This design comes from an exercise in tuning for small area and a short achievable clock period on the open sky130 flow, not from production work. Where RTL was checked, it was by simulation tests only, not by an equivalence proof against the original. The series may have gaps, and a smaller design here may also do less where the tests do not look. For runs 2 to 6, only the layout was checked, not whether the RTL still works.

$ cat design/flow/design.v
module design_1
   (bias,
    bias_1,
    bias_2,
    bias_3,
    clk,
    in1,
    in1_1,
    in1_2,
    in1_3,
    in2,
    in2_1,
    in2_2,
    in2_3,
    in3,
    in3_1,
    in3_2,
    in3_3,
    in4,
    in4_1,
    in4_2,
    in4_3,
    mac,
    n_en,
    n_in,
    n_in_1,
    n_in_2,
    n_in_3,
    n_out,
    n_out_1,
    n_out_2,
    n_out_3,
    outen,
    outen_1,
    outen_2,
    outen_3,
    p_en,
    p_out,
    p_out_1,
    p_out_2,
    p_out_3,
    rst,
    wgh,
    wgh_1,
    wgh_2,
    wgh_3);
  input [15:0]bias;
  input [15:0]bias_1;
  input [15:0]bias_2;
  input [15:0]bias_3;
  input clk;
  input [15:0]in1;
  input [15:0]in1_1;
  input [15:0]in1_2;
  input [15:0]in1_3;
  input [15:0]in2;
  input [15:0]in2_1;
  input [15:0]in2_2;
  input [15:0]in2_3;
  input [15:0]in3;
  input [15:0]in3_1;
  input [15:0]in3_2;
  input [15:0]in3_3;
  input [15:0]in4;
  input [15:0]in4_1;
  input [15:0]in4_2;
  input [15:0]in4_3;
  input mac;
  input n_en;
  input [15:0]n_in;
  input [15:0]n_in_1;
  input [15:0]n_in_2;
  input [15:0]n_in_3;
  output [15:0]n_out;
  output [15:0]n_out_1;
  output [15:0]n_out_2;
  output [15:0]n_out_3;
  output outen;
  output outen_1;
  output outen_2;
  output outen_3;
  input p_en;
  output [15:0]p_out;
  output [15:0]p_out_1;
  output [15:0]p_out_2;
  output [15:0]p_out_3;
  input rst;
  input [15:0]wgh;
  input [15:0]wgh_1;
  input [15:0]wgh_2;
  input [15:0]wgh_3;
  wire [15:0]\^bias_1 ;
  wire [15:0]bias_1_1;
  wire [15:0]bias_2_1;
  wire [15:0]bias_3_1;
  wire clk_1;
  wire en_1;
  wire en_2;
  wire [15:0]\^in1_1 ;
  wire [15:0]in1_1_1;
  wire [15:0]in1_2_1;
  wire [15:0]in1_3_1;
  wire [15:0]\^in2_1 ;
  wire [15:0]in2_1_1;
  wire [15:0]in2_2_1;
  wire [15:0]in2_3_1;
  wire [15:0]\^in3_1 ;
  wire [15:0]in3_1_1;
  wire [15:0]in3_2_1;
  wire [15:0]in3_3_1;
  wire [15:0]\^in4_1 ;
  wire [15:0]in4_1_1;
  wire [15:0]in4_2_1;
  wire [15:0]in4_3_1;
  wire mac_1;
  wire [15:0]\^n_in_1 ;
  wire [15:0]n_in_1_1;
  wire [15:0]n_in_2_1;
  wire [15:0]n_in_3_1;
  wire [15:0]neuron_0_n_out;
  wire [15:0]neuron_1_n_out;
  wire [15:0]neuron_2_n_out;
  wire [15:0]neuron_3_n_out;
  wire pooling_0_outen;
  wire [15:0]pooling_0_p_out;
  wire pooling_1_outen;
  wire [15:0]pooling_1_p_out;
  wire pooling_2_outen;
  wire [15:0]pooling_2_p_out;
  wire pooling_3_outen;
  wire [15:0]pooling_3_p_out;
  wire rst_1;
  wire [15:0]\^wgh_1 ;
  wire [15:0]wgh_1_1;
  wire [15:0]wgh_2_1;
  wire [15:0]wgh_3_1;
  assign \^bias_1 [15:0] = bias[15:0];
  assign \^in1_1 [15:0] = in1[15:0];
  assign \^in2_1 [15:0] = in2[15:0];
  assign \^in3_1 [15:0] = in3[15:0];
  assign \^in4_1 [15:0] = in4[15:0];
  assign \^n_in_1 [15:0] = n_in[15:0];
  assign \^wgh_1 [15:0] = wgh[15:0];
  assign bias_1_1 = bias_1[15:0];
  assign bias_2_1 = bias_2[15:0];
  assign bias_3_1 = bias_3[15:0];
  assign clk_1 = clk;
  assign en_1 = n_en;
  assign en_2 = p_en;
  assign in1_1_1 = in1_1[15:0];
  assign in1_2_1 = in1_2[15:0];
  assign in1_3_1 = in1_3[15:0];
  assign in2_1_1 = in2_1[15:0];
  assign in2_2_1 = in2_2[15:0];
  assign in2_3_1 = in2_3[15:0];
  assign in3_1_1 = in3_1[15:0];
  assign in3_2_1 = in3_2[15:0];
  assign in3_3_1 = in3_3[15:0];
  assign in4_1_1 = in4_1[15:0];
  assign in4_2_1 = in4_2[15:0];
  assign in4_3_1 = in4_3[15:0];
  assign mac_1 = mac;
  assign n_in_1_1 = n_in_1[15:0];
  assign n_in_2_1 = n_in_2[15:0];
  assign n_in_3_1 = n_in_3[15:0];
  assign n_out[15:0] = neuron_3_n_out;
  assign n_out_1[15:0] = neuron_0_n_out;
  assign n_out_2[15:0] = neuron_1_n_out;
  assign n_out_3[15:0] = neuron_2_n_out;
  assign outen = pooling_0_outen;
  assign outen_1 = pooling_1_outen;
  assign outen_2 = pooling_2_outen;
  assign outen_3 = pooling_3_outen;
  assign p_out[15:0] = pooling_0_p_out;
  assign p_out_1[15:0] = pooling_1_p_out;
  assign p_out_2[15:0] = pooling_2_p_out;
  assign p_out_3[15:0] = pooling_3_p_out;
  assign rst_1 = rst;
  assign wgh_1_1 = wgh_1[15:0];
  assign wgh_2_1 = wgh_2[15:0];
  assign wgh_3_1 = wgh_3[15:0];
  neuron neuron_0
       (.bias(bias_1_1),
        .clk(clk_1),
        .en(en_1),
        .mac(mac_1),
        .n_in(n_in_1_1),
        .n_out(neuron_0_n_out),
        .rst(rst_1),
        .wgh(wgh_1_1));
  neuron neuron_1
       (.bias(bias_2_1),
        .clk(clk_1),
        .en(en_1),
        .mac(mac_1),
        .n_in(n_in_2_1),
        .n_out(neuron_1_n_out),
        .rst(rst_1),
        .wgh(wgh_2_1));
  neuron neuron_2
       (.bias(bias_3_1),
        .clk(clk_1),
        .en(en_1),
        .mac(mac_1),
        .n_in(n_in_3_1),
        .n_out(neuron_2_n_out),
        .rst(rst_1),
        .wgh(wgh_3_1));
  neuron neuron_3
       (.bias(\^bias_1 ),
        .clk(clk_1),
        .en(en_1),
        .mac(mac_1),
        .n_in(\^n_in_1 ),
        .n_out(neuron_3_n_out),
        .rst(rst_1),
        .wgh(\^wgh_1 ));
  pooling pooling_0
       (.clk(clk_1),
        .en(en_2),
        .in1(\^in1_1 ),
        .in2(\^in2_1 ),
        .in3(\^in3_1 ),
        .in4(\^in4_1 ),
        .outen(pooling_0_outen),
        .p_out(pooling_0_p_out));
  pooling pooling_1
       (.clk(clk_1),
        .en(en_2),
        .in1(in1_1_1),
        .in2(in2_1_1),
        .in3(in3_1_1),
        .in4(in4_1_1),
        .outen(pooling_1_outen),
        .p_out(pooling_1_p_out));
  pooling pooling_2
       (.clk(clk_1),
        .en(en_2),
        .in1(in1_2_1),
        .in2(in2_2_1),
        .in3(in3_2_1),
        .in4(in4_2_1),
        .outen(pooling_2_outen),
        .p_out(pooling_2_p_out));
  pooling pooling_3
       (.clk(clk_1),
        .en(en_2),
        .in1(in1_3_1),
        .in2(in2_3_1),
        .in3(in3_3_1),
        .in4(in4_3_1),
        .outen(pooling_3_outen),
        .p_out(pooling_3_p_out));
endmodule
module neuron(
input [15:0] n_in,
input [15:0] wgh,
input [15:0] bias,
input clk,
input en,
input rst,
input mac,
output reg [15:0] n_out
    );
    reg [29:0] t;
    reg [15:0] temp;
    reg [15:0] sum;
    reg [15:0] tsum;
    always@(posedge clk)
    begin
    if(rst)
    begin
       n_out<=0;
       sum<=0;
       temp<=0;
       t<=0;
       tsum<=0;
    end
    else if(en)
         begin
	    if(en && mac)
       begin
          tsum<=sum+bias;
                       if(sum[14:0]>bias[14:0])
                       begin
                           if(bias[15]&&sum[15])
                           begin
                              if(!tsum[15])
                              begin
                                 sum<=16'b1111111110000000;
                              end
                              else sum<={1'b1,(sum[14:0]+bias[14:0])}; 
                           end
                           else if(bias[15]&&(!sum[15]))
                           begin
                              sum<={1'b0,(sum[14:0]-bias[14:0])};
                           end
                           else if((!bias[15])&&sum[15])
                           begin
                               sum<={1'b1,(sum[14:0]-bias[14:0])};
                           end
                           else
                           begin
                              if(tsum[15])
                              begin
                                 sum<=16'b0111111110000000;
                              end
                              else sum<={1'b0,(sum[14:0]+bias[14:0])};
                           end
                       end
                       else if(sum[14:0]<bias[14:0])
                       begin
                          if(bias[15]&&sum[15])
                          begin
                             if(!tsum[15])
                             begin
                                sum<=16'b1111111110000000;
                             end
                             else sum<={1'b1,(sum[14:0]+bias[14:0])}; 
                          end
                          else if(bias[15]&&(!sum[15]))
                          begin
                             sum<={1'b1,(bias[14:0]-sum[14:0])};
                          end
                          else if((!bias[15])&&sum[15])
                          begin
                             sum<={1'b0,(bias[14:0]-sum[14:0])};
                          end
                          else
                          begin
                             if(tsum[15])
                             begin
                                sum<=16'b0111111110000000;
                             end
                             else sum<={1'b0,(sum[14:0]+bias[14:0])};
                          end
                       end
                       if(sum[15])
                       begin
                          n_out<=0;
                       end
                       else
                       begin
                          n_out<=sum;
                       end
       end
            else if(!mac)
            begin
                t<=n_in[14:0]*wgh[14:0];
                if(n_in[15]^wgh[15])
                begin
                    temp<={1'b1,t[21:7]};
                end
                else
                begin
                    temp<={1'b0,t[21:7]};
                end
                tsum<=sum+temp;
                if(sum[14:0]>temp[14:0])
                begin
                    if(temp[15]&&sum[15])
                    begin
                       if(!tsum[15])
                       begin
                          sum<=16'b1111111110000000;
                       end
                       else sum<={1'b1,(sum[14:0]+temp[14:0])}; 
                    end
                    else if(temp[15]&&(!sum[15]))
                    begin
                       sum<={1'b0,(sum[14:0]-temp[14:0])};
                    end
                    else if((!temp[15])&&sum[15])
                    begin
                        sum<={1'b1,(sum[14:0]-temp[14:0])};
                    end
                    else
                    begin
                       if(tsum[15])
                       begin
                          sum<=16'b0111111110000000;
                       end
                       else sum<={1'b0,(sum[14:0]+temp[14:0])};
                    end
                end
                else if(sum[14:0]<temp[14:0])
                begin
                   if(temp[15]&&sum[15])
                   begin
                      if(!tsum[15])
                      begin
                         sum<=16'b1111111110000000;
                      end
                      else sum<={1'b1,(sum[14:0]+temp[14:0])}; 
                   end
                   else if(temp[15]&&(!sum[15]))
                   begin
                      sum<={1'b1,(temp[14:0]-sum[14:0])};
                   end
                   else if((!temp[15])&&sum[15])
                   begin
                      sum<={1'b0,(temp[14:0]-sum[14:0])};
                   end
                   else
                   begin
                      if(tsum[15])
                      begin
                         sum<=16'b0111111110000000;
                      end
                      else sum<={1'b0,(sum[14:0]+temp[14:0])};
                   end
                end               
            end
         end
    end
endmodule
module pooling(
input clk,
input [15:0] in1,
input [15:0] in2,
input [15:0] in3,
input [15:0] in4,
input en,
output reg [15:0] p_out,
output reg outen
    );
   parameter inimax= 16'b000000000000000;
   always @ (posedge clk) begin
           if(en) begin
               if(inimax < (in1)) begin
                   if((in2) < (in1)) begin
                       if((in3) < (in1)) begin
                           if((in4) < (in1)) begin
                               p_out <= in1;
                               outen <= 1;
                           end
                           else begin
                               p_out <= in4;
                               outen <= 1;
                           end
                       end
                       else begin
                           if((in3) < (in4)) begin
                               p_out <= in4;
                               outen <= 1;
                           end
                           else begin
                               p_out <= in3;
                               outen <= 1;
                           end
                       end
                   end
                   else begin
                       if((in3) < (in2)) begin
                           if((in4) < (in2)) begin
                               p_out <= in2;
                               outen <= 1;
                           end
                           else begin
                               p_out <= in4;
                               outen <= 1;
                           end
                       end
                       else begin
                           if((in3) < (in4)) begin
                               p_out <= in4;
                               outen <= 1;
                           end
                           else begin
                               p_out <= in3;
                               outen <= 1;
                           end
                       end
                   end
               end
               else begin
                   p_out <= inimax;
                   outen <= 1;
               end
           end
           else begin
               p_out <= 0;
               outen <= 0;
           end
       end
endmodule
$ cat design/flow/run.sh
#!/bin/bash
# synth_recipe.tcl (not shown) runs the flow's synth.tcl, then flattens the netlist and writes it again
# the make line also repeats each setting of config.mk as NAME=value (left out here)
make -C /OpenROAD-flow-scripts/flow DESIGN_CONFIG=/design/flow/config.mk WORK_HOME=/design/flow/orfs CLKGATE_MAP_FILE= SYNTH_SCRIPT=/design/flow/synth_recipe.tcl finish
$ cat design/flow/config.mk
export PLATFORM = sky130hd
export DESIGN_NAME = design_1
export DESIGN_NICKNAME = design_1
export VERILOG_FILES = /design/flow/design.v
export SDC_FILE = /design/flow/constraint.sdc
export NUM_CORES = 4
export LEC_CHECK = 0
export CAP_MARGIN = 20
export CORE_MARGIN = 2
export CORE_UTILIZATION = 40
export PLACE_DENSITY = 0.6
export SLEW_MARGIN = 20
$ cat design/flow/constraint.sdc
create_clock -name core_clock -period 9.0 [get_ports {clk}]
set_input_delay 1.8000 -clock core_clock [delete_from_list [all_inputs] [get_ports {clk}]]
set_output_delay 1.8000 -clock core_clock [all_outputs]
set_load 0.01 [all_outputs]
Run 1, nets reached from selected ports:
Bar = 100 µm.
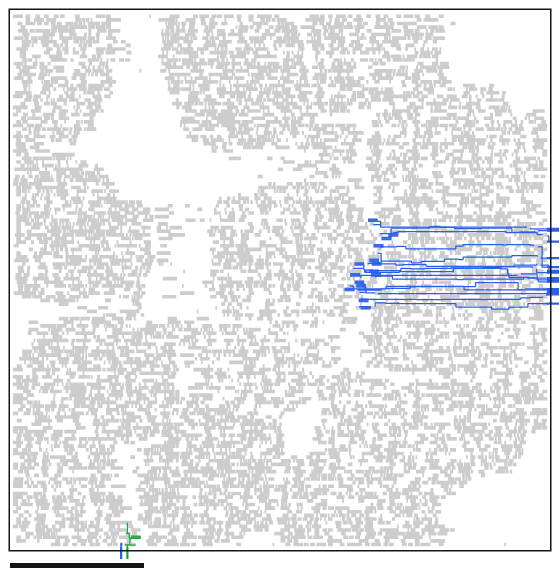
legend:
  `n_out_1`:
    colour: blue
    direction: output
    end_cells: 16
    buffers: 15
    wire: 2150 µm
  `outen_3`:
    colour: green
    direction: output
    end_cells: 1
    buffers: 1
    wire: 40.7 µm
PortBufs: 580
# IOs: 585

Run 1, routed clock nets over the placement:
Bar = 100 µm.
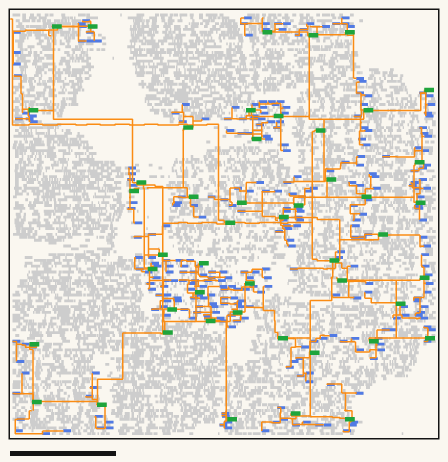
legend:
  clock wires:
    colour: orange
    length: 7040 µm
  cells driving clock nets:
    colour: green
    count: 48
  flip-flops:
    colour: blue
    count: 317
flops lie: all over the die
routed clock nets: 49
clock latency on the worst-skew pair: 0.69 ns
Clock Skew: 0.0615 ns

Run 1, full-chip view from the flow's report step:
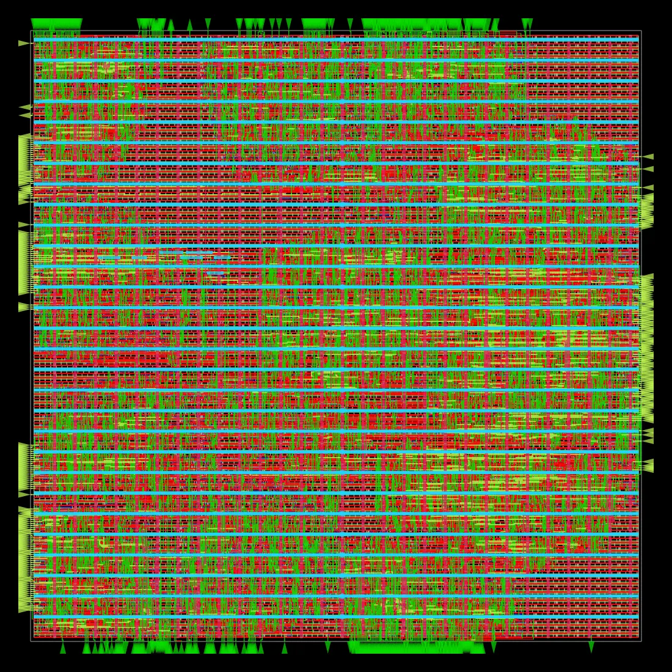
row cnt: 146
design area: 0.0729 mm²
final std cells w/o fill: 10500
die height: 403 µm

Run 1, the metal 1 layer:
Bar = 100 µm. Supply wires on this layer in grey.
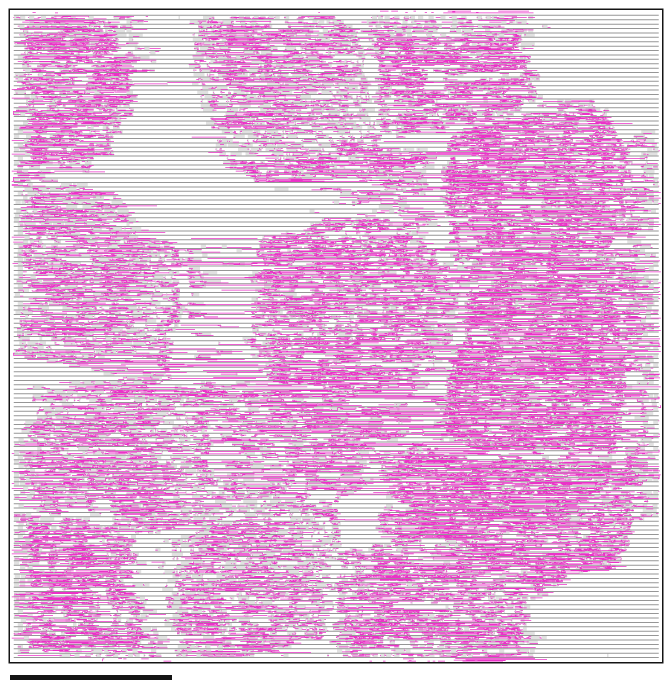
longest straight run: 91.1 µm
nets with wire on the layer: 9514
main direction: horizontal
share of all routed wire: 46%
met1 usage: 36.6%
final WL: 214 mm
routed via count: 59000

-- run 1: final timing paths --
kind / startpoint / end / slack [ns]
hold / removal: neuron_2.t[12] / neuron_2.temp[5] / 0.43
setup reg to reg: neuron_1.sum[8] / neuron_1.sum[4] / 4.11
setup / recovery: n_in[5] / neuron_3.t[20] / 1.13
hold reg to reg: neuron_2.t[12] / neuron_2.temp[5] / 0.43
-- run 1: state kept, by name, summed over array words and instances (netlist names), 16 cells and up, named ones only --
name / cells
neuron_0.temp: 16
neuron_1.temp: 16
neuron_2.temp: 16
neuron_3.temp: 16
pooling_0.p_out: 16
pooling_1.p_out: 16
pooling_2.p_out: 16
pooling_3.p_out: 16
-- run 1: cells in the mapped netlist, types with 78 or more instances --
| cell type | instances | area, µm² |
|---|---|---|
| mux2i_1 | 80 | 801 |
| fa_1 | 584 | 11700 |
| a21oi_1 | 530 | 2650 |
| nor2b_1 | 78 | 488 |
| nor2_1 | 433 | 1630 |
| dfxtp_1 | 317 | 6350 |
| inv_1 | 1178 | 4420 |
| o21ai_0 | 326 | 1630 |
| nand2_1 | 785 | 2950 |
| nand3_1 | 81 | 405 |
| o22ai_1 | 83 | 519 |
| o221ai_1 | 102 | 893 |
| a21o_1 | 185 | 1390 |
| nor3_1 | 179 | 896 |
| nand2b_1 | 85 | 532 |
| clkbuf_1 | 323 | 1210 |
| and2_1 | 481 | 3010 |
| xnor2_1 | 156 | 1370 |
| ha_1 | 984 | 12300 |
-- run 1: logic make-up after synthesis --
family,Yosys count,synth area share [%]
DFF,317,9.96
other,1,0.00588
buffers and inverters,1568,9.41
AOI/OAI and AO/OA,1945,20.4
and+or+nand+nor,2350,17.9
xor gates and xnor gates,214,2.94
muxes,104,1.68
adders and majority gates,1568,37.7
-- run 1: layer usage --
layer / wire, µm / track usage [%]
met2: 96700 / 41.3
met1: 98900 / 36.6
met4: 4650 / 5.93
met5: 81 / 0
met3: 13700 / 3.54
-- run 1: cell type report --
class                   instances  area, µm²  share of cell area [%]
multi-input cells            6185      51400                    70.5
repair buffers                665       6450                    8.84
flip-flops and latches        317       6350                    8.70
inverters                    1178       4420                    6.06
well taps                    2072       2590                    3.55
clock buffers                  64       1370                    1.88
clock inverters                25        299                   0.410
diodes                          9       22.5                  0.0309
-- run 1: metrics by stage --
step,util [%],hold slack (ns)
2_1_floorplan,-,0.420
3_3_place_gp,45.0,0.439
3_5_place_dp,45.0,0.445
4_1_cts,46.0,0.428
5_1_grt,46.1,0.464
6_report,46.1,0.427
-- run 1: worst reg2reg max path: stages (launching register included) --
cell,delay [ns]
dfxtp_1,0.59
inv_1,0.23
ha_1,0.60
and3_1,0.32
o211ai_1,0.11
nor2_1,0.17
a21oi_1,0.13
o31ai_2,0.48
nand2_1,0.71
mux2_2,0.54
o21ai_1,0.20
a21oi_1,0.09
o311ai_1,0.42
a211oi_1,0.13
==> flow_metrics.tcl, run 1 <==
set metrics [dict create \
    seq_area_frac_synth_pct 9.96 \
    clock-root-buffer "clkbuf_16" \
    hold_class "register to register" \
    gp_congestion 0.972 \
    mostFrequentLayoutCells "inv_1 (1178), ha_1 (984), nand2_1 (783)" \
    async_flop_share_pct 0 \
    syn_area_per_cell_um2 7.90 \
    slew_viol_final 0 \
    final_common_cell "inv_1" \
    cp_slowest_stage_delay_ns 0.77 \
    die-area_mm2 0.163 \
    ant_nets 0 \
    crit_chain "clkdlybuf4s50_1, and2_1, fa_1, inv_1, fa_1, inv_1, fa_1, inv_1, fa_1, inv_1, fa_1, inv_1, fa_1, inv_1, ha_1, a2111oi_0, o21ai_1, a31oi_1, o21a_1, o21ai_1, o21a_1, or3_1, a32o_1" \
    drtIter0Drc 4482 \
    dp_hpwl_mm 175 \
    slew_headroom_pct 19.3 \
    n_fill_cell 15700 \
    worst_ep_arrival_time_ns 8.39 \
    nets 10400 \
    synth_edf_count 0 \
    synth_seq_cells 317 \
    placed_area_mm2 0.0712 \
    cts.sink_count 317 \
    die_w_um 403 \
    ys_types 96 \
    hold_path_depth 2 \
    rsz0062_at_grt "no" \
    syn_inst 8067 \
    synth_flop_cell "dfxtp_1" \
    cts_setup_buffers 0 \
    crit_slowest_cell "clkdlybuf4s50_1" \
    dp_cells 10400 \
    cts_buffers 48 \
    ys_warn_count 2 \
    cts_resized 0 \
    cp-end-kind "register" \
    maxCapViolCount 0 \
    cts_tree "done" \
    clk_pin_slew_ns 0.06 \
    path_buf_inv 7 \
    netlist_area_mm2 0.0637 \
    postCtsHoldBufs 0 \
    drc 0 \
    fin_crit_sh_pct 87.4 \
    avgViaCountPerCell 5.61 \
    grt_pass1_vias 58300 \
    grt_max_degree 82 \
    period_minus_slack_ns 7.87 \
    fmax_mhz 127 \
    crit_path_start_kind "input pin" \
    h-tree-depth 2 \
    path_max_fanout 15 \
    run_status "timing/DRC/antenna clean" \
    drive_gt1_share_pct 3.21 \
    finalSetupViolCount 0 \
    syn2layout_area_growth_pct 14.5 \
    tightestPinTransition_ns 1.21 \
    rr_worst_depth 13 \
    hold_viol 0 \
    setup_tns_ns 0 \
    dp_slack_ns 0.488 \
    antenna_found_initial 19 \
    crit_cells 23 \
    start_util_pct 40.2 \
    grt_pass1_wl_mm 335 \
    dr.pass1.iters 6 \
    grt.total_usage_pct 25.7 \
    wl_per_cell_um 20.4 \
    fp.coreArea_mm2 0.158 \
    finalWorstSetupSlack_ns 1.13 \
    grt.overflow.total 0 \
    path_class "input pin to register" \
    required_ns 9.52 \
    clock_path_buffers 3 \
    crit_family "adder cells" \
]
==> run 2: changes to the inputs <==
==> design/flow/design.v (replaced) <==
module design_1
   (bias, bias_1, bias_2, bias_3, clk,
    in1, in1_1, in1_2, in1_3, in2, in2_1, in2_2, in2_3,
    in3, in3_1, in3_2, in3_3, in4, in4_1, in4_2, in4_3,
    mac, n_en, n_in, n_in_1, n_in_2, n_in_3,
    n_out, n_out_1, n_out_2, n_out_3,
    outen, outen_1, outen_2, outen_3, p_en,
    p_out, p_out_1, p_out_2, p_out_3, rst,
    wgh, wgh_1, wgh_2, wgh_3);
  input [15:0]bias;
  input [15:0]bias_1;
  input [15:0]bias_2;
  input [15:0]bias_3;
  input clk;
  input [15:0]in1;
  input [15:0]in1_1;
  input [15:0]in1_2;
  input [15:0]in1_3;
  input [15:0]in2;
  input [15:0]in2_1;
  input [15:0]in2_2;
  input [15:0]in2_3;
  input [15:0]in3;
  input [15:0]in3_1;
  input [15:0]in3_2;
  input [15:0]in3_3;
  input [15:0]in4;
  input [15:0]in4_1;
  input [15:0]in4_2;
  input [15:0]in4_3;
  input mac;
  input n_en;
  input [15:0]n_in;
  input [15:0]n_in_1;
  input [15:0]n_in_2;
  input [15:0]n_in_3;
  output [15:0]n_out;
  output [15:0]n_out_1;
  output [15:0]n_out_2;
  output [15:0]n_out_3;
  output outen;
  output outen_1;
  output outen_2;
  output outen_3;
  input p_en;
  output [15:0]p_out;
  output [15:0]p_out_1;
  output [15:0]p_out_2;
  output [15:0]p_out_3;
  input rst;
  input [15:0]wgh;
  input [15:0]wgh_1;
  input [15:0]wgh_2;
  input [15:0]wgh_3;
  neuron neuron_0 (.clk(clk), .rst(rst), .en(n_en), .mac(mac),
    .n_in(n_in),   .wgh(wgh),   .bias(bias),   .n_out(n_out));
  neuron neuron_1 (.clk(clk), .rst(rst), .en(n_en), .mac(mac),
    .n_in(n_in_1), .wgh(wgh_1), .bias(bias_1), .n_out(n_out_1));
  neuron neuron_2 (.clk(clk), .rst(rst), .en(n_en), .mac(mac),
    .n_in(n_in_2), .wgh(wgh_2), .bias(bias_2), .n_out(n_out_2));
  neuron neuron_3 (.clk(clk), .rst(rst), .en(n_en), .mac(mac),
    .n_in(n_in_3), .wgh(wgh_3), .bias(bias_3), .n_out(n_out_3));
  pooling pooling_0 (.clk(clk), .en(p_en), .in1(in1),   .in2(in2),   .in3(in3),   .in4(in4),   .p_out(p_out),   .outen(outen));
  pooling pooling_1 (.clk(clk), .en(p_en), .in1(in1_1), .in2(in2_1), .in3(in3_1), .in4(in4_1), .p_out(p_out_1), .outen(outen_1));
  pooling pooling_2 (.clk(clk), .en(p_en), .in1(in1_2), .in2(in2_2), .in3(in3_2), .in4(in4_2), .p_out(p_out_2), .outen(outen_2));
  pooling pooling_3 (.clk(clk), .en(p_en), .in1(in1_3), .in2(in2_3), .in3(in3_3), .in4(in4_3), .p_out(p_out_3), .outen(outen_3));
endmodule
module neuron(
  input [15:0] n_in,
  input [15:0] wgh,
  input [15:0] bias,
  input clk,
  input en,
  input rst,
  input mac,
  output [15:0] n_out
);
  reg [14:0] a, b;       
  reg [15:0] temp;       
  reg [15:0] sum;
  reg        tsum;       
  reg [14:0] nout;
  wire [21:0] prod = a * b;
  wire [15:0] x  = mac ? bias : temp;
  wire [14:0] sm = sum[14:0];
  wire [14:0] xm = x[14:0];
  wire [15:0] add = {1'b0, sm} + {1'b0, xm};
  wire        gt = sm > xm;
  wire        eq = sm == xm;
  wire [14:0] dif = gt ? sm - xm : xm - sm;
  wire        same = sum[15] == x[15];
  wire [15:0] nsum = same ? {sum[15], (tsum == sum[15]) ? add[14:0] : 15'h7f80}
                          : {gt ? sum[15] : x[15], dif};
  always @(posedge clk) begin
    if (rst) begin
      a <= 0; b <= 0; temp <= 0; sum <= 0; tsum <= 0; nout <= 0;
    end else if (en) begin
      tsum <= sum[15] ^ x[15] ^ add[15];
      if (!eq) sum <= nsum;
      if (mac) begin
        nout <= sum[15] ? 15'd0 : sum[14:0];
      end else begin
        a <= n_in[14:0];
        b <= wgh[14:0];
        temp <= {n_in[15] ^ wgh[15], prod[21:7]};
      end
    end
  end
  assign n_out = {1'b0, nout};
endmodule
module pooling(
  input clk,
  input [15:0] in1,
  input [15:0] in2,
  input [15:0] in3,
  input [15:0] in4,
  input en,
  output reg [15:0] p_out,
  output reg outen
);
  wire [15:0] m12 = (in1 < in2) ? in2 : in1;
  wire [15:0] m34 = (in3 < in4) ? in4 : in3;
  wire [15:0] m   = (m12 < m34) ? m34 : m12;
  always @(posedge clk) begin
    outen <= en;
    p_out <= (en && in1 != 0) ? m : 16'd0;
  end
endmodule
==> run 2 against run 1 <==
  * Setup slack improved by 0.82 ns
  * Critical path depth decreased by 1
  * Worst hold slack improved by 0.023 ns
  * Utilization increased by 0.79 points
  * Synthesized cell count fell by 20%
  * Fmax grew 12%
==> flow_metrics.tcl, run 2 <==
set metrics [dict create \
    run_status "timing/DRC/antenna clean" \
    synth.most_common_cell "inv_1" \
    die-area_mm2 0.135 \
    synth_common_cells "inv_1 (991), nand2_1 (765), ha_1 (580)" \
    dp_hpwl_mm 132 \
    path_buf_inv 2 \
    finClkSkew_ns 0.0184 \
    drtIter0Drc 2770 \
    crit_family "compound AO/OA/AOI/OAI gates" \
    ys_types 101 \
    period_minus_slack_ns 7.05 \
    ys_warn_count 2 \
    register_area_mm2 0.00755 \
    synth_seq_cells 377 \
    h-tree-depth 2 \
    crit_path_start_kind "input pin" \
    finalWorstSetupSlack_ns 1.95 \
    cp_slowest_stage_delay_ns 0.65 \
    finalSetupViolCount 0 \
    slew_headroom_pct 20.1 \
    avgViaCountPerCell 5.32 \
    die_w_um 368 \
    grt_pass1_vias 45600 \
    final_common_cell "inv_1" \
    maxCapViolCount 0 \
    cts_buffers 49 \
    multi_input_area_mm2 0.0403 \
    slew_viol_final 0 \
    mostFrequentLayoutCells "inv_1 (991), nand2_1 (764), ha_1 (580)" \
    cts_setup_buffers 0 \
    rsz0062_at_grt "no" \
    cts_resized 0 \
    grt_pass1_wl_mm 263 \
    wl_per_cell_um 19.6 \
    hold_viol 0 \
    drive_gt1_share_pct 4.02 \
    cp-end-kind "register" \
    drc 0 \
    required_ns 9.57 \
    path_max_fanout 16 \
    dr.pass1.iters 6 \
    antenna_found_initial 17 \
    start_util_pct 40.3 \
    insertion_delay_ns 0.64 \
    syn_inst 6438 \
    cts_tree "done" \
    netlist_area_mm2 0.0529 \
    crit_chain "clkdlybuf4s50_1, inv_1, ha_1, a21o_1, a21o_1, a221oi_1, o21ai_1, a311o_1, a221o_1, a21o_2, mux2i_2, ha_1, a21o_1, a21o_1, a21o_1, a21o_1, a21oi_1, nor2_1, a211oi_1, nand3_1, a2bb2oi_1, nand3_1" \
    netlist_top_cells_area "fa_1 (22%), dfxtp_1 (14%), ha_1 (14%), inv_1 (7.0%), and2_1 (5.6%)" \
    grt.overflow.total 0 \
    hold_class "register to register" \
    cts.sink_count 377 \
    path_class "input pin to register" \
    grt_max_degree 161 \
    async_flop_share_pct 0 \
    ios 585 \
    seq_area_frac_synth_pct 14.3 \
    ant_nets 0 \
    crit_top_cell "a21o_1" \
    syn2layout_area_growth_pct 16.3 \
    fp.coreArea_mm2 0.131 \
    n_fill_cell 13000 \
    gp_congestion 0.916 \
    nets 8359 \
    dp_slack_ns 1.21 \
    postCtsHoldBufs 0 \
    portBuffers 580 \
    grt.total_usage_pct 24.5 \
    tightestPinTransition_ns 1.19 \
    synth_edf_count 0 \
    clock_path_buffers 3 \
    yosysTopAreaCellShare_pct 21.6 \
    setup_tns_ns 0 \
    synth_area_leader_cell "fa_1" \
    fmax_mhz 142 \
    crit_slowest_cell "nand3_1" \
    synth_flop_cell "dfxtp_1" \
    clk_pin_slew_ns 0.06 \
    clock-root-buffer "clkbuf_16" \
    syn_area_per_cell_um2 8.22 \
    fin_crit_sh_pct 78.3 \
    worst_ep_arrival_time_ns 7.62 \
]
==> run 2: cell count changes in the layout (fill, tap and decap cells not counted), moves of 63 or more <==
cell      change
ha_1        -404
nor2_1      -200
o21ai_0     -190
inv_1       -187
a21o_1       -94
o221ai_1     -86
a21oi_1      -82
nor3_1       -82
o22ai_1      -73
mux2i_1      +63
==> run 2: path summary, 6_finish.rpt <==
check	startpoint	endpoint	slack [ns]	cells after the start
setup / recovery	in4_1[5]	pooling_1.p_out[5]	1.95	22
hold / removal	neuron_2.temp[2]	neuron_2.temp[2]	0.45	2
setup reg to reg	neuron_0.b[1]	neuron_0.temp[14]	2.08	24
hold reg to reg	neuron_2.temp[2]	neuron_2.temp[2]	0.45	2
==> run 2: kinds of logic after synthesis <==
family / count (synthesis) / share of synthesized area (%)
muxes: 241 / 4.93
xor gates and xnor gates: 150 / 2.48
AOI/OAI and AO/OA: 1190 / 14.7
buffers and inverters: 1348 / 9.89
and+or+nand+nor: 1979 / 18.4
adders and majority gates: 1152 / 35.3
other: 1 / 0.00708
DFF: 377 / 14.3
==> run 2: stage by stage <==
stage | cell area, µm² | hold WS (ns) | utilization (%) | instances
2_1_floorplan | 52900 | 0.424 | - | 6441
3_3_place_gp | 59800 | 0.437 | 45.5 | 8458
3_5_place_dp | 59800 | 0.444 | 45.5 | 8458
4_1_cts | 61500 | 0.451 | 46.8 | 8544
5_1_grt | 61600 | 0.466 | 46.8 | 8554
6_report | 61600 | 0.450 | 46.8 | 8555
==> run 2: cell type report <==
class	instances	area share [%]
Inverter	996	6.07
Sequential cell	377	12.3
Antenna cell	11	0.0447
Timing Repair Buffer	614	9.87
Clock inverter	26	0.660
Clock buffer	60	2.14
Tap cell	1755	3.57
Multi-Input combinational cell	4716	65.4
==> run 2: worst register-to-register path, stage by stage, from the launching register on <==
cell and delay [ns]:
dfxtp_1 0.54, and2_1 0.32, fa_1 0.52, inv_1 0.06
fa_1 0.54, inv_1 0.06, fa_1 0.50, inv_1 0.05
fa_1 0.53, inv_1 0.05, fa_1 0.47, inv_1 0.05
fa_1 0.47, inv_1 0.04, ha_1 0.31, o21a_1 0.13
o21ai_0 0.09, a21o_1 0.17, o211ai_1 0.18, nand2_1 0.15
o2111a_1 0.28, nor3_1 0.45, a31oi_1 0.18, xnor2_1 0.49
a211oi_1 0.15
==> run 2: routing by layer <==
metal  vias to the layer above  part of all wire, %  global-route usage, %
met1                     22200                   46                   33.8
met3                       219                  5.4                   3.08
met2                      1248                   46                   40.0
met4                         8                  2.8                   7.13
li1                      21800                    -                      -
met5                         -                0.028                      0
Run 2, full-chip view from the flow's report step:
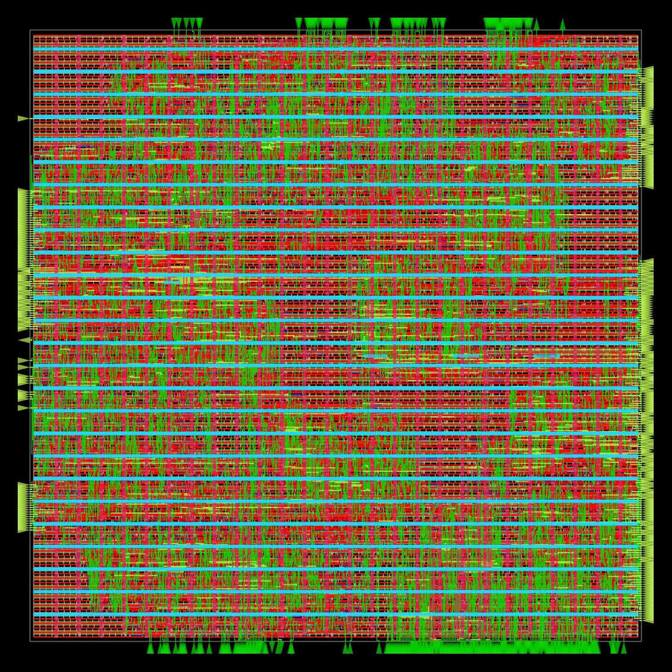
die height: 368 µm
Util after Layout: 46.8%
row cnt: 133
design area: 0.0616 mm²
final WL: 168 mm

Run 2, nets reached from selected ports:
Bar = 100 µm.
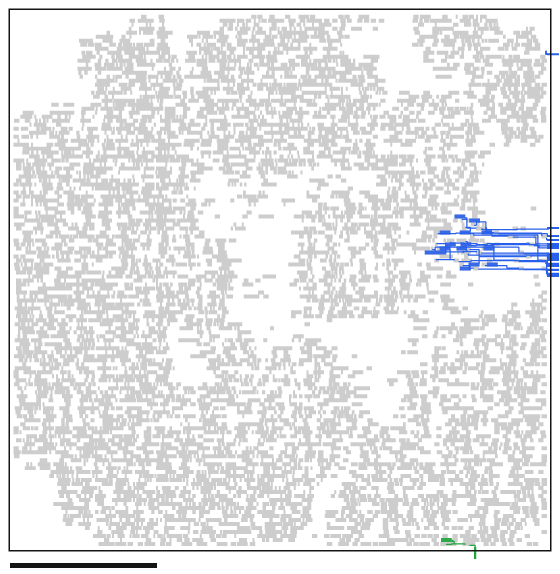
legend:
  `outen_3`:
    colour: green
    direction: output
    end_cells: 1
    buffers: 1
    wire: 24.7 µm
  `n_out_1`:
    colour: blue
    direction: output
    end_cells: 16
    buffers: 15
    wire: 999 µm

Run 2, the metal 1 layer:
Bar = 100 µm. Supply wires on this layer in grey.
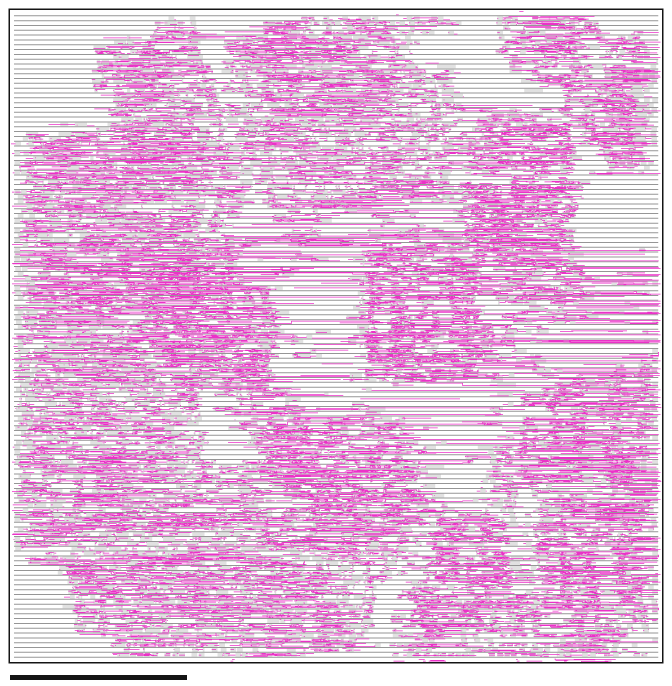
wire length on this layer: 76.7 mm
nets with wire on the layer: 7614
main direction: horizontal
routed via count: 45500
met1 usage: 33.8%

==> run 3: a larger rewrite; changed files in full <==
==> design/flow/design.v <==
module design_1
   (bias, bias_1, bias_2, bias_3, clk,
    in1, in1_1, in1_2, in1_3, in2, in2_1, in2_2, in2_3,
    in3, in3_1, in3_2, in3_3, in4, in4_1, in4_2, in4_3,
    mac, n_en, n_in, n_in_1, n_in_2, n_in_3,
    n_out, n_out_1, n_out_2, n_out_3,
    outen, outen_1, outen_2, outen_3, p_en,
    p_out, p_out_1, p_out_2, p_out_3, rst,
    wgh, wgh_1, wgh_2, wgh_3);
  input [15:0]bias;
  input [15:0]bias_1;
  input [15:0]bias_2;
  input [15:0]bias_3;
  input clk;
  input [15:0]in1;
  input [15:0]in1_1;
  input [15:0]in1_2;
  input [15:0]in1_3;
  input [15:0]in2;
  input [15:0]in2_1;
  input [15:0]in2_2;
  input [15:0]in2_3;
  input [15:0]in3;
  input [15:0]in3_1;
  input [15:0]in3_2;
  input [15:0]in3_3;
  input [15:0]in4;
  input [15:0]in4_1;
  input [15:0]in4_2;
  input [15:0]in4_3;
  input mac;
  input n_en;
  input [15:0]n_in;
  input [15:0]n_in_1;
  input [15:0]n_in_2;
  input [15:0]n_in_3;
  output [15:0]n_out;
  output [15:0]n_out_1;
  output [15:0]n_out_2;
  output [15:0]n_out_3;
  output outen;
  output outen_1;
  output outen_2;
  output outen_3;
  input p_en;
  output [15:0]p_out;
  output [15:0]p_out_1;
  output [15:0]p_out_2;
  output [15:0]p_out_3;
  input rst;
  input [15:0]wgh;
  input [15:0]wgh_1;
  input [15:0]wgh_2;
  input [15:0]wgh_3;
  neuron neuron_0 (.clk(clk), .rst(rst), .en(n_en), .mac(mac),
    .n_in(n_in),   .wgh(wgh),   .bias(bias),   .n_out(n_out));
  neuron neuron_1 (.clk(clk), .rst(rst), .en(n_en), .mac(mac),
    .n_in(n_in_1), .wgh(wgh_1), .bias(bias_1), .n_out(n_out_1));
  neuron neuron_2 (.clk(clk), .rst(rst), .en(n_en), .mac(mac),
    .n_in(n_in_2), .wgh(wgh_2), .bias(bias_2), .n_out(n_out_2));
  neuron neuron_3 (.clk(clk), .rst(rst), .en(n_en), .mac(mac),
    .n_in(n_in_3), .wgh(wgh_3), .bias(bias_3), .n_out(n_out_3));
  pooling pooling_0 (.clk(clk), .en(p_en), .in1(in1),   .in2(in2),   .in3(in3),   .in4(in4),   .p_out(p_out),   .outen(outen));
  pooling pooling_1 (.clk(clk), .en(p_en), .in1(in1_1), .in2(in2_1), .in3(in3_1), .in4(in4_1), .p_out(p_out_1), .outen(outen_1));
  pooling pooling_2 (.clk(clk), .en(p_en), .in1(in1_2), .in2(in2_2), .in3(in3_2), .in4(in4_2), .p_out(p_out_2), .outen(outen_2));
  pooling pooling_3 (.clk(clk), .en(p_en), .in1(in1_3), .in2(in2_3), .in3(in3_3), .in4(in4_3), .p_out(p_out_3), .outen(outen_3));
endmodule
module neuron(
  input [15:0] n_in,
  input [15:0] wgh,
  input [15:0] bias,
  input clk,
  input en,
  input rst,
  input mac,
  output [15:0] n_out
);
  reg [14:0] a, b;       
  reg [15:0] temp;       
  reg [15:0] sum;
  reg        tsum;       
  reg [14:0] nout;
  wire [21:0] prod;
  mul15x15_lo22 mul (.a(a), .b(b), .p(prod));
  wire [15:0] x  = mac ? bias : temp;
  wire [14:0] sm = sum[14:0];
  wire [14:0] xm = x[14:0];
  wire [15:0] add = {1'b0, sm} + {1'b0, xm};
  wire        gt = sm > xm;
  wire        eq = sm == xm;
  wire [14:0] dif = gt ? sm - xm : xm - sm;
  wire        same = sum[15] == x[15];
  wire [15:0] nsum = same ? {sum[15], (tsum == sum[15]) ? add[14:0] : 15'h7f80}
                          : {gt ? sum[15] : x[15], dif};
  always @(posedge clk) begin
    if (rst) begin
      b <= 0; temp <= 0; sum <= 0; tsum <= 0; nout <= 0;
    end else if (en) begin
      tsum <= sum[15] ^ x[15] ^ add[15];
      if (!eq) sum <= nsum;
      if (mac) begin
        nout <= sum[15] ? 15'd0 : sum[14:0];
      end else begin
        a <= n_in[14:0];
        b <= wgh[14:0];
        temp <= {n_in[15] ^ wgh[15], prod[21:7]};
      end
    end
  end
  assign n_out = {1'b0, nout};
endmodule
module pooling(
  input clk,
  input [15:0] in1,
  input [15:0] in2,
  input [15:0] in3,
  input [15:0] in4,
  input en,
  output reg [15:0] p_out,
  output reg outen
);
  wire c12 = in1 < in2, c13 = in1 < in3, c14 = in1 < in4;
  wire c23 = in2 < in3, c24 = in2 < in4, c34 = in3 < in4;
  wire s1 = ~c12 & ~c13 & ~c14;
  wire s2 =  c12 & ~c23 & ~c24;
  wire s3 =  c13 &  c23 & ~c34;
  wire s4 = ~(s1 | s2 | s3);
  wire v  = en && in1 != 0;
  wire [15:0] m = ({16{s1}} & in1) | ({16{s2}} & in2) | ({16{s3}} & in3) | ({16{s4}} & in4);
  always @(posedge clk) begin
    outen <= en;
    p_out <= v ? m : 16'd0;
  end
endmodule
module mul15x15_lo22(input [14:0] a, input [14:0] b, output [21:0] p);
  wire pp0_0 = a[0] & b[0];
  wire pp0_1 = a[1] & b[0];
  wire pp0_2 = a[2] & b[0];
  wire pp0_3 = a[3] & b[0];
  wire pp0_4 = a[4] & b[0];
  wire pp0_5 = a[5] & b[0];
  wire pp0_6 = a[6] & b[0];
  wire pp0_7 = a[7] & b[0];
  wire pp0_8 = a[8] & b[0];
  wire pp0_9 = a[9] & b[0];
  wire pp0_10 = a[10] & b[0];
  wire pp0_11 = a[11] & b[0];
  wire pp0_12 = a[12] & b[0];
  wire pp0_13 = a[13] & b[0];
  wire pp0_14 = a[14] & b[0];
  wire pp1_0 = a[0] & b[1];
  wire pp1_1 = a[1] & b[1];
  wire pp1_2 = a[2] & b[1];
  wire pp1_3 = a[3] & b[1];
  wire pp1_4 = a[4] & b[1];
  wire pp1_5 = a[5] & b[1];
  wire pp1_6 = a[6] & b[1];
  wire pp1_7 = a[7] & b[1];
  wire pp1_8 = a[8] & b[1];
  wire pp1_9 = a[9] & b[1];
  wire pp1_10 = a[10] & b[1];
  wire pp1_11 = a[11] & b[1];
  wire pp1_12 = a[12] & b[1];
  wire pp1_13 = a[13] & b[1];
  wire pp1_14 = a[14] & b[1];
  wire pp2_0 = a[0] & b[2];
  wire pp2_1 = a[1] & b[2];
  wire pp2_2 = a[2] & b[2];
  wire pp2_3 = a[3] & b[2];
  wire pp2_4 = a[4] & b[2];
  wire pp2_5 = a[5] & b[2];
  wire pp2_6 = a[6] & b[2];
  wire pp2_7 = a[7] & b[2];
  wire pp2_8 = a[8] & b[2];
  wire pp2_9 = a[9] & b[2];
  wire pp2_10 = a[10] & b[2];
  wire pp2_11 = a[11] & b[2];
  wire pp2_12 = a[12] & b[2];
  wire pp2_13 = a[13] & b[2];
  wire pp2_14 = a[14] & b[2];
  wire pp3_0 = a[0] & b[3];
  wire pp3_1 = a[1] & b[3];
  wire pp3_2 = a[2] & b[3];
  wire pp3_3 = a[3] & b[3];
  wire pp3_4 = a[4] & b[3];
  wire pp3_5 = a[5] & b[3];
  wire pp3_6 = a[6] & b[3];
  wire pp3_7 = a[7] & b[3];
  wire pp3_8 = a[8] & b[3];
  wire pp3_9 = a[9] & b[3];
  wire pp3_10 = a[10] & b[3];
  wire pp3_11 = a[11] & b[3];
  wire pp3_12 = a[12] & b[3];
  wire pp3_13 = a[13] & b[3];
  wire pp3_14 = a[14] & b[3];
  wire pp4_0 = a[0] & b[4];
  wire pp4_1 = a[1] & b[4];
  wire pp4_2 = a[2] & b[4];
  wire pp4_3 = a[3] & b[4];
  wire pp4_4 = a[4] & b[4];
  wire pp4_5 = a[5] & b[4];
  wire pp4_6 = a[6] & b[4];
  wire pp4_7 = a[7] & b[4];
  wire pp4_8 = a[8] & b[4];
  wire pp4_9 = a[9] & b[4];
  wire pp4_10 = a[10] & b[4];
  wire pp4_11 = a[11] & b[4];
  wire pp4_12 = a[12] & b[4];
  wire pp4_13 = a[13] & b[4];
  wire pp4_14 = a[14] & b[4];
  wire pp5_0 = a[0] & b[5];
  wire pp5_1 = a[1] & b[5];
  wire pp5_2 = a[2] & b[5];
  wire pp5_3 = a[3] & b[5];
  wire pp5_4 = a[4] & b[5];
  wire pp5_5 = a[5] & b[5];
  wire pp5_6 = a[6] & b[5];
  wire pp5_7 = a[7] & b[5];
  wire pp5_8 = a[8] & b[5];
  wire pp5_9 = a[9] & b[5];
  wire pp5_10 = a[10] & b[5];
  wire pp5_11 = a[11] & b[5];
  wire pp5_12 = a[12] & b[5];
  wire pp5_13 = a[13] & b[5];
  wire pp5_14 = a[14] & b[5];
  wire pp6_0 = a[0] & b[6];
  wire pp6_1 = a[1] & b[6];
  wire pp6_2 = a[2] & b[6];
  wire pp6_3 = a[3] & b[6];
  wire pp6_4 = a[4] & b[6];
  wire pp6_5 = a[5] & b[6];
  wire pp6_6 = a[6] & b[6];
  wire pp6_7 = a[7] & b[6];
  wire pp6_8 = a[8] & b[6];
  wire pp6_9 = a[9] & b[6];
  wire pp6_10 = a[10] & b[6];
  wire pp6_11 = a[11] & b[6];
  wire pp6_12 = a[12] & b[6];
  wire pp6_13 = a[13] & b[6];
  wire pp6_14 = a[14] & b[6];
  wire pp7_0 = a[0] & b[7];
  wire pp7_1 = a[1] & b[7];
  wire pp7_2 = a[2] & b[7];
  wire pp7_3 = a[3] & b[7];
  wire pp7_4 = a[4] & b[7];
  wire pp7_5 = a[5] & b[7];
  wire pp7_6 = a[6] & b[7];
  wire pp7_7 = a[7] & b[7];
  wire pp7_8 = a[8] & b[7];
  wire pp7_9 = a[9] & b[7];
  wire pp7_10 = a[10] & b[7];
  wire pp7_11 = a[11] & b[7];
  wire pp7_12 = a[12] & b[7];
  wire pp7_13 = a[13] & b[7];
  wire pp7_14 = a[14] & b[7];
  wire pp8_0 = a[0] & b[8];
  wire pp8_1 = a[1] & b[8];
  wire pp8_2 = a[2] & b[8];
  wire pp8_3 = a[3] & b[8];
  wire pp8_4 = a[4] & b[8];
  wire pp8_5 = a[5] & b[8];
  wire pp8_6 = a[6] & b[8];
  wire pp8_7 = a[7] & b[8];
  wire pp8_8 = a[8] & b[8];
  wire pp8_9 = a[9] & b[8];
  wire pp8_10 = a[10] & b[8];
  wire pp8_11 = a[11] & b[8];
  wire pp8_12 = a[12] & b[8];
  wire pp8_13 = a[13] & b[8];
  wire pp9_0 = a[0] & b[9];
  wire pp9_1 = a[1] & b[9];
  wire pp9_2 = a[2] & b[9];
  wire pp9_3 = a[3] & b[9];
  wire pp9_4 = a[4] & b[9];
  wire pp9_5 = a[5] & b[9];
  wire pp9_6 = a[6] & b[9];
  wire pp9_7 = a[7] & b[9];
  wire pp9_8 = a[8] & b[9];
  wire pp9_9 = a[9] & b[9];
  wire pp9_10 = a[10] & b[9];
  wire pp9_11 = a[11] & b[9];
  wire pp9_12 = a[12] & b[9];
  wire pp10_0 = a[0] & b[10];
  wire pp10_1 = a[1] & b[10];
  wire pp10_2 = a[2] & b[10];
  wire pp10_3 = a[3] & b[10];
  wire pp10_4 = a[4] & b[10];
  wire pp10_5 = a[5] & b[10];
  wire pp10_6 = a[6] & b[10];
  wire pp10_7 = a[7] & b[10];
  wire pp10_8 = a[8] & b[10];
  wire pp10_9 = a[9] & b[10];
  wire pp10_10 = a[10] & b[10];
  wire pp10_11 = a[11] & b[10];
  wire pp11_0 = a[0] & b[11];
  wire pp11_1 = a[1] & b[11];
  wire pp11_2 = a[2] & b[11];
  wire pp11_3 = a[3] & b[11];
  wire pp11_4 = a[4] & b[11];
  wire pp11_5 = a[5] & b[11];
  wire pp11_6 = a[6] & b[11];
  wire pp11_7 = a[7] & b[11];
  wire pp11_8 = a[8] & b[11];
  wire pp11_9 = a[9] & b[11];
  wire pp11_10 = a[10] & b[11];
  wire pp12_0 = a[0] & b[12];
  wire pp12_1 = a[1] & b[12];
  wire pp12_2 = a[2] & b[12];
  wire pp12_3 = a[3] & b[12];
  wire pp12_4 = a[4] & b[12];
  wire pp12_5 = a[5] & b[12];
  wire pp12_6 = a[6] & b[12];
  wire pp12_7 = a[7] & b[12];
  wire pp12_8 = a[8] & b[12];
  wire pp12_9 = a[9] & b[12];
  wire pp13_0 = a[0] & b[13];
  wire pp13_1 = a[1] & b[13];
  wire pp13_2 = a[2] & b[13];
  wire pp13_3 = a[3] & b[13];
  wire pp13_4 = a[4] & b[13];
  wire pp13_5 = a[5] & b[13];
  wire pp13_6 = a[6] & b[13];
  wire pp13_7 = a[7] & b[13];
  wire pp13_8 = a[8] & b[13];
  wire pp14_0 = a[0] & b[14];
  wire pp14_1 = a[1] & b[14];
  wire pp14_2 = a[2] & b[14];
  wire pp14_3 = a[3] & b[14];
  wire pp14_4 = a[4] & b[14];
  wire pp14_5 = a[5] & b[14];
  wire pp14_6 = a[6] & b[14];
  wire pp14_7 = a[7] & b[14];
  wire s0 = pp0_13 ^ pp10_3;
  wire c0 = pp0_13 & pp10_3;
  wire s1 = pp0_14 ^ pp10_4 ^ pp11_3;
  wire c1 = (pp0_14 & pp10_4) | (pp0_14 & pp11_3) | (pp10_4 & pp11_3);
  wire s2 = pp12_2 ^ pp13_1;
  wire c2 = pp12_2 & pp13_1;
  wire s3 = pp10_5 ^ pp11_4 ^ pp12_3;
  wire c3 = (pp10_5 & pp11_4) | (pp10_5 & pp12_3) | (pp11_4 & pp12_3);
  wire s4 = pp13_2 ^ pp14_1;
  wire c4 = pp13_2 & pp14_1;
  wire s5 = pp10_6 ^ pp11_5 ^ pp12_4;
  wire c5 = (pp10_6 & pp11_5) | (pp10_6 & pp12_4) | (pp11_5 & pp12_4);
  wire s6 = pp0_9 ^ pp1_8;
  wire c6 = pp0_9 & pp1_8;
  wire s7 = pp0_10 ^ pp10_0 ^ pp1_9;
  wire c7 = (pp0_10 & pp10_0) | (pp0_10 & pp1_9) | (pp10_0 & pp1_9);
  wire s8 = pp2_8 ^ pp3_7;
  wire c8 = pp2_8 & pp3_7;
  wire s9 = pp0_11 ^ pp10_1 ^ pp11_0;
  wire c9 = (pp0_11 & pp10_1) | (pp0_11 & pp11_0) | (pp10_1 & pp11_0);
  wire s10 = pp1_10 ^ pp2_9 ^ pp3_8;
  wire c10 = (pp1_10 & pp2_9) | (pp1_10 & pp3_8) | (pp2_9 & pp3_8);
  wire s11 = pp4_7 ^ pp5_6;
  wire c11 = pp4_7 & pp5_6;
  wire s12 = pp0_12 ^ pp10_2 ^ pp11_1;
  wire c12 = (pp0_12 & pp10_2) | (pp0_12 & pp11_1) | (pp10_2 & pp11_1);
  wire s13 = pp12_0 ^ pp1_11 ^ pp2_10;
  wire c13 = (pp12_0 & pp1_11) | (pp12_0 & pp2_10) | (pp1_11 & pp2_10);
  wire s14 = pp3_9 ^ pp4_8 ^ pp5_7;
  wire c14 = (pp3_9 & pp4_8) | (pp3_9 & pp5_7) | (pp4_8 & pp5_7);
  wire s15 = pp6_6 ^ pp7_5;
  wire c15 = pp6_6 & pp7_5;
  wire s16 = pp11_2 ^ pp12_1 ^ pp13_0;
  wire c16 = (pp11_2 & pp12_1) | (pp11_2 & pp13_0) | (pp12_1 & pp13_0);
  wire s17 = pp1_12 ^ pp2_11 ^ pp3_10;
  wire c17 = (pp1_12 & pp2_11) | (pp1_12 & pp3_10) | (pp2_11 & pp3_10);
  wire s18 = pp4_9 ^ pp5_8 ^ pp6_7;
  wire c18 = (pp4_9 & pp5_8) | (pp4_9 & pp6_7) | (pp5_8 & pp6_7);
  wire s19 = pp7_6 ^ pp8_5 ^ pp9_4;
  wire c19 = (pp7_6 & pp8_5) | (pp7_6 & pp9_4) | (pp8_5 & pp9_4);
  wire s20 = pp14_0 ^ pp1_13 ^ pp2_12;
  wire c20 = (pp14_0 & pp1_13) | (pp14_0 & pp2_12) | (pp1_13 & pp2_12);
  wire s21 = pp3_11 ^ pp4_10 ^ pp5_9;
  wire c21 = (pp3_11 & pp4_10) | (pp3_11 & pp5_9) | (pp4_10 & pp5_9);
  wire s22 = pp6_8 ^ pp7_7 ^ pp8_6;
  wire c22 = (pp6_8 & pp7_7) | (pp6_8 & pp8_6) | (pp7_7 & pp8_6);
  wire s23 = pp9_5 ^ c0 ^ s2;
  wire c23 = (pp9_5 & c0) | (pp9_5 & s2) | (c0 & s2);
  wire s24 = pp1_14 ^ pp2_13 ^ pp3_12;
  wire c24 = (pp1_14 & pp2_13) | (pp1_14 & pp3_12) | (pp2_13 & pp3_12);
  wire s25 = pp4_11 ^ pp5_10 ^ pp6_9;
  wire c25 = (pp4_11 & pp5_10) | (pp4_11 & pp6_9) | (pp5_10 & pp6_9);
  wire s26 = pp7_8 ^ pp8_7 ^ pp9_6;
  wire c26 = (pp7_8 & pp8_7) | (pp7_8 & pp9_6) | (pp8_7 & pp9_6);
  wire s27 = c2 ^ s4 ^ c1;
  wire c27 = (c2 & s4) | (c2 & c1) | (s4 & c1);
  wire s28 = pp13_3 ^ pp14_2 ^ pp2_14;
  wire c28 = (pp13_3 & pp14_2) | (pp13_3 & pp2_14) | (pp14_2 & pp2_14);
  wire s29 = pp3_13 ^ pp4_12 ^ pp5_11;
  wire c29 = (pp3_13 & pp4_12) | (pp3_13 & pp5_11) | (pp4_12 & pp5_11);
  wire s30 = pp6_10 ^ pp7_9 ^ pp8_8;
  wire c30 = (pp6_10 & pp7_9) | (pp6_10 & pp8_8) | (pp7_9 & pp8_8);
  wire s31 = pp9_7 ^ c4 ^ c3;
  wire c31 = (pp9_7 & c4) | (pp9_7 & c3) | (c4 & c3);
  wire s32 = pp10_7 ^ pp11_6 ^ pp12_5;
  wire c32 = (pp10_7 & pp11_6) | (pp10_7 & pp12_5) | (pp11_6 & pp12_5);
  wire s33 = pp13_4 ^ pp14_3 ^ pp3_14;
  wire c33 = (pp13_4 & pp14_3) | (pp13_4 & pp3_14) | (pp14_3 & pp3_14);
  wire s34 = pp4_13 ^ pp5_12 ^ pp6_11;
  wire c34 = (pp4_13 & pp5_12) | (pp4_13 & pp6_11) | (pp5_12 & pp6_11);
  wire s35 = pp7_10 ^ pp8_9 ^ pp9_8;
  wire c35 = (pp7_10 & pp8_9) | (pp7_10 & pp9_8) | (pp8_9 & pp9_8);
  wire s36 = pp10_8 ^ pp11_7 ^ pp12_6;
  wire c36 = (pp10_8 & pp11_7) | (pp10_8 & pp12_6) | (pp11_7 & pp12_6);
  wire s37 = pp13_5 ^ pp14_4 ^ pp4_14;
  wire c37 = (pp13_5 & pp14_4) | (pp13_5 & pp4_14) | (pp14_4 & pp4_14);
  wire s38 = pp5_13 ^ pp6_12 ^ pp7_11;
  wire c38 = (pp5_13 & pp6_12) | (pp5_13 & pp7_11) | (pp6_12 & pp7_11);
  wire s39 = pp10_9 ^ pp11_8 ^ pp12_7;
  wire c39 = (pp10_9 & pp11_8) | (pp10_9 & pp12_7) | (pp11_8 & pp12_7);
  wire s40 = pp13_6 ^ pp14_5 ^ pp5_14;
  wire c40 = (pp13_6 & pp14_5) | (pp13_6 & pp5_14) | (pp14_5 & pp5_14);
  wire s41 = pp10_10 ^ pp11_9 ^ pp12_8;
  wire c41 = (pp10_10 & pp11_9) | (pp10_10 & pp12_8) | (pp11_9 & pp12_8);
  wire s42 = pp0_6 ^ pp1_5;
  wire c42 = pp0_6 & pp1_5;
  wire s43 = pp0_7 ^ pp1_6 ^ pp2_5;
  wire c43 = (pp0_7 & pp1_6) | (pp0_7 & pp2_5) | (pp1_6 & pp2_5);
  wire s44 = pp3_4 ^ pp4_3;
  wire c44 = pp3_4 & pp4_3;
  wire s45 = pp0_8 ^ pp1_7 ^ pp2_6;
  wire c45 = (pp0_8 & pp1_7) | (pp0_8 & pp2_6) | (pp1_7 & pp2_6);
  wire s46 = pp3_5 ^ pp4_4 ^ pp5_3;
  wire c46 = (pp3_5 & pp4_4) | (pp3_5 & pp5_3) | (pp4_4 & pp5_3);
  wire s47 = pp6_2 ^ pp7_1;
  wire c47 = pp6_2 & pp7_1;
  wire s48 = pp2_7 ^ pp3_6 ^ pp4_5;
  wire c48 = (pp2_7 & pp3_6) | (pp2_7 & pp4_5) | (pp3_6 & pp4_5);
  wire s49 = pp5_4 ^ pp6_3 ^ pp7_2;
  wire c49 = (pp5_4 & pp6_3) | (pp5_4 & pp7_2) | (pp6_3 & pp7_2);
  wire s50 = pp8_1 ^ pp9_0 ^ s6;
  wire c50 = (pp8_1 & pp9_0) | (pp8_1 & s6) | (pp9_0 & s6);
  wire s51 = pp4_6 ^ pp5_5 ^ pp6_4;
  wire c51 = (pp4_6 & pp5_5) | (pp4_6 & pp6_4) | (pp5_5 & pp6_4);
  wire s52 = pp7_3 ^ pp8_2 ^ pp9_1;
  wire c52 = (pp7_3 & pp8_2) | (pp7_3 & pp9_1) | (pp8_2 & pp9_1);
  wire s53 = c6 ^ s8 ^ s7;
  wire c53 = (c6 & s8) | (c6 & s7) | (s8 & s7);
  wire s54 = pp6_5 ^ pp7_4 ^ pp8_3;
  wire c54 = (pp6_5 & pp7_4) | (pp6_5 & pp8_3) | (pp7_4 & pp8_3);
  wire s55 = pp9_2 ^ c8 ^ s11;
  wire c55 = (pp9_2 & c8) | (pp9_2 & s11) | (c8 & s11);
  wire s56 = c7 ^ s10 ^ s9;
  wire c56 = (c7 & s10) | (c7 & s9) | (s10 & s9);
  wire s57 = pp8_4 ^ pp9_3 ^ c11;
  wire c57 = (pp8_4 & pp9_3) | (pp8_4 & c11) | (pp9_3 & c11);
  wire s58 = s15 ^ c10 ^ c9;
  wire c58 = (s15 & c10) | (s15 & c9) | (c10 & c9);
  wire s59 = s12 ^ s13 ^ s14;
  wire c59 = (s12 & s13) | (s12 & s14) | (s13 & s14);
  wire s60 = c15 ^ s0 ^ c12;
  wire c60 = (c15 & s0) | (c15 & c12) | (s0 & c12);
  wire s61 = c13 ^ c14 ^ s16;
  wire c61 = (c13 & c14) | (c13 & s16) | (c14 & s16);
  wire s62 = s17 ^ s18 ^ s19;
  wire c62 = (s17 & s18) | (s17 & s19) | (s18 & s19);
  wire s63 = c16 ^ c17 ^ c18;
  wire c63 = (c16 & c17) | (c16 & c18) | (c17 & c18);
  wire s64 = c19 ^ s1 ^ s20;
  wire c64 = (c19 & s1) | (c19 & s20) | (s1 & s20);
  wire s65 = s21 ^ s22 ^ s23;
  wire c65 = (s21 & s22) | (s21 & s23) | (s22 & s23);
  wire s66 = c20 ^ c21 ^ c22;
  wire c66 = (c20 & c21) | (c20 & c22) | (c21 & c22);
  wire s67 = s24 ^ s25 ^ s26;
  wire c67 = (s24 & s25) | (s24 & s26) | (s25 & s26);
  wire s68 = s3 ^ c23 ^ s27;
  wire c68 = (s3 & c23) | (s3 & s27) | (c23 & s27);
  wire s69 = c24 ^ c25 ^ c26;
  wire c69 = (c24 & c25) | (c24 & c26) | (c25 & c26);
  wire s70 = s28 ^ s29 ^ s30;
  wire c70 = (s28 & s29) | (s28 & s30) | (s29 & s30);
  wire s71 = s5 ^ c27 ^ s31;
  wire c71 = (s5 & c27) | (s5 & s31) | (c27 & s31);
  wire s72 = c28 ^ c29 ^ c30;
  wire c72 = (c28 & c29) | (c28 & c30) | (c29 & c30);
  wire s73 = c5 ^ s32 ^ s33;
  wire c73 = (c5 & s32) | (c5 & s33) | (s32 & s33);
  wire s74 = s34 ^ s35 ^ c31;
  wire c74 = (s34 & s35) | (s34 & c31) | (s35 & c31);
  wire s75 = pp8_10 ^ pp9_9 ^ c32;
  wire c75 = (pp8_10 & pp9_9) | (pp8_10 & c32) | (pp9_9 & c32);
  wire s76 = c33 ^ c34 ^ c35;
  wire c76 = (c33 & c34) | (c33 & c35) | (c34 & c35);
  wire s77 = s36 ^ s37 ^ s38;
  wire c77 = (s36 & s37) | (s36 & s38) | (s37 & s38);
  wire s78 = pp6_13 ^ pp7_12 ^ pp8_11;
  wire c78 = (pp6_13 & pp7_12) | (pp6_13 & pp8_11) | (pp7_12 & pp8_11);
  wire s79 = pp9_10 ^ c36 ^ c37;
  wire c79 = (pp9_10 & c36) | (pp9_10 & c37) | (c36 & c37);
  wire s80 = c38 ^ s39 ^ s40;
  wire c80 = (c38 & s39) | (c38 & s40) | (s39 & s40);
  wire s81 = pp13_7 ^ pp14_6 ^ pp6_14;
  wire c81 = (pp13_7 & pp14_6) | (pp13_7 & pp6_14) | (pp14_6 & pp6_14);
  wire s82 = pp7_13 ^ pp8_12 ^ pp9_11;
  wire c82 = (pp7_13 & pp8_12) | (pp7_13 & pp9_11) | (pp8_12 & pp9_11);
  wire s83 = c39 ^ c40 ^ s41;
  wire c83 = (c39 & c40) | (c39 & s41) | (c40 & s41);
  wire s84 = pp10_11 ^ pp11_10 ^ pp12_9;
  wire c84 = (pp10_11 & pp11_10) | (pp10_11 & pp12_9) | (pp11_10 & pp12_9);
  wire s85 = pp13_8 ^ pp14_7 ^ pp7_14;
  wire c85 = (pp13_8 & pp14_7) | (pp13_8 & pp7_14) | (pp14_7 & pp7_14);
  wire s86 = pp8_13 ^ pp9_12 ^ c41;
  wire c86 = (pp8_13 & pp9_12) | (pp8_13 & c41) | (pp9_12 & c41);
  wire s87 = pp0_4 ^ pp1_3;
  wire c87 = pp0_4 & pp1_3;
  wire s88 = pp0_5 ^ pp1_4 ^ pp2_3;
  wire c88 = (pp0_5 & pp1_4) | (pp0_5 & pp2_3) | (pp1_4 & pp2_3);
  wire s89 = pp3_2 ^ pp4_1;
  wire c89 = pp3_2 & pp4_1;
  wire s90 = pp2_4 ^ pp3_3 ^ pp4_2;
  wire c90 = (pp2_4 & pp3_3) | (pp2_4 & pp4_2) | (pp3_3 & pp4_2);
  wire s91 = pp5_1 ^ pp6_0 ^ s42;
  wire c91 = (pp5_1 & pp6_0) | (pp5_1 & s42) | (pp6_0 & s42);
  wire s92 = pp5_2 ^ pp6_1 ^ pp7_0;
  wire c92 = (pp5_2 & pp6_1) | (pp5_2 & pp7_0) | (pp6_1 & pp7_0);
  wire s93 = c42 ^ s44 ^ s43;
  wire c93 = (c42 & s44) | (c42 & s43) | (s44 & s43);
  wire s94 = pp8_0 ^ c44 ^ s47;
  wire c94 = (pp8_0 & c44) | (pp8_0 & s47) | (c44 & s47);
  wire s95 = c43 ^ s45 ^ s46;
  wire c95 = (c43 & s45) | (c43 & s46) | (s45 & s46);
  wire s96 = c47 ^ c45 ^ c46;
  wire c96 = (c47 & c45) | (c47 & c46) | (c45 & c46);
  wire s97 = s48 ^ s49 ^ s50;
  wire c97 = (s48 & s49) | (s48 & s50) | (s49 & s50);
  wire s98 = c48 ^ c49 ^ s51;
  wire c98 = (c48 & c49) | (c48 & s51) | (c49 & s51);
  wire s99 = s52 ^ c50 ^ s53;
  wire c99 = (s52 & c50) | (s52 & s53) | (c50 & s53);
  wire s100 = c51 ^ c52 ^ s54;
  wire c100 = (c51 & c52) | (c51 & s54) | (c52 & s54);
  wire s101 = s55 ^ c53 ^ s56;
  wire c101 = (s55 & c53) | (s55 & s56) | (c53 & s56);
  wire s102 = c54 ^ c55 ^ s57;
  wire c102 = (c54 & c55) | (c54 & s57) | (c55 & s57);
  wire s103 = c56 ^ s58 ^ s59;
  wire c103 = (c56 & s58) | (c56 & s59) | (s58 & s59);
  wire s104 = c57 ^ c58 ^ c59;
  wire c104 = (c57 & c58) | (c57 & c59) | (c58 & c59);
  wire s105 = s60 ^ s61 ^ s62;
  wire c105 = (s60 & s61) | (s60 & s62) | (s61 & s62);
  wire s106 = c60 ^ c61 ^ c62;
  wire c106 = (c60 & c61) | (c60 & c62) | (c61 & c62);
  wire s107 = s63 ^ s64 ^ s65;
  wire c107 = (s63 & s64) | (s63 & s65) | (s64 & s65);
  wire s108 = c63 ^ c64 ^ s66;
  wire c108 = (c63 & c64) | (c63 & s66) | (c64 & s66);
  wire s109 = s67 ^ c65 ^ s68;
  wire c109 = (s67 & c65) | (s67 & s68) | (c65 & s68);
  wire s110 = c66 ^ c67 ^ s69;
  wire c110 = (c66 & c67) | (c66 & s69) | (c67 & s69);
  wire s111 = s70 ^ c68 ^ s71;
  wire c111 = (s70 & c68) | (s70 & s71) | (c68 & s71);
  wire s112 = c69 ^ c70 ^ s72;
  wire c112 = (c69 & c70) | (c69 & s72) | (c70 & s72);
  wire s113 = s73 ^ c71 ^ s74;
  wire c113 = (s73 & c71) | (s73 & s74) | (c71 & s74);
  wire s114 = c72 ^ c73 ^ s75;
  wire c114 = (c72 & c73) | (c72 & s75) | (c73 & s75);
  wire s115 = s76 ^ s77 ^ c74;
  wire c115 = (s76 & s77) | (s76 & c74) | (s77 & c74);
  wire s116 = s78 ^ c75 ^ c76;
  wire c116 = (s78 & c75) | (s78 & c76) | (c75 & c76);
  wire s117 = c77 ^ s79 ^ s80;
  wire c117 = (c77 & s79) | (c77 & s80) | (s79 & s80);
  wire s118 = c78 ^ s81 ^ s82;
  wire c118 = (c78 & s81) | (c78 & s82) | (s81 & s82);
  wire s119 = c79 ^ c80 ^ s83;
  wire c119 = (c79 & c80) | (c79 & s83) | (c80 & s83);
  wire s120 = c81 ^ c82 ^ s84;
  wire c120 = (c81 & c82) | (c81 & s84) | (c82 & s84);
  wire s121 = s85 ^ c83 ^ s86;
  wire c121 = (s85 & c83) | (s85 & s86) | (c83 & s86);
  wire s122 = pp0_3 ^ pp1_2;
  wire c122 = pp0_3 & pp1_2;
  wire s123 = pp2_2 ^ pp3_1 ^ pp4_0;
  wire c123 = (pp2_2 & pp3_1) | (pp2_2 & pp4_0) | (pp3_1 & pp4_0);
  wire s124 = pp5_0 ^ c87 ^ s89;
  wire c124 = (pp5_0 & c87) | (pp5_0 & s89) | (c87 & s89);
  wire s125 = c89 ^ c88 ^ s90;
  wire c125 = (c89 & c88) | (c89 & s90) | (c88 & s90);
  wire s126 = c90 ^ s92 ^ c91;
  wire c126 = (c90 & s92) | (c90 & c91) | (s92 & c91);
  wire s127 = c92 ^ s94 ^ c93;
  wire c127 = (c92 & s94) | (c92 & c93) | (s94 & c93);
  wire s128 = c94 ^ c95 ^ s96;
  wire c128 = (c94 & c95) | (c94 & s96) | (c95 & s96);
  wire s129 = c96 ^ s98 ^ c97;
  wire c129 = (c96 & s98) | (c96 & c97) | (s98 & c97);
  wire s130 = c98 ^ s100 ^ c99;
  wire c130 = (c98 & s100) | (c98 & c99) | (s100 & c99);
  wire s131 = c100 ^ s102 ^ c101;
  wire c131 = (c100 & s102) | (c100 & c101) | (s102 & c101);
  wire s132 = c102 ^ c103 ^ s104;
  wire c132 = (c102 & c103) | (c102 & s104) | (c103 & s104);
  wire s133 = c104 ^ c105 ^ s106;
  wire c133 = (c104 & c105) | (c104 & s106) | (c105 & s106);
  wire s134 = c106 ^ s108 ^ c107;
  wire c134 = (c106 & s108) | (c106 & c107) | (s108 & c107);
  wire s135 = c108 ^ s110 ^ c109;
  wire c135 = (c108 & s110) | (c108 & c109) | (s110 & c109);
  wire s136 = c110 ^ s112 ^ c111;
  wire c136 = (c110 & s112) | (c110 & c111) | (s112 & c111);
  wire s137 = c112 ^ s114 ^ c113;
  wire c137 = (c112 & s114) | (c112 & c113) | (s114 & c113);
  wire s138 = c114 ^ s116 ^ s117;
  wire c138 = (c114 & s116) | (c114 & s117) | (s116 & s117);
  wire s139 = s118 ^ c116 ^ c117;
  wire c139 = (s118 & c116) | (s118 & c117) | (c116 & c117);
  wire s140 = c118 ^ s120 ^ c119;
  wire c140 = (c118 & s120) | (c118 & c119) | (s120 & c119);
  wire s141 = pp0_2 ^ pp1_1;
  wire c141 = pp0_2 & pp1_1;
  wire s142 = pp2_1 ^ pp3_0 ^ s122;
  wire c142 = (pp2_1 & pp3_0) | (pp2_1 & s122) | (pp3_0 & s122);
  wire s143 = c122 ^ s87 ^ s123;
  wire c143 = (c122 & s87) | (c122 & s123) | (s87 & s123);
  wire s144 = c123 ^ s88 ^ s124;
  wire c144 = (c123 & s88) | (c123 & s124) | (s88 & s124);
  wire s145 = c124 ^ s91 ^ s125;
  wire c145 = (c124 & s91) | (c124 & s125) | (s91 & s125);
  wire s146 = c125 ^ s93 ^ s126;
  wire c146 = (c125 & s93) | (c125 & s126) | (s93 & s126);
  wire s147 = s95 ^ c126 ^ s127;
  wire c147 = (s95 & c126) | (s95 & s127) | (c126 & s127);
  wire s148 = c127 ^ s97 ^ s128;
  wire c148 = (c127 & s97) | (c127 & s128) | (s97 & s128);
  wire s149 = c128 ^ s99 ^ s129;
  wire c149 = (c128 & s99) | (c128 & s129) | (s99 & s129);
  wire s150 = s101 ^ c129 ^ s130;
  wire c150 = (s101 & c129) | (s101 & s130) | (c129 & s130);
  wire s151 = s103 ^ c130 ^ s131;
  wire c151 = (s103 & c130) | (s103 & s131) | (c130 & s131);
  wire s152 = s105 ^ c131 ^ s132;
  wire c152 = (s105 & c131) | (s105 & s132) | (c131 & s132);
  wire s153 = c132 ^ s107 ^ s133;
  wire c153 = (c132 & s107) | (c132 & s133) | (s107 & s133);
  wire s154 = c133 ^ s109 ^ s134;
  wire c154 = (c133 & s109) | (c133 & s134) | (s109 & s134);
  wire s155 = s111 ^ c134 ^ s135;
  wire c155 = (s111 & c134) | (s111 & s135) | (c134 & s135);
  wire s156 = s113 ^ c135 ^ s136;
  wire c156 = (s113 & c135) | (s113 & s136) | (c135 & s136);
  wire s157 = s115 ^ c136 ^ s137;
  wire c157 = (s115 & c136) | (s115 & s137) | (c136 & s137);
  wire s158 = c115 ^ s138 ^ c137;
  wire c158 = (c115 & s138) | (c115 & c137) | (s138 & c137);
  wire s159 = s119 ^ c138 ^ s139;
  wire c159 = (s119 & c138) | (s119 & s139) | (c138 & s139);
  wire s160 = s121 ^ c139 ^ s140;
  wire c160 = (s121 & c139) | (s121 & s140) | (c139 & s140);
  wire [21:0] r0 = {c159, s159, c157, c156, c155, c154, c153, c152, c151, c150, c149, c148, c147, c146, c145, c144, c143, c142, c141, pp2_0, pp0_1, pp0_0};
  wire [21:0] r1 = {s160, c158, s158, s157, s156, s155, s154, s153, s152, s151, s150, s149, s148, s147, s146, s145, s144, s143, s142, s141, pp1_0, 1'b0};
  assign p = r0 + r1;
endmodule
==> run 3 against run 2 <==
  * Via count is 2.7% higher
  * Clock skew rose by 0.018 ns
  * Highest routed layer unchanged
  * Clock-buffer cell count up 18
  * Cell count up 0.57%
==> flow_metrics.tcl, run 3 <==
set metrics [dict create \
    worstSetupStartpoint "neuron_0.a[9]" \
    hold_viol 0 \
    tightestPinTransition_ns 1.10 \
    netlist_top_cells_area "fa_1 (21%), ha_1 (16%), dfxtp_1 (12%), inv_1 (7.5%), and2_1 (6.1%)" \
    cts_setup_buffers 0 \
    synth-compound-area-share_pct 16.7 \
    ant_nets 0 \
    drc 0 \
    crit-reg2reg-launch "neuron_0.a[9]" \
    syn_inst 6410 \
    slew_headroom_pct 26.5 \
    yosys.area_share.xor_xnor_pct 2.23 \
    postCtsHoldBufs 0 \
    syn_area_per_cell_um2 8.40 \
    insertion_delay_ns 0.66 \
    final_common_cell "inv_1" \
    clk_pin_slew_ns 0.06 \
    start_util_pct 40.3 \
    clock-root-buffer "clkbuf_16" \
    crit_path_start_kind "register" \
    avgViaCountPerCell 5.43 \
    final-instance-count-excl-fill 8604 \
    mostFrequentLayoutCells "inv_1 (1076), ha_1 (668), nand2_1 (612)" \
    async_flop_share_pct 0 \
    rr_worst_depth 19 \
    dp_hpwl_mm 138 \
    seq_area_frac_synth_pct 15.1 \
    die_h_um 371 \
    cp-end-kind "register" \
    ys_warn_count 2 \
    cts_buffers 54 \
    cp_slowest_stage_delay_ns 0.65 \
    clock_path_buffers 3 \
    worst_ep_arrival_time_ns 6.57 \
    drive_gt1_share_pct 2.81 \
    die_w_um 371 \
    r2r_slack_ns 2.99 \
    grt_pass1_wl_mm 278 \
    syn2layout_area_growth_pct 16.9 \
    r2r_end "neuron_0.temp[11]" \
    required_ns 9.56 \
    synth_flop_cell "dfxtp_1" \
    nets 8479 \
    ys_types 104 \
    ios 585 \
    hp-start "neuron_3.temp[8]" \
    run_status "timing/DRC/antenna clean" \
    portBuffers 580 \
    grt_max_degree 87 \
    hold_end "neuron_3.temp[8]" \
    crit_chain "and2_1, fa_1, inv_1, fa_1, fa_1, fa_1, fa_1, inv_1, ha_1, o21a_1, o21a_1, a21o_1, a21oi_1, o31a_2, nor2_1, a2111oi_4, nor2b_1, or3_1, a32o_1" \
    grt_pass1_vias 48000 \
    synth_area_leader_cell "fa_1" \
    h-tree-depth 2 \
    dr.pass1.iters 6 \
    cts_resized 0 \
    path_buf_inv 2 \
    num_rows 134 \
    slew_viol_final 0 \
    drtIter0Drc 3544 \
    fmax_mhz 166 \
    period_minus_slack_ns 6.01 \
    hold_class "register to register" \
    synth_edf_count 60 \
    cts.sink_count 377 \
    grt.overflow.total 0 \
    yosysTopAreaCellShare_pct 21.3 \
    synth_simple_gate_area_share_pct 17.2 \
    synth_common_cells "inv_1 (1076), ha_1 (668), nand2_1 (613)" \
    antenna_found_initial 17 \
    grt.total_usage_pct 25.7 \
    maxCapViolCount 0 \
    crit_slowest_cell "edfxtp_1" \
    cts_tree "done" \
    finClkSkew_ns 0.0365 \
    netlist_area_mm2 0.0538 \
    fin_crit_sh_pct 66.8 \
    wl_per_cell_um 20.6 \
    dp_cells 8498 \
    path_class "register to register" \
    setup_tns_ns 0 \
    finalSetupViolCount 0 \
    path_max_fanout 13 \
    synth_seq_cells 377 \
    synth_top_family_by_area "adder cells" \
    crit_top_cell "fa_1" \
    synth.most_common_cell "inv_1" \
    crit_family "adder cells" \
    post_synth_mux_area_share_pct 2.17 \
    rsz0062_at_grt "no" \
    die-area_mm2 0.138 \
    synthAdderAreaFrac_pct 36.8 \
    gp_congestion 0.947 \
    hold_path_depth 2 \
]
run 3: cell count changes after synthesis, moves of 46 or more:
cell / previous run / this run
nand3_1: 113 / 41
mux2_2: 67 / 8
nand2_1: 765 / 613
a222oi_1: 0 / 64
or4_1: 49 / 3
ha_1: 580 / 668
and2_1: 471 / 527
a22o_1: 3 / 54
clkbuf_1: 291 / 245
a21o_1: 92 / 174
dfxtp_1: 377 / 317
edfxtp_1: 0 / 60
inv_1: 991 / 1076
a2bb2oi_1: 49 / 2
run 3: layout make-up:
| type | count | area (µm²) |
|---|---|---|
| clock buffers | 78 | 1580 |
| well taps | 1768 | 2210 |
| clock inverters | 22 | 324 |
| inverters | 1077 | 4040 |
| repair buffers | 613 | 6060 |
| fillers | 13100 | 70600 |
| diodes | 6 | 15.0 |
| multi-input cells | 4663 | 40500 |
| flip-flops and latches | 377 | 8150 |
run 3: layer usage:
metal / vias to the layer above / global-route usage [%] / share of wire [%]
met5: - / 0 / 0.061
met4: 16 / 7.41 / 2.8
met3: 253 / 4.62 / 7.4
met2: 1561 / 40.3 / 44
met1: 22800 / 35.9 / 46
li1: 22000 / - / -
run 3: cell families (layout without fill, tap and decap cells):
group | count (synthesis) | after routing
buffers and inverters | 1373 | 1790
muxes | 115 | 115
xor gates and xnor gates | 137 | 137
adders and majority gates | 1240 | 1240
and+or+nand+nor | 1850 | 1850
DFF | 377 | 377
other | 1 | 10
AOI/OAI and AO/OA | 1317 | 1317
run 3: through the flow:
stage                     setup WS, ns  instance area (µm²)  utilization (%)  hold WS (ns)
after floorplan                   3.10                53800                -         0.419
after global placement            2.63                61000             45.7         0.437
after detailed placement          2.61                61000             45.7         0.444
after CTS                         3.05                62900             47.1         0.452
after global routing              2.70                62900             47.1         0.469
final                             2.99                62900             47.1         0.447
run 3: worst max-delay path by stage:
stage	end	cells after the start
after floorplan	neuron_1.sum[11]	16
after global placement	neuron_1.sum[11]	15
after detailed placement	neuron_1.sum[11]	15
after CTS	neuron_0.temp[11]	19
after global routing	neuron_3.temp[13]	17
final	neuron_0.temp[11]	19
run 3: tightest hold or removal path, stage by stage (launching register included):
cell and delay (ns):
dfxtp_1 0.30, nand2_1 0.05, a21oi_1 0.05
Run 3, placed cells, one colour a class:
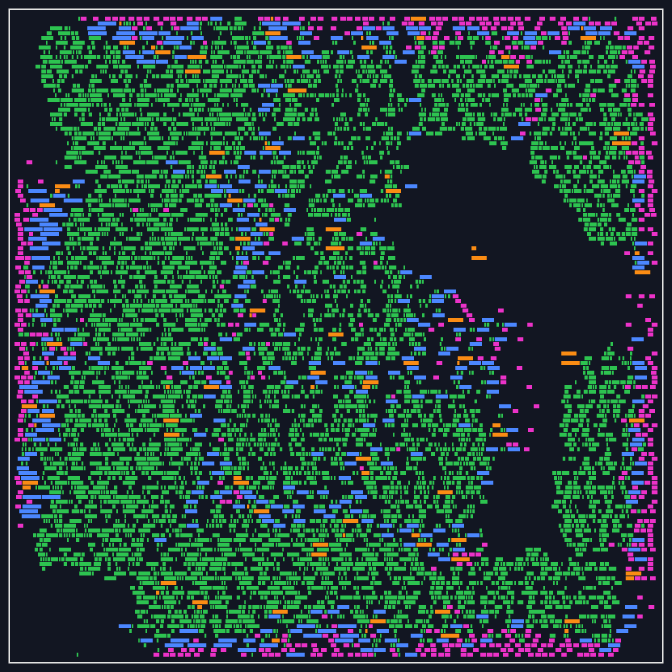
legend:
  other buffers and delay cells:
    colour: magenta
    cells: 613
  flip-flops:
    colour: blue
    cells: 377
  all other logic:
    colour: green
    cells: 5740
  clock drivers and dummy loads:
    colour: orange
    cells: 100
design area: 0.0629 mm²
Util after Layout: 47.1%
core area: 0.133 mm²

Run 3, routed clock nets over the placement:
Bar = 100 µm.
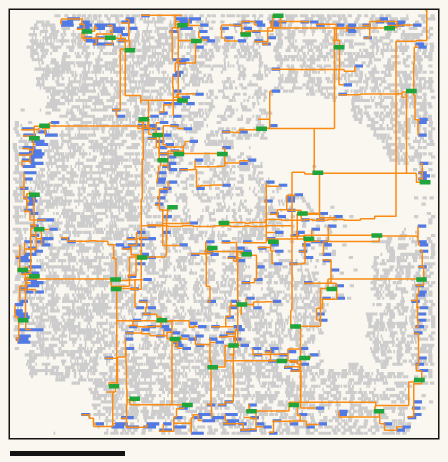
legend:
  clock wires:
    colour: orange
    length: 7850 µm
  cells driving clock nets:
    colour: green
    count: 54
  flip-flops:
    colour: blue
    count: 377
flops lie: all over the die
routed clock nets: 55

Run 3, the metal 1 layer:
Bar = 100 µm. Supply wires on this layer in grey.
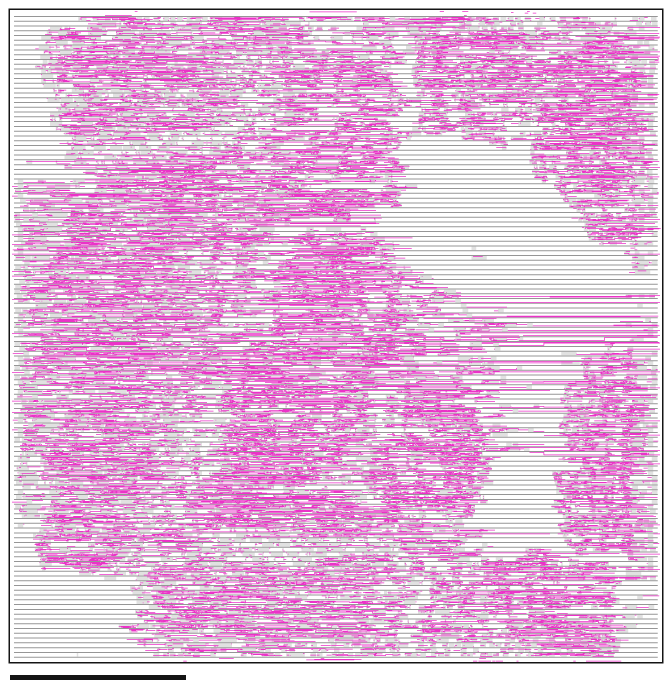
share of all routed wire: 46%
main direction: horizontal
nets with wire on the layer: 7691
final WL: 178 mm
routed via count: 46700
met1 usage: 35.9%

==> run 4: changes to the inputs <==
--- a/design/flow/config.mk
+++ b/design/flow/config.mk
@@ -11,2 +11,3 @@
 export PLACE_DENSITY = 0.6
+export SETUP_SLACK_MARGIN = 3.5
 export SLEW_MARGIN = 20
Run 4, routed clock nets over the placement:
Bar = 100 µm.
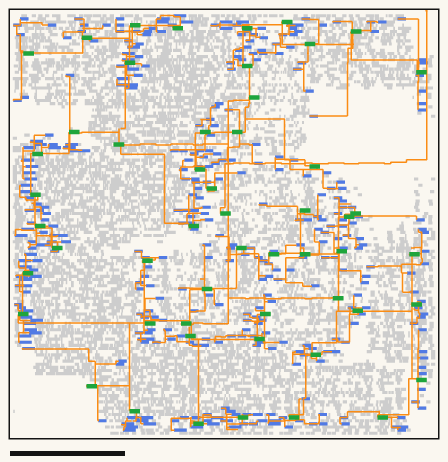
legend:
  cells driving clock nets:
    colour: green
    count: 53
  clock wires:
    colour: orange
    length: 7640 µm
  flip-flops:
    colour: blue
    count: 377
flops lie: all over the die
routed clock nets: 54
clock latency on the worst-skew pair: 0.68 ns

Run 4, full-chip view from the flow's report step:
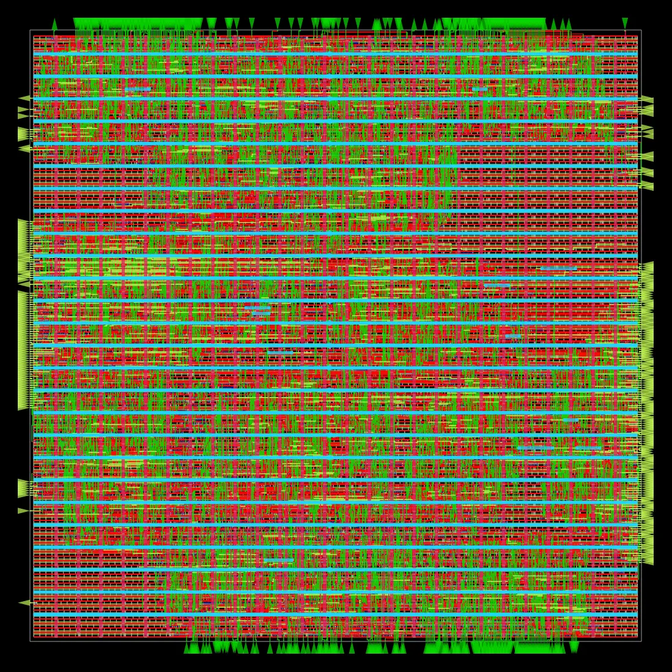
DIE AREA: 0.138 mm²
row cnt: 134
Die X: 371 µm

Run 4, the metal 1 layer:
Bar = 100 µm. Supply wires on this layer in grey.
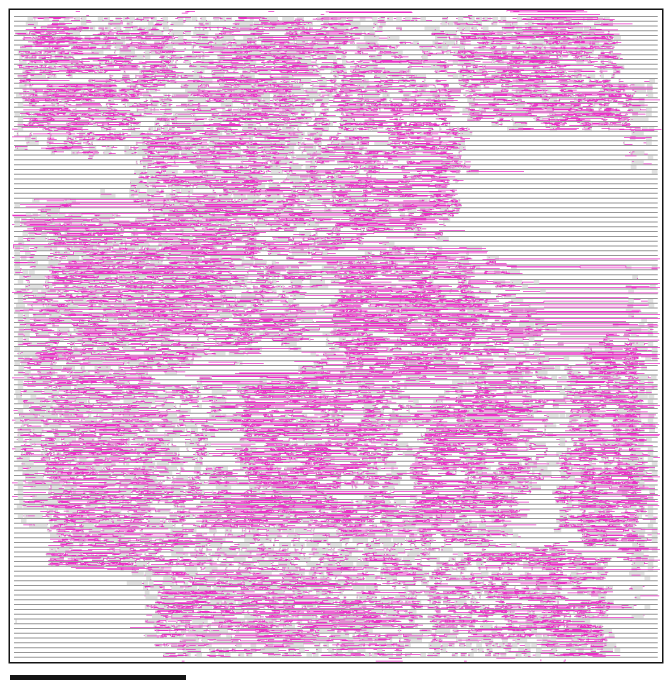
nets with wire on the layer: 7900
wire length on this layer: 81.5 mm
main direction: horizontal
longest straight run: 101 µm
share of all routed wire: 45%
final WL: 180 mm
met1 usage: 35.4%
routed via count: 47200

==> run 4 against run 3 <==
  * First-iteration DRC count fell by 5.1%
  * Non-clock buffer count up 129
  * Clock-buffer cell count fell by 15
  * Die area unchanged
  * Setup slack improved by 0.55 ns
  * Wire length grew 1.3%
==> flow_metrics.tcl, run 4 <==
set metrics [dict create \
    run_status "timing/DRC/antenna clean" \
    drc 0 \
    wl_per_cell_um 20.6 \
    gp_congestion 0.925 \
    grt.overflow.total 0 \
    antenna_found_initial 11 \
    clock_path_buffers 3 \
    cp-end-kind "register" \
    rsz0062_at_grt "yes" \
    r2r_slack_ns 3.54 \
    syn2layout_area_growth_pct 19.5 \
    clk_pin_slew_ns 0.06 \
    synth_simple_gate_area_share_pct 17.2 \
    hold_class "register to register" \
    start_util_pct 40.3 \
    finalSetupViolCount 0 \
    synth_seq_cells 377 \
    drive_gt1_share_pct 6.38 \
    path_max_fanout 3 \
    mostFrequentLayoutCells "inv_1 (1070), ha_1 (643), nand2_1 (607)" \
    ant_nets 0 \
    crit_path_start_kind "register" \
    finalWorstSetupSlack_ns 3.54 \
    dr.pass1.iters 7 \
    n_antenna_cell 0 \
    h-tree-depth 2 \
    nets 8608 \
    busiest_layer "met2" \
    ys_warn_count 2 \
    grt_util_met2_pct 41.5 \
    netlist_area_mm2 0.0538 \
    slew_viol_final 0 \
    dp_slack_ns 2.27 \
    yosysTopAreaCellShare_pct 21.3 \
    path_class "register to register" \
    post_synth_mux_area_share_pct 2.17 \
    rr_worst_depth 20 \
    hold_viol 0 \
    synthAdderAreaFrac_pct 36.8 \
    final_common_cell "inv_1" \
    synth_area_leader_cell "fa_1" \
    grt_pass1_wl_mm 277 \
    yosys.area_share.xor_xnor_pct 2.23 \
    netlist_top_cells_area "fa_1 (21%), ha_1 (16%), dfxtp_1 (12%), inv_1 (7.5%), and2_1 (6.1%)" \
    clock-root-buffer "clkbuf_16" \
    async_flop_share_pct 0 \
    ys_types 104 \
    fmax_mhz 183 \
    synth.most_common_cell "inv_1" \
    grt_max_degree 94 \
    grt_pass1_vias 47900 \
    synth_top_family_by_area "adder cells" \
    hp-start "neuron_3.temp[8]" \
    drtIter0Drc 3364 \
    synth_edf_count 60 \
    hold_path_depth 2 \
    seq_area_frac_synth_pct 15.1 \
    fp.coreArea_mm2 0.133 \
    hold_end "neuron_3.temp[8]" \
    dp_hpwl_mm 137 \
    r2r_end "neuron_0.temp[11]" \
    required_ns 9.54 \
    slew_headroom_pct 25.0 \
    finClkSkew_ns 0.0377 \
    cts_buffers 53 \
    syn_inst 6410 \
    fin_crit_sh_pct 60.7 \
    synth_common_cells "inv_1 (1076), ha_1 (668), nand2_1 (613)" \
    ios 585 \
    maxCapViolCount 0 \
    avgViaCountPerCell 5.41 \
    crit-reg2reg-launch "neuron_0.a[9]" \
    grtUsageMet3_pct 4.48 \
    grt.total_usage_pct 25.6 \
    tightestPinTransition_ns 1.12 \
    cts_tree "done" \
    cts.sink_count 377 \
    portBuffers 580 \
    synth_flop_cell "dfxtp_1" \
    period_minus_slack_ns 5.46 \
    synth-compound-area-share_pct 16.7 \
    syn_area_per_cell_um2 8.40 \
    worst_ep_arrival_time_ns 6.00 \
    setup_tns_ns 0 \
]
==> run 4: cell counts after synthesis <==
No cell type changed its count.
==> run 4: final cells by class <==
type	count	area, µm²
Clock buffer	63	1390
Clock inverter	36	395
Fill cell	13100	69100
Inverter	1077	4040
Multi-Input combinational cell	4664	41000
Sequential cell	377	8210
Tap cell	1768	2210
Timing Repair Buffer	742	7110
==> run 4: worst max-delay path by stage <==
stage	startpoint	endpoint	slack, ns	depth (start not counted)
after detailed placement	mac	neuron_2.sum[10]	2.27	14
final	neuron_0.a[9]	neuron_0.temp[11]	3.54	20
after global routing	neuron_3.a[9]	neuron_3.temp[11]	3.41	16
after floorplan	neuron_0.a[9]	neuron_0.temp[11]	3.53	20
after global placement	mac	neuron_3.sum[12]	2.31	14
after CTS	bias_1[7]	neuron_1.sum[12]	3.50	14
==> run 4: cells by family (layout without fill, tap and decap cells) <==
logic type,after synthesis,count (layout)
buf+inv,1373,1918
simple gates,1850,1850
xor+xnor,137,137
other cells,1,4
mux,115,115
fa+ha+maj,1240,1240
compound gates,1317,1318
flops,377,377
==> run 4: layer usage <==
metal  vias up  share of wire [%]
met2      1422                 45
met1     23200                 45
met4        24                2.3
met3       238                6.9
li1      22300                  -
met5         -              0.087
==> run 4: worst max-delay path, stage by stage, from the launching register on <==
cell and delay, ns:
edfxtp_1 0.51, buf_6 0.17, and2_1 0.14, ha_1 0.30, inv_2 0.07, fa_1 0.43
fa_2 0.38, fa_1 0.48, inv_1 0.05, fa_1 0.56, ha_4 0.22, o21a_1 0.16
o21a_1 0.21, a21o_1 0.21, a21oi_2 0.14, o31a_2 0.18, nor2_2 0.06, a2111oi_4 0.36
nor2b_1 0.09, or3_1 0.38, a32o_1 0.25
==> run 4: stage by stage <==
step	hold WS, ns	cells	utilization (%)	cell area (µm²)
after CTS	0.454	8687	47.6	63500
after global routing	0.473	8727	48.2	64300
after global placement	0.441	8498	45.7	61000
after floorplan	0.419	6413	-	53900
final	0.453	8727	48.2	64300
after detailed placement	0.445	8498	45.7	61000
==> run 4: timing repair <==
| item | CTS | global route |
|---|---|---|
| cloned | 1 | 0 |
| hold buffers | 0 | 0 |
| setup endpoints to repair | 45 | 38 |
| pin swaps | 5 | 60 |
| setup buffers | 89 | 40 |
| gates resized for setup | 38 | 114 |
==> run 5: changes to the inputs <==
--- a/design/flow/design.v
+++ b/design/flow/design.v
@@ -82,2 +82,18 @@
   reg [14:0] nout;
+  function [29:0] prefix15(input [14:0] g, input [14:0] p);
+    reg [14:0] G, P, Gn, Pn;
+    integer i, k;
+    begin
+      G = g; P = p;
+      for (k = 1; k < 15; k = k * 2) begin
+        Gn = G; Pn = P;
+        for (i = k; i < 15; i = i + 1) begin
+          Gn[i] = G[i] | (P[i] & G[i-k]);
+          Pn[i] = P[i] & P[i-k];
+        end
+        G = Gn; P = Pn;
+      end
+      prefix15 = {P, G};
+    end
+  endfunction
   wire [21:0] prod;
@@ -87,6 +103,11 @@
   wire [14:0] xm = x[14:0];
-  wire [15:0] add = {1'b0, sm} + {1'b0, xm};
-  wire        gt = sm > xm;
-  wire        eq = sm == xm;
-  wire [14:0] dif = gt ? sm - xm : xm - sm;
+  wire [14:0] pd = sm ^ ~xm;
+  wire [29:0] d  = prefix15(sm & ~xm, pd);
+  wire [14:0] gd = d[14:0], ad = d[29:15];
+  wire        gt = gd[14];
+  wire        eq = ad[14];
+  wire [14:0] dif = gt ? (pd ^ {gd[13:0] | ad[13:0], 1'b1}) : ~(pd ^ {gd[13:0], 1'b0});
+  wire [14:0] pa = sm ^ xm;
+  wire [29:0] s  = prefix15(sm & xm, pa);
+  wire [15:0] add = {s[14], pa ^ {s[13:0], 1'b0}};
   wire        same = sum[15] == x[15];
==> design/flow/flow/run.sh (new file) <==
#!/bin/bash
# The standard layout, with the ports buffered by the smallest plain buffer
# (buffer_ports otherwise picks a clkdlybuf4s50_1 delay cell for every port).
set -euo pipefail
export BUFFER_PORTS_ARGS="-buffer_cell sky130_fd_sc_hd__buf_1"
bash standard.sh > standard.log 2>&1
==> design/flow/standard.sh (new file) <==
#!/bin/bash
# synth_recipe.tcl (not shown) runs the flow's synth.tcl, then flattens the netlist and writes it again
# the make line also repeats each setting of config.mk as NAME=value (left out here)
make -C /OpenROAD-flow-scripts/flow DESIGN_CONFIG=/design/flow/config.mk WORK_HOME=/design/flow/orfs CLKGATE_MAP_FILE= SYNTH_SCRIPT=/design/flow/synth_recipe.tcl "${@:-finish}"
--- a/design/flow/config.mk
+++ b/design/flow/config.mk
@@ -11,3 +11,2 @@
 export PLACE_DENSITY = 0.6
-export SETUP_SLACK_MARGIN = 3.5
 export SLEW_MARGIN = 20
removed: design/flow/run.sh
==> run 5 against run 4 <==
  * Area after synthesis fell by 3.2%
  * Non-clock buffer count fell by 129
  * Fmax fell by 8.7%
  * Largest cell class unchanged
  * Highest routed layer unchanged
==> flow_metrics.tcl, run 5 <==
set metrics [dict create \
    ys_warn_count 2 \
    run_status "timing/DRC/antenna clean" \
    synth_common_cells "inv_1 (964), nand2_1 (648), ha_1 (616)" \
    antenna_found_initial 17 \
    synth_seq_cells 377 \
    clk_pin_slew_ns 0.06 \
    path_class "register to register" \
    die_w_um 365 \
    ys_types 95 \
    cts_tree "done" \
    worst_hold_slack_ns 0.448 \
    crit-reg2reg-launch "neuron_1.a[0]" \
    clock_path_buffers 3 \
    crit_top_cell "fa_1" \
    final-instance-count-excl-fill 8398 \
    final_common_cell "inv_1" \
    fmax_mhz 167 \
    ant_nets 0 \
    avgViaCountPerCell 5.40 \
    synth_edf_count 60 \
    drt_wl_total_mm 167 \
    async_flop_share_pct 0 \
    slew_headroom_pct 26.5 \
    grt_max_degree 180 \
    crit_path_start_kind "register" \
    drc 0 \
    required_ns 9.56 \
    syn2layout_area_growth_pct 10.6 \
    cts_buffers 54 \
    cp-end-kind "register" \
    r2r_end "neuron_1.temp[13]" \
    die-area_mm2 0.133 \
    gp_congestion 0.915 \
    tightestPinTransition_ns 1.10 \
    hold_class "register to register" \
    slew_viol_final 0 \
    synth_flop_cell "dfxtp_1" \
    ios 585 \
    hold_end "neuron_3.temp[3]" \
    wl_per_cell_um 19.9 \
    cts_resized 0 \
    grt_pass1_vias 45500 \
    cts_setup_buffers 0 \
    r2r_slack_ns 3.02 \
    dp_hpwl_mm 131 \
    hold_path_depth 2 \
    start_util_pct 40.3 \
    fin_crit_sh_pct 66.4 \
    grt.overflow.total 0 \
    mostFrequentLayoutCells "inv_1 (964), nand2_1 (647), ha_1 (616)" \
    h-tree-depth 2 \
    worst_ep_arrival_time_ns 6.54 \
    dr.pass1.iters 10 \
    hold_viol 0 \
    period_minus_slack_ns 5.98 \
    synth_area_leader_cell "fa_1" \
    syn_inst 6208 \
    path_buf_inv 4 \
    n_fill_cell 13100 \
    maxCapViolCount 0 \
    drive_gt1_share_pct 2.69 \
    crit_family "adder cells" \
    path_max_fanout 14 \
    grt.total_usage_pct 24.9 \
    cts.sink_count 377 \
    hp-start "neuron_3.temp[3]" \
    grt_pass1_wl_mm 261 \
    via_count 45300 \
    post_synth_mux_area_share_pct 1.64 \
    nets 8237 \
    dp_cells 8286 \
    synthAdderAreaFrac_pct 36.6 \
    synth-compound-area-share_pct 16.1 \
    synth_simple_gate_area_share_pct 18.1 \
    finalSetupViolCount 0 \
    cp_slowest_stage_delay_ns 0.64 \
    drtIter0Drc 3368 \
    syn_area_per_cell_um2 8.39 \
    crit_slowest_cell "edfxtp_1" \
    crit_chain "and2_1, fa_1, inv_1, fa_1, inv_1, fa_1, fa_1, inv_1, fa_1, inv_1, ha_1, nand2_1, o21ai_0, a31o_2, a311oi_1, a21oi_1, a31o_2, xor2_1, a22o_1" \
    postCtsHoldBufs 0 \
    netlist_area_mm2 0.0521 \
    die_h_um 365 \
    rsz0062_at_grt "no" \
    portBuffers 580 \
    setup_tns_ns 0 \
    yosys.area_share.xor_xnor_pct 2.74 \
    yosysTopAreaCellShare_pct 21.8 \
    rr_worst_depth 19 \
    seq_area_frac_synth_pct 15.6 \
    netlist_top_cells_area "fa_1 (22%), ha_1 (15%), dfxtp_1 (12%), inv_1 (6.9%), and2_1 (6.1%)" \
    synth_top_family_by_area "adder cells" \
    synth.most_common_cell "inv_1" \
    clock-root-buffer "clkbuf_16" \
]
## run 5: stage by stage
step | setup WS (ns) | util, % | instance area, µm²
final | 3.02 | 44.6 | 57600
after global routing | 2.72 | 44.6 | 57600
after CTS | 3.02 | 44.5 | 57600
after detailed placement | 2.79 | 43.1 | 55700
after global placement | 2.83 | 43.1 | 55700
after floorplan | 3.39 | - | 52100
## run 5: final cells by class
class	count	area (µm²)	area share (%)
Multi-Input combinational cell	4589	39300	68.2
Sequential cell	377	8150	14.1
Inverter	965	3620	6.29
Timing Repair Buffer	613	2460	4.27
Tap cell	1742	2180	3.78
Clock buffer	67	1470	2.55
Clock inverter	34	437	0.758
Antenna cell	11	27.5	0.0478
## run 5: cell families after synthesis
kind of cell | after synthesis
AOI/OAI and AO/OA | 1274
xor gates and xnor gates | 163
and+or+nand+nor | 1879
other | 1
muxes | 85
DFF | 377
buffers and inverters | 1245
adders and majority gates | 1184
## run 5: worst max path at each step
stage,from,endpoint,slack [ns],cells after the start
after floorplan,mac,neuron_3.sum[14],3.39,16
after global placement,mac,neuron_0.sum[2],2.83,13
after detailed placement,mac,neuron_0.sum[2],2.79,13
after CTS,neuron_1.a[0],neuron_1.temp[13],3.02,19
after global routing,neuron_1.a[0],neuron_1.temp[13],2.72,19
final,neuron_1.a[0],neuron_1.temp[13],3.02,19
## run 5: worst register-to-register path, stage by stage, from the launching register on
cell and delay [ns]:
edfxtp_1 0.64, and2_1 0.30, fa_1 0.54, inv_1 0.06
fa_1 0.53, inv_1 0.05, fa_1 0.44, fa_1 0.57
inv_1 0.06, fa_1 0.53, inv_1 0.04, ha_1 0.31
nand2_1 0.10, o21ai_0 0.13, a31o_2 0.27, a311oi_1 0.44
a21oi_1 0.23, a31o_2 0.32, xor2_1 0.14, a22o_1 0.17
## run 5: layer usage
layer / wire (µm) / up-vias / part of all wire [%] / track usage [%]
li1: - / 21500 / - / -
met1: 75700 / 22200 / 45 / 34.0
met2: 75000 / 1321 / 45 / 39.6
met3: 11400 / 250 / 6.8 / 4.80
met4: 5250 / 16 / 3.1 / 8.04
met5: 100 / - / 0.060 / 0
Run 5, placed cells, one colour a class:
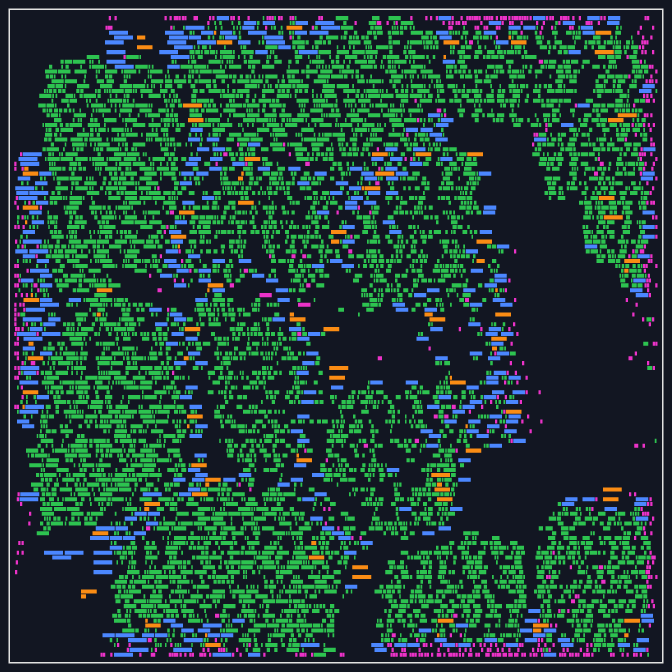
legend:
  all other logic:
    colour: green
    cells: 5554
  clock drivers and dummy loads:
    colour: orange
    cells: 101
  other buffers and delay cells:
    colour: magenta
    cells: 613
  flip-flops:
    colour: blue
    cells: 377
row cnt: 132
Seq area share: 14.1%
core area: 0.129 mm²
design area: 0.0576 mm²
Util after Layout: 44.6%

Run 5, nets reached from selected ports:
Bar = 100 µm.
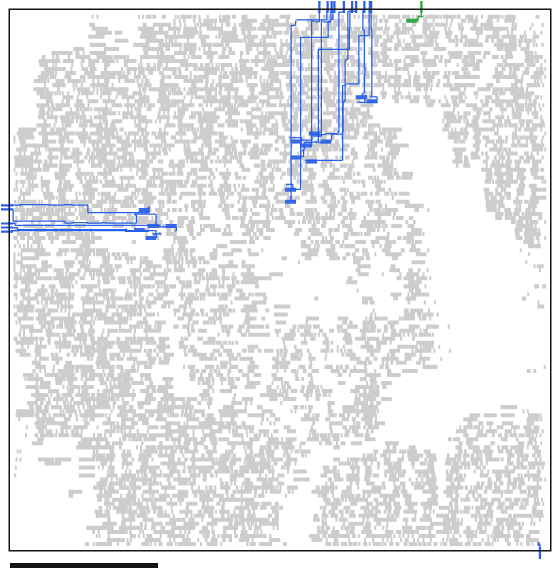
legend:
  `outen_3`:
    colour: green
    direction: output
    end_cells: 1
    buffers: 1
    wire: 10.6 µm
  `n_out_1`:
    colour: blue
    direction: output
    end_cells: 16
    buffers: 15
    wire: 1730 µm

Run 5, routed clock nets over the placement:
Bar = 100 µm.
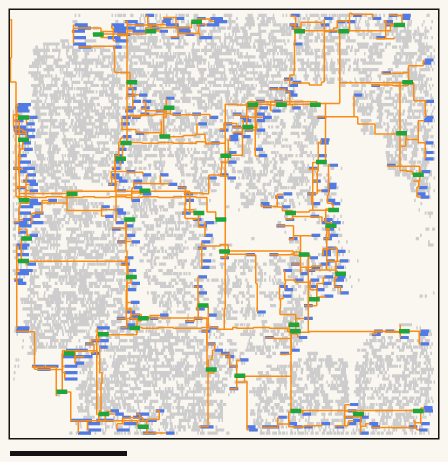
legend:
  cells driving clock nets:
    colour: green
    count: 54
  flip-flops:
    colour: blue
    count: 377
  clock wires:
    colour: orange
    length: 7750 µm
routed clock nets: 55
flops lie: all over the die
Clock Skew: 0.0246 ns
clock latency on the worst-skew pair: 0.66 ns

Run 5, the metal 1 layer:
Bar = 100 µm. Supply wires on this layer in grey.
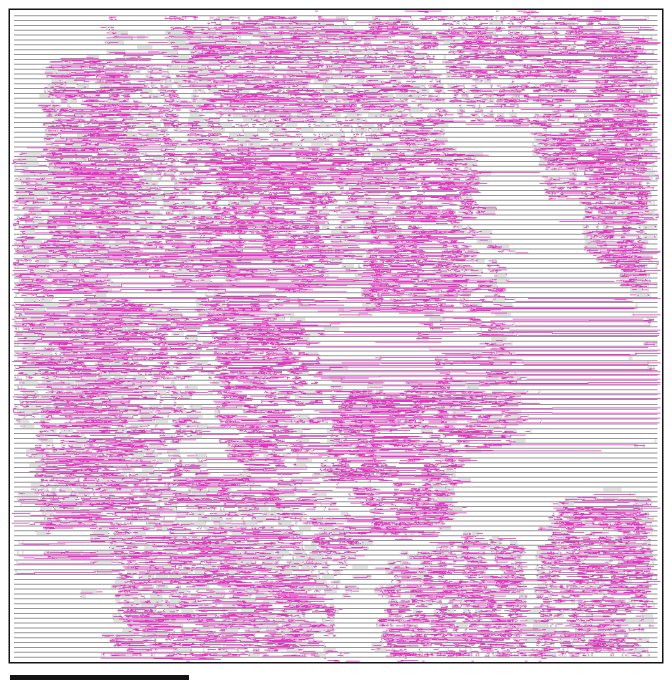

==> run 6: changes to the inputs <==
--- a/design/flow/design.v
+++ b/design/flow/design.v
@@ -78,3 +78,5 @@
   reg [14:0] a, b;       
-  reg [15:0] temp;       
+  reg        ts;         
+  reg [14:0] th0, th1;   
+  reg        tci;        
   reg [15:0] sum;
@@ -98,4 +100,9 @@
   endfunction
-  wire [21:0] prod;
-  mul15x15_lo22 mul (.a(a), .b(b), .p(prod));
+  wire [14:0] ph0, ph1;
+  wire        pci;
+  mul15x15_cs mul (.a(a), .b(b), .hi0(ph0), .hi1(ph1), .ci(pci));
+  wire [14:0] tp = th0 ^ th1;
+  wire [14:0] tg = (th0 & th1) | {14'd0, tp[0] & tci};
+  wire [29:0] tc = prefix15(tg, tp);
+  wire [15:0] temp = {ts, tp ^ {tc[13:0], tci}};
   wire [15:0] x  = mac ? bias : temp;
@@ -117,3 +124,3 @@
     if (rst) begin
-      b <= 0; temp <= 0; sum <= 0; tsum <= 0; nout <= 0;
+      b <= 0; ts <= 0; th0 <= 0; th1 <= 0; tci <= 0; sum <= 0; tsum <= 0; nout <= 0;
     end else if (en) begin
@@ -126,3 +133,4 @@
         b <= wgh[14:0];
-        temp <= {n_in[15] ^ wgh[15], prod[21:7]};
+        ts <= n_in[15] ^ wgh[15];
+        th0 <= ph0; th1 <= ph1; tci <= pci;
       end
@@ -155,3 +163,3 @@
 endmodule
-module mul15x15_lo22(input [14:0] a, input [14:0] b, output [21:0] p);
+module mul15x15_cs(input [14:0] a, input [14:0] b, output [14:0] hi0, output [14:0] hi1, output ci);
   wire pp0_0 = a[0] & b[0];
@@ -677,3 +685,6 @@
   wire [21:0] r1 = {s160, c158, s158, s157, s156, s155, s154, s153, s152, s151, s150, s149, s148, s147, s146, s145, s144, s143, s142, s141, pp1_0, 1'b0};
-  assign p = r0 + r1;
+  wire [6:0] lg = r0[6:0] & r1[6:0], lp = r0[6:0] ^ r1[6:0];
+  assign ci = (lg[6]) | (lg[5] & lp[6]) | (lg[4] & lp[5] & lp[6]) | (lg[3] & lp[4] & lp[5] & lp[6]) | (lg[2] & lp[3] & lp[4] & lp[5] & lp[6]) | (lg[1] & lp[2] & lp[3] & lp[4] & lp[5] & lp[6]) | (lg[0] & lp[1] & lp[2] & lp[3] & lp[4] & lp[5] & lp[6]);
+  assign hi0 = r0[21:7];
+  assign hi1 = r1[21:7];
 endmodule
--- a/design/flow/config.mk
+++ b/design/flow/config.mk
@@ -11,2 +11,3 @@
 export PLACE_DENSITY = 0.6
+export SETUP_SLACK_MARGIN = 4.0
 export SLEW_MARGIN = 20
Run 6, the metal 1 layer:
Bar = 100 µm. Supply wires on this layer in grey.
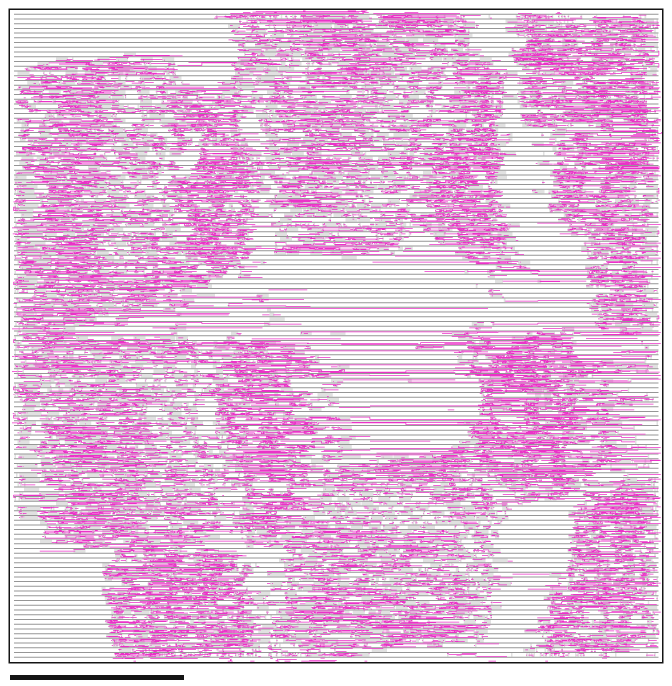
longest straight run: 173 µm
share of all routed wire: 44%
wire length on this layer: 76.0 mm
nets with wire on the layer: 7847
main direction: horizontal
final WL: 171 mm
routed via count: 47600
met1 usage: 31.8%

Run 6, full-chip view from the flow's report step:
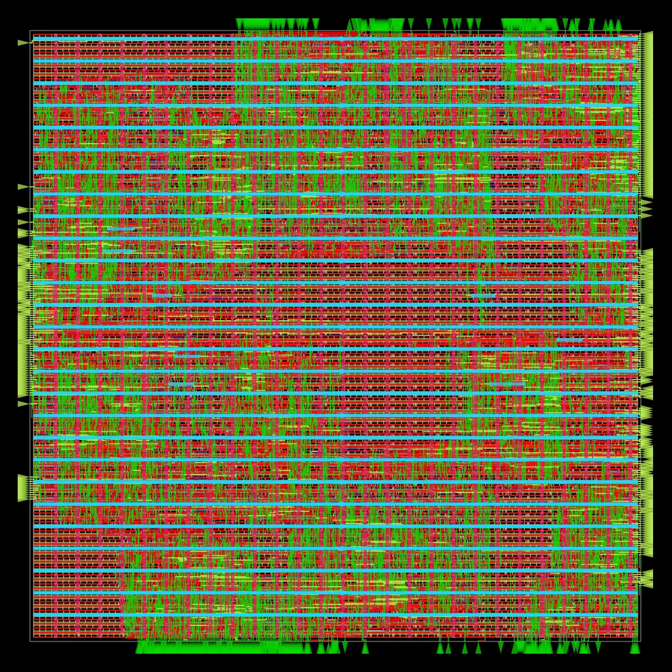
design area: 0.0616 mm²
row cnt: 136
final std cells w/o fill: 8797
Die X: 375 µm

Run 6, routed clock nets over the placement:
Bar = 100 µm.
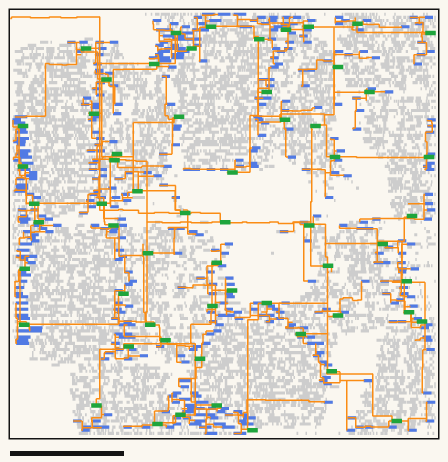
legend:
  cells driving clock nets:
    colour: green
    count: 60
  flip-flops:
    colour: blue
    count: 441
  clock wires:
    colour: orange
    length: 8680 µm
flops lie: all over the die
routed clock nets: 61
clock latency on the worst-skew pair: 0.69 ns
Clock Skew: 0.0258 ns

==> run 6 against run 5 <==
  * Via count rose by 5.1%
  * Fmax rose by 21%
  * Design area rose by 6.9%
==> flow_metrics.tcl, run 6 <==
set metrics [dict create \
    run_status "timing/DRC/antenna clean" \
    hp-start "neuron_3.th1[4]" \
    cp_slowest_stage_delay_ns 0.41 \
    worst_ep_arrival_time_ns 5.52 \
    netlist_area_mm2 0.0551 \
    syn_area_per_cell_um2 8.42 \
    h-tree-depth 2 \
    seq_area_frac_synth_pct 17.1 \
    crit_path_start_kind "register" \
    fin_crit_sh_pct 54.8 \
    required_ns 9.58 \
    netlist_top_cells_area "fa_1 (21%), ha_1 (14%), dfxtp_1 (14%), and2_1 (6.6%), inv_1 (6.3%)" \
    gp_congestion 0.919 \
    path_class "register to register" \
    clock_path_buffers 3 \
    n_fill_cell 13800 \
    ys_types 105 \
    ys_warn_count 2 \
    rsz0062_at_grt "yes" \
    period_minus_slack_ns 4.93 \
    fp.coreArea_mm2 0.137 \
    portBuffers 580 \
    synth_seq_cells 441 \
    syn_inst 6542 \
    start_util_pct 40.2 \
    grt_pass1_wl_mm 269 \
    crit-reg2reg-launch "neuron_0.th0[0]" \
    rr_worst_depth 24 \
    slew_headroom_pct 24.6 \
    dp_hpwl_mm 130 \
    die-area_mm2 0.141 \
    path_max_fanout 6 \
    ant_nets 0 \
    clk_pin_slew_ns 0.07 \
    hold_path_depth 2 \
    mostFrequentLayoutCells "inv_1 (920), nand2_1 (670), ha_1 (604)" \
    setup_tns_ns 0 \
    postCtsHoldBufs 0 \
    synth_flop_cell "dfxtp_1" \
    cts_tree "done" \
    cts_buffers 60 \
    drc 0 \
    grt_max_degree 133 \
    grt_pass1_vias 48400 \
    ios 585 \
    grt.overflow.total 0 \
    syn2layout_area_growth_pct 11.9 \
    worst_hold_slack_ns 0.458 \
    r2r_end "neuron_0.sum[9]" \
    finalSetupViolCount 0 \
    multi_input_area_mm2 0.0415 \
    register_area_mm2 0.00943 \
    drive_gt1_share_pct 5.49 \
    dr.pass1.iters 8 \
    hold_class "register to register" \
    r2r_slack_ns 4.07 \
    busiest_layer "met2" \
    final_common_cell "inv_1" \
    hold_end "neuron_3.th1[4]" \
    async_flop_share_pct 0 \
    synth_edf_count 60 \
    wl_per_cell_um 19.4 \
    yosysTopAreaCellShare_pct 20.9 \
    drtIter0Drc 2620 \
    cts.sink_count 441 \
    crit_slowest_cell "fa_2" \
    hold_viol 0 \
    synth_common_cells "inv_1 (924), nand2_1 (673), ha_1 (620)" \
    synth.most_common_cell "inv_1" \
    grtUsageMet3_pct 3.06 \
    crit_chain "fa_2, inv_2, fa_2, nor2b_4, o31a_1, o211ai_1, a21o_1, nand2_2, o41ai_4, buf_4, xor2_4, nor2_2, a21o_1, ha_4, nor2b_2, o21bai_1, a21oi_2, a211oi_2, o21ai_4, buf_6, buf_6, o21a_1, or3_1, a32o_1" \
    nets 8594 \
    synth_area_leader_cell "fa_1" \
    cp-end-kind "register" \
    maxCapViolCount 0 \
    grt.total_usage_pct 23.9 \
    antenna_found_initial 17 \
    fmax_mhz 203 \
    tightestPinTransition_ns 1.12 \
    slew_viol_final 0 \
    avgViaCountPerCell 5.41 \
    grt_util_met2_pct 40.2 \
    clock-root-buffer "clkbuf_16" \
]
## run 6: layer usage
metal	wire length, µm	part of all wire, %
met1	76000	44
met5	115	0.067
met3	9750	5.7
met4	5400	3.2
met2	79600	47
## run 6: repair_timing
item | CTS | global route
pin swaps | 11 | 59
cloned | 1 | 0
endpoints found under the setup margin | 60 | 61
resized for setup | 24 | 104
setup buffers | 23 | 28
## run 6: cell type report
type / instances / share of cell area, %
multi-input combinational: 4860 / 67.4
sequential: 441 / 15.3
inverter: 926 / 5.64
timing repair buffer: 656 / 4.64
tap: 1794 / 3.64
clock buffer: 76 / 2.60
clock inverter: 37 / 0.691
antenna: 7 / 0.0284
## run 6: critical path, delay by kind of cell, from the launching register on
kind	cells	cell delay (ns)
and+or+nand+nor	5	0.53
adders and majority gates	3	0.92
buffers and inverters	4	0.53
DFF	1	0.33
xor gates and xnor gates	1	0.19
AOI/OAI and AO/OA	11	2.32
## run 6: kinds of logic (layout without fill, tap and decap cells)
family / count (synthesis) / count (layout) / share of synthesized area (%)
multiplexers: 73 / 73 / 1.39
adder cells (fa/ha/maj): 1196 / 1196 / 35.0
AND/OR/NAND/NOR: 2041 / 2041 / 18.6
flip-flops: 441 / 441 / 17.1
AO/OA/AOI/OAI: 1397 / 1398 / 16.7
XOR/XNOR: 148 / 148 / 2.35
other: 1 / 11 / 0.00681
buffers and inverters: 1245 / 1695 / 8.76
## run 6: stage by stage
| step | instance area, µm² | cells | setup slack [ns] | utilization [%] |
|---|---|---|---|---|
| 6_report | 61600 | 8797 | 4.07 | 44.9 |
| 2_1_floorplan | 55200 | 6545 | 4.02 | - |
| 3_5_place_dp | 58500 | 8625 | 2.61 | 42.6 |
| 5_1_grt | 61600 | 8795 | 3.87 | 44.9 |
| 4_1_cts | 60900 | 8762 | 4.00 | 44.4 |
| 3_3_place_gp | 58500 | 8624 | 2.58 | 42.6 |
## run 6: worst max-delay path by stage
| stage | endpoint | startpoint | slack (ns) | cells past startpoint |
|---|---|---|---|---|
| floorplan | neuron_0.sum[14] | mac | 4.02 | 16 |
| finish | neuron_0.sum[9] | neuron_0.th0[0] | 4.07 | 24 |
| global route | neuron_0.sum[6] | neuron_0.th0[0] | 3.87 | 22 |
| CTS | neuron_0.sum[9] | neuron_0.tci | 4.00 | 23 |
| global placement | neuron_2.sum[2] | mac | 2.58 | 13 |
| detailed placement | neuron_2.sum[2] | mac | 2.61 | 13 |

## Gallery

Placed cells, one colour a class.
(a)
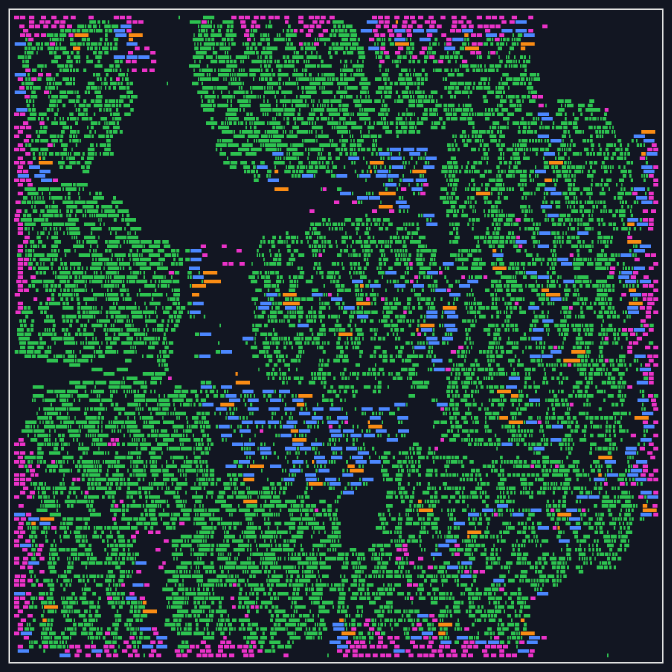
(b)
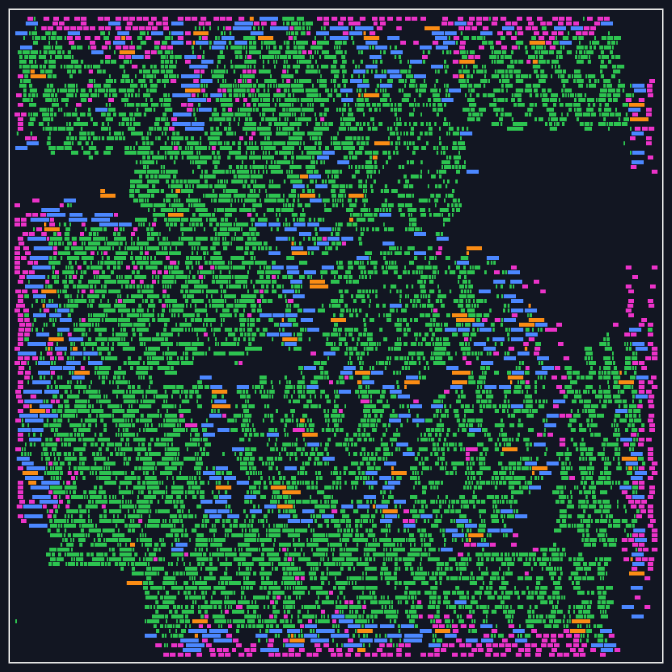
(c)
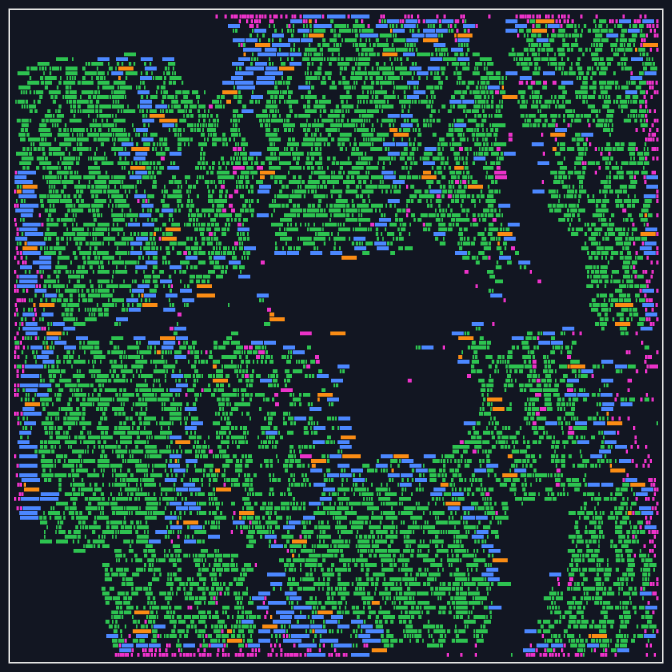
(d)
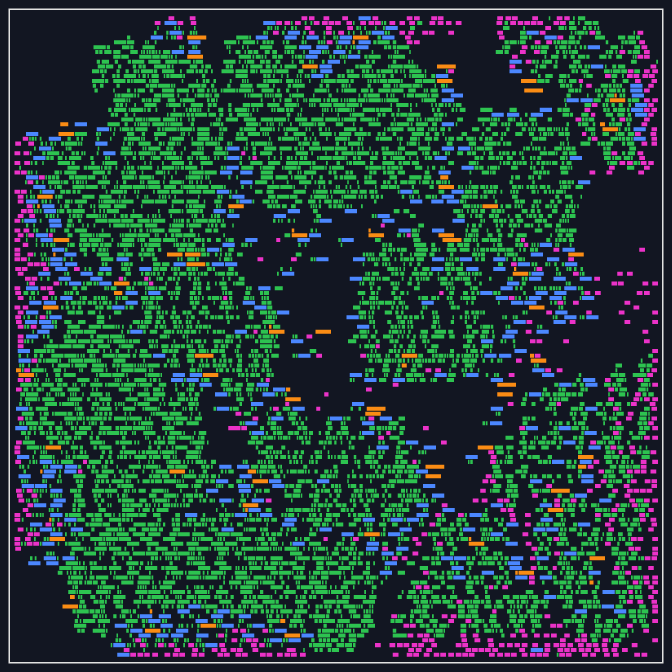
(a) comes from run 1.
(b) comes from run 4.
(d) comes from run 2.
(c) comes from run 6.
Of these, most sequential cells: (c)
Of these, most cells: (a)


==> notes/layouts.md <==
Pictures saved along the way, in no particular order.

Nets reached from selected ports.
Bar = 100 µm.
picture 1
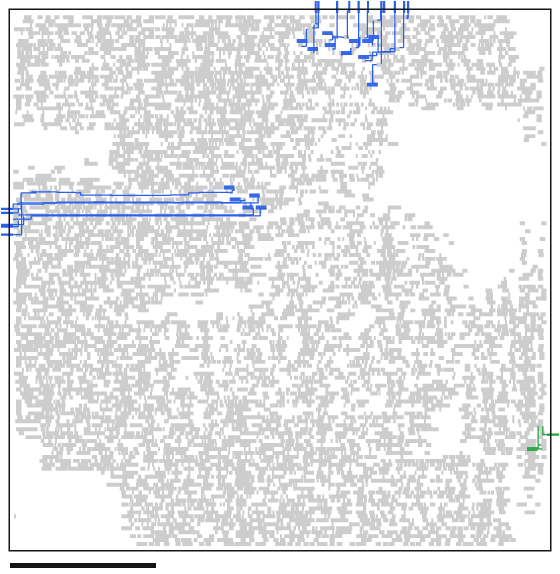
picture 2
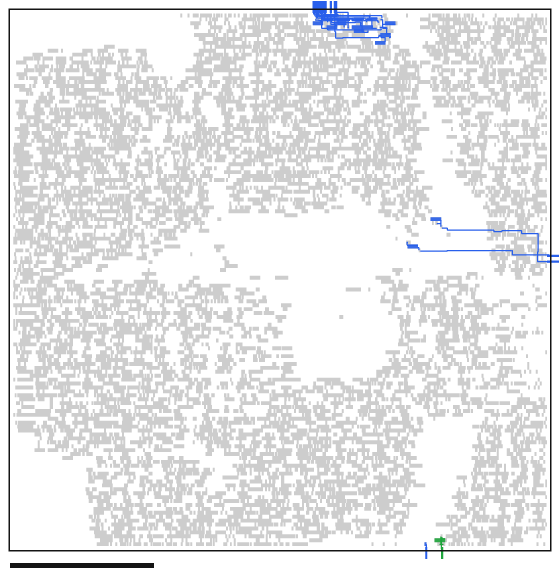
picture 3
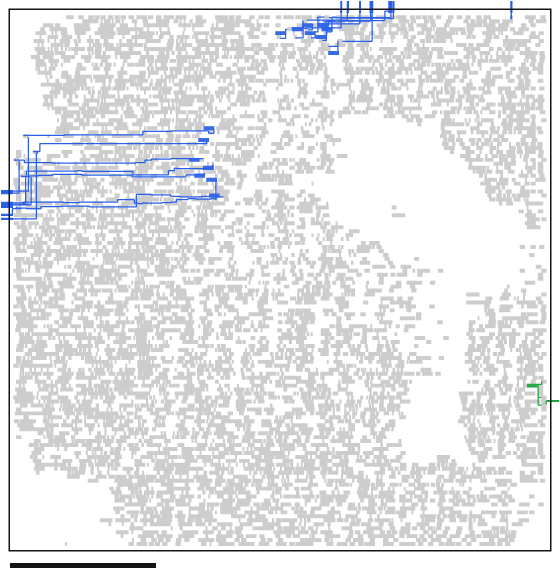
- picture 2 = run 6
- picture 1 = run 4
- picture 3 = run 3

Key to picture 3:
legend:
  `n_out_1`:
    colour: blue
    direction: output
    end_cells: 16
    buffers: 15
    wire: 1670 µm
  `outen_3`:
    colour: green
    direction: output
    end_cells: 1
    buffers: 1
    wire: 28.0 µm

-- afterwards: timing with drivers on the ports --
No port has a modelled driver above. Below, the same layouts with a new extraction and two added sets of constraints.
Step 1 (the two cells are an assumption about what drives the block):
set clk [get_ports {clk}]
set_driving_cell -lib_cell sky130_fd_sc_hd__clkbuf_16 $clk
set_driving_cell -lib_cell sky130_fd_sc_hd__buf_2 [delete_from_list [all_inputs] $clk]
Step 2 adds t to the input delays and takes it off the output delays; t is the mean of the earliest and latest rising clock arrival at the registers after step 1. Input paths then give back, and output paths get back, about the clock's delay inside the block.
Three values: ideal, step 1, step 2; two values: the first two.
run | shift t [ns] | slack for setup (ns) | worst slew at a driven data input, ns
run 1 | 0.736 | 1.130 / 1.190 / 0.453 | 0.15
run 2 | 0.701 | 1.954 / 1.948 / 1.247 | 0.17
run 3 | 0.727 | 2.991 / 2.991 / 2.398 | 0.20
run 4 | 0.729 | 3.537 / 3.537 / 2.966 | 0.15
run 5 | 0.727 | 3.020 / 3.020 / 2.699 | 0.23
run 6 | 0.753 | 4.069 / 4.069 / 3.518 | 0.14
After both steps setup and hold are still met in every run listed. The setup slack of run 2, which loses most, moves by -0.006 ns with the drivers and by -0.707 ns with both steps.
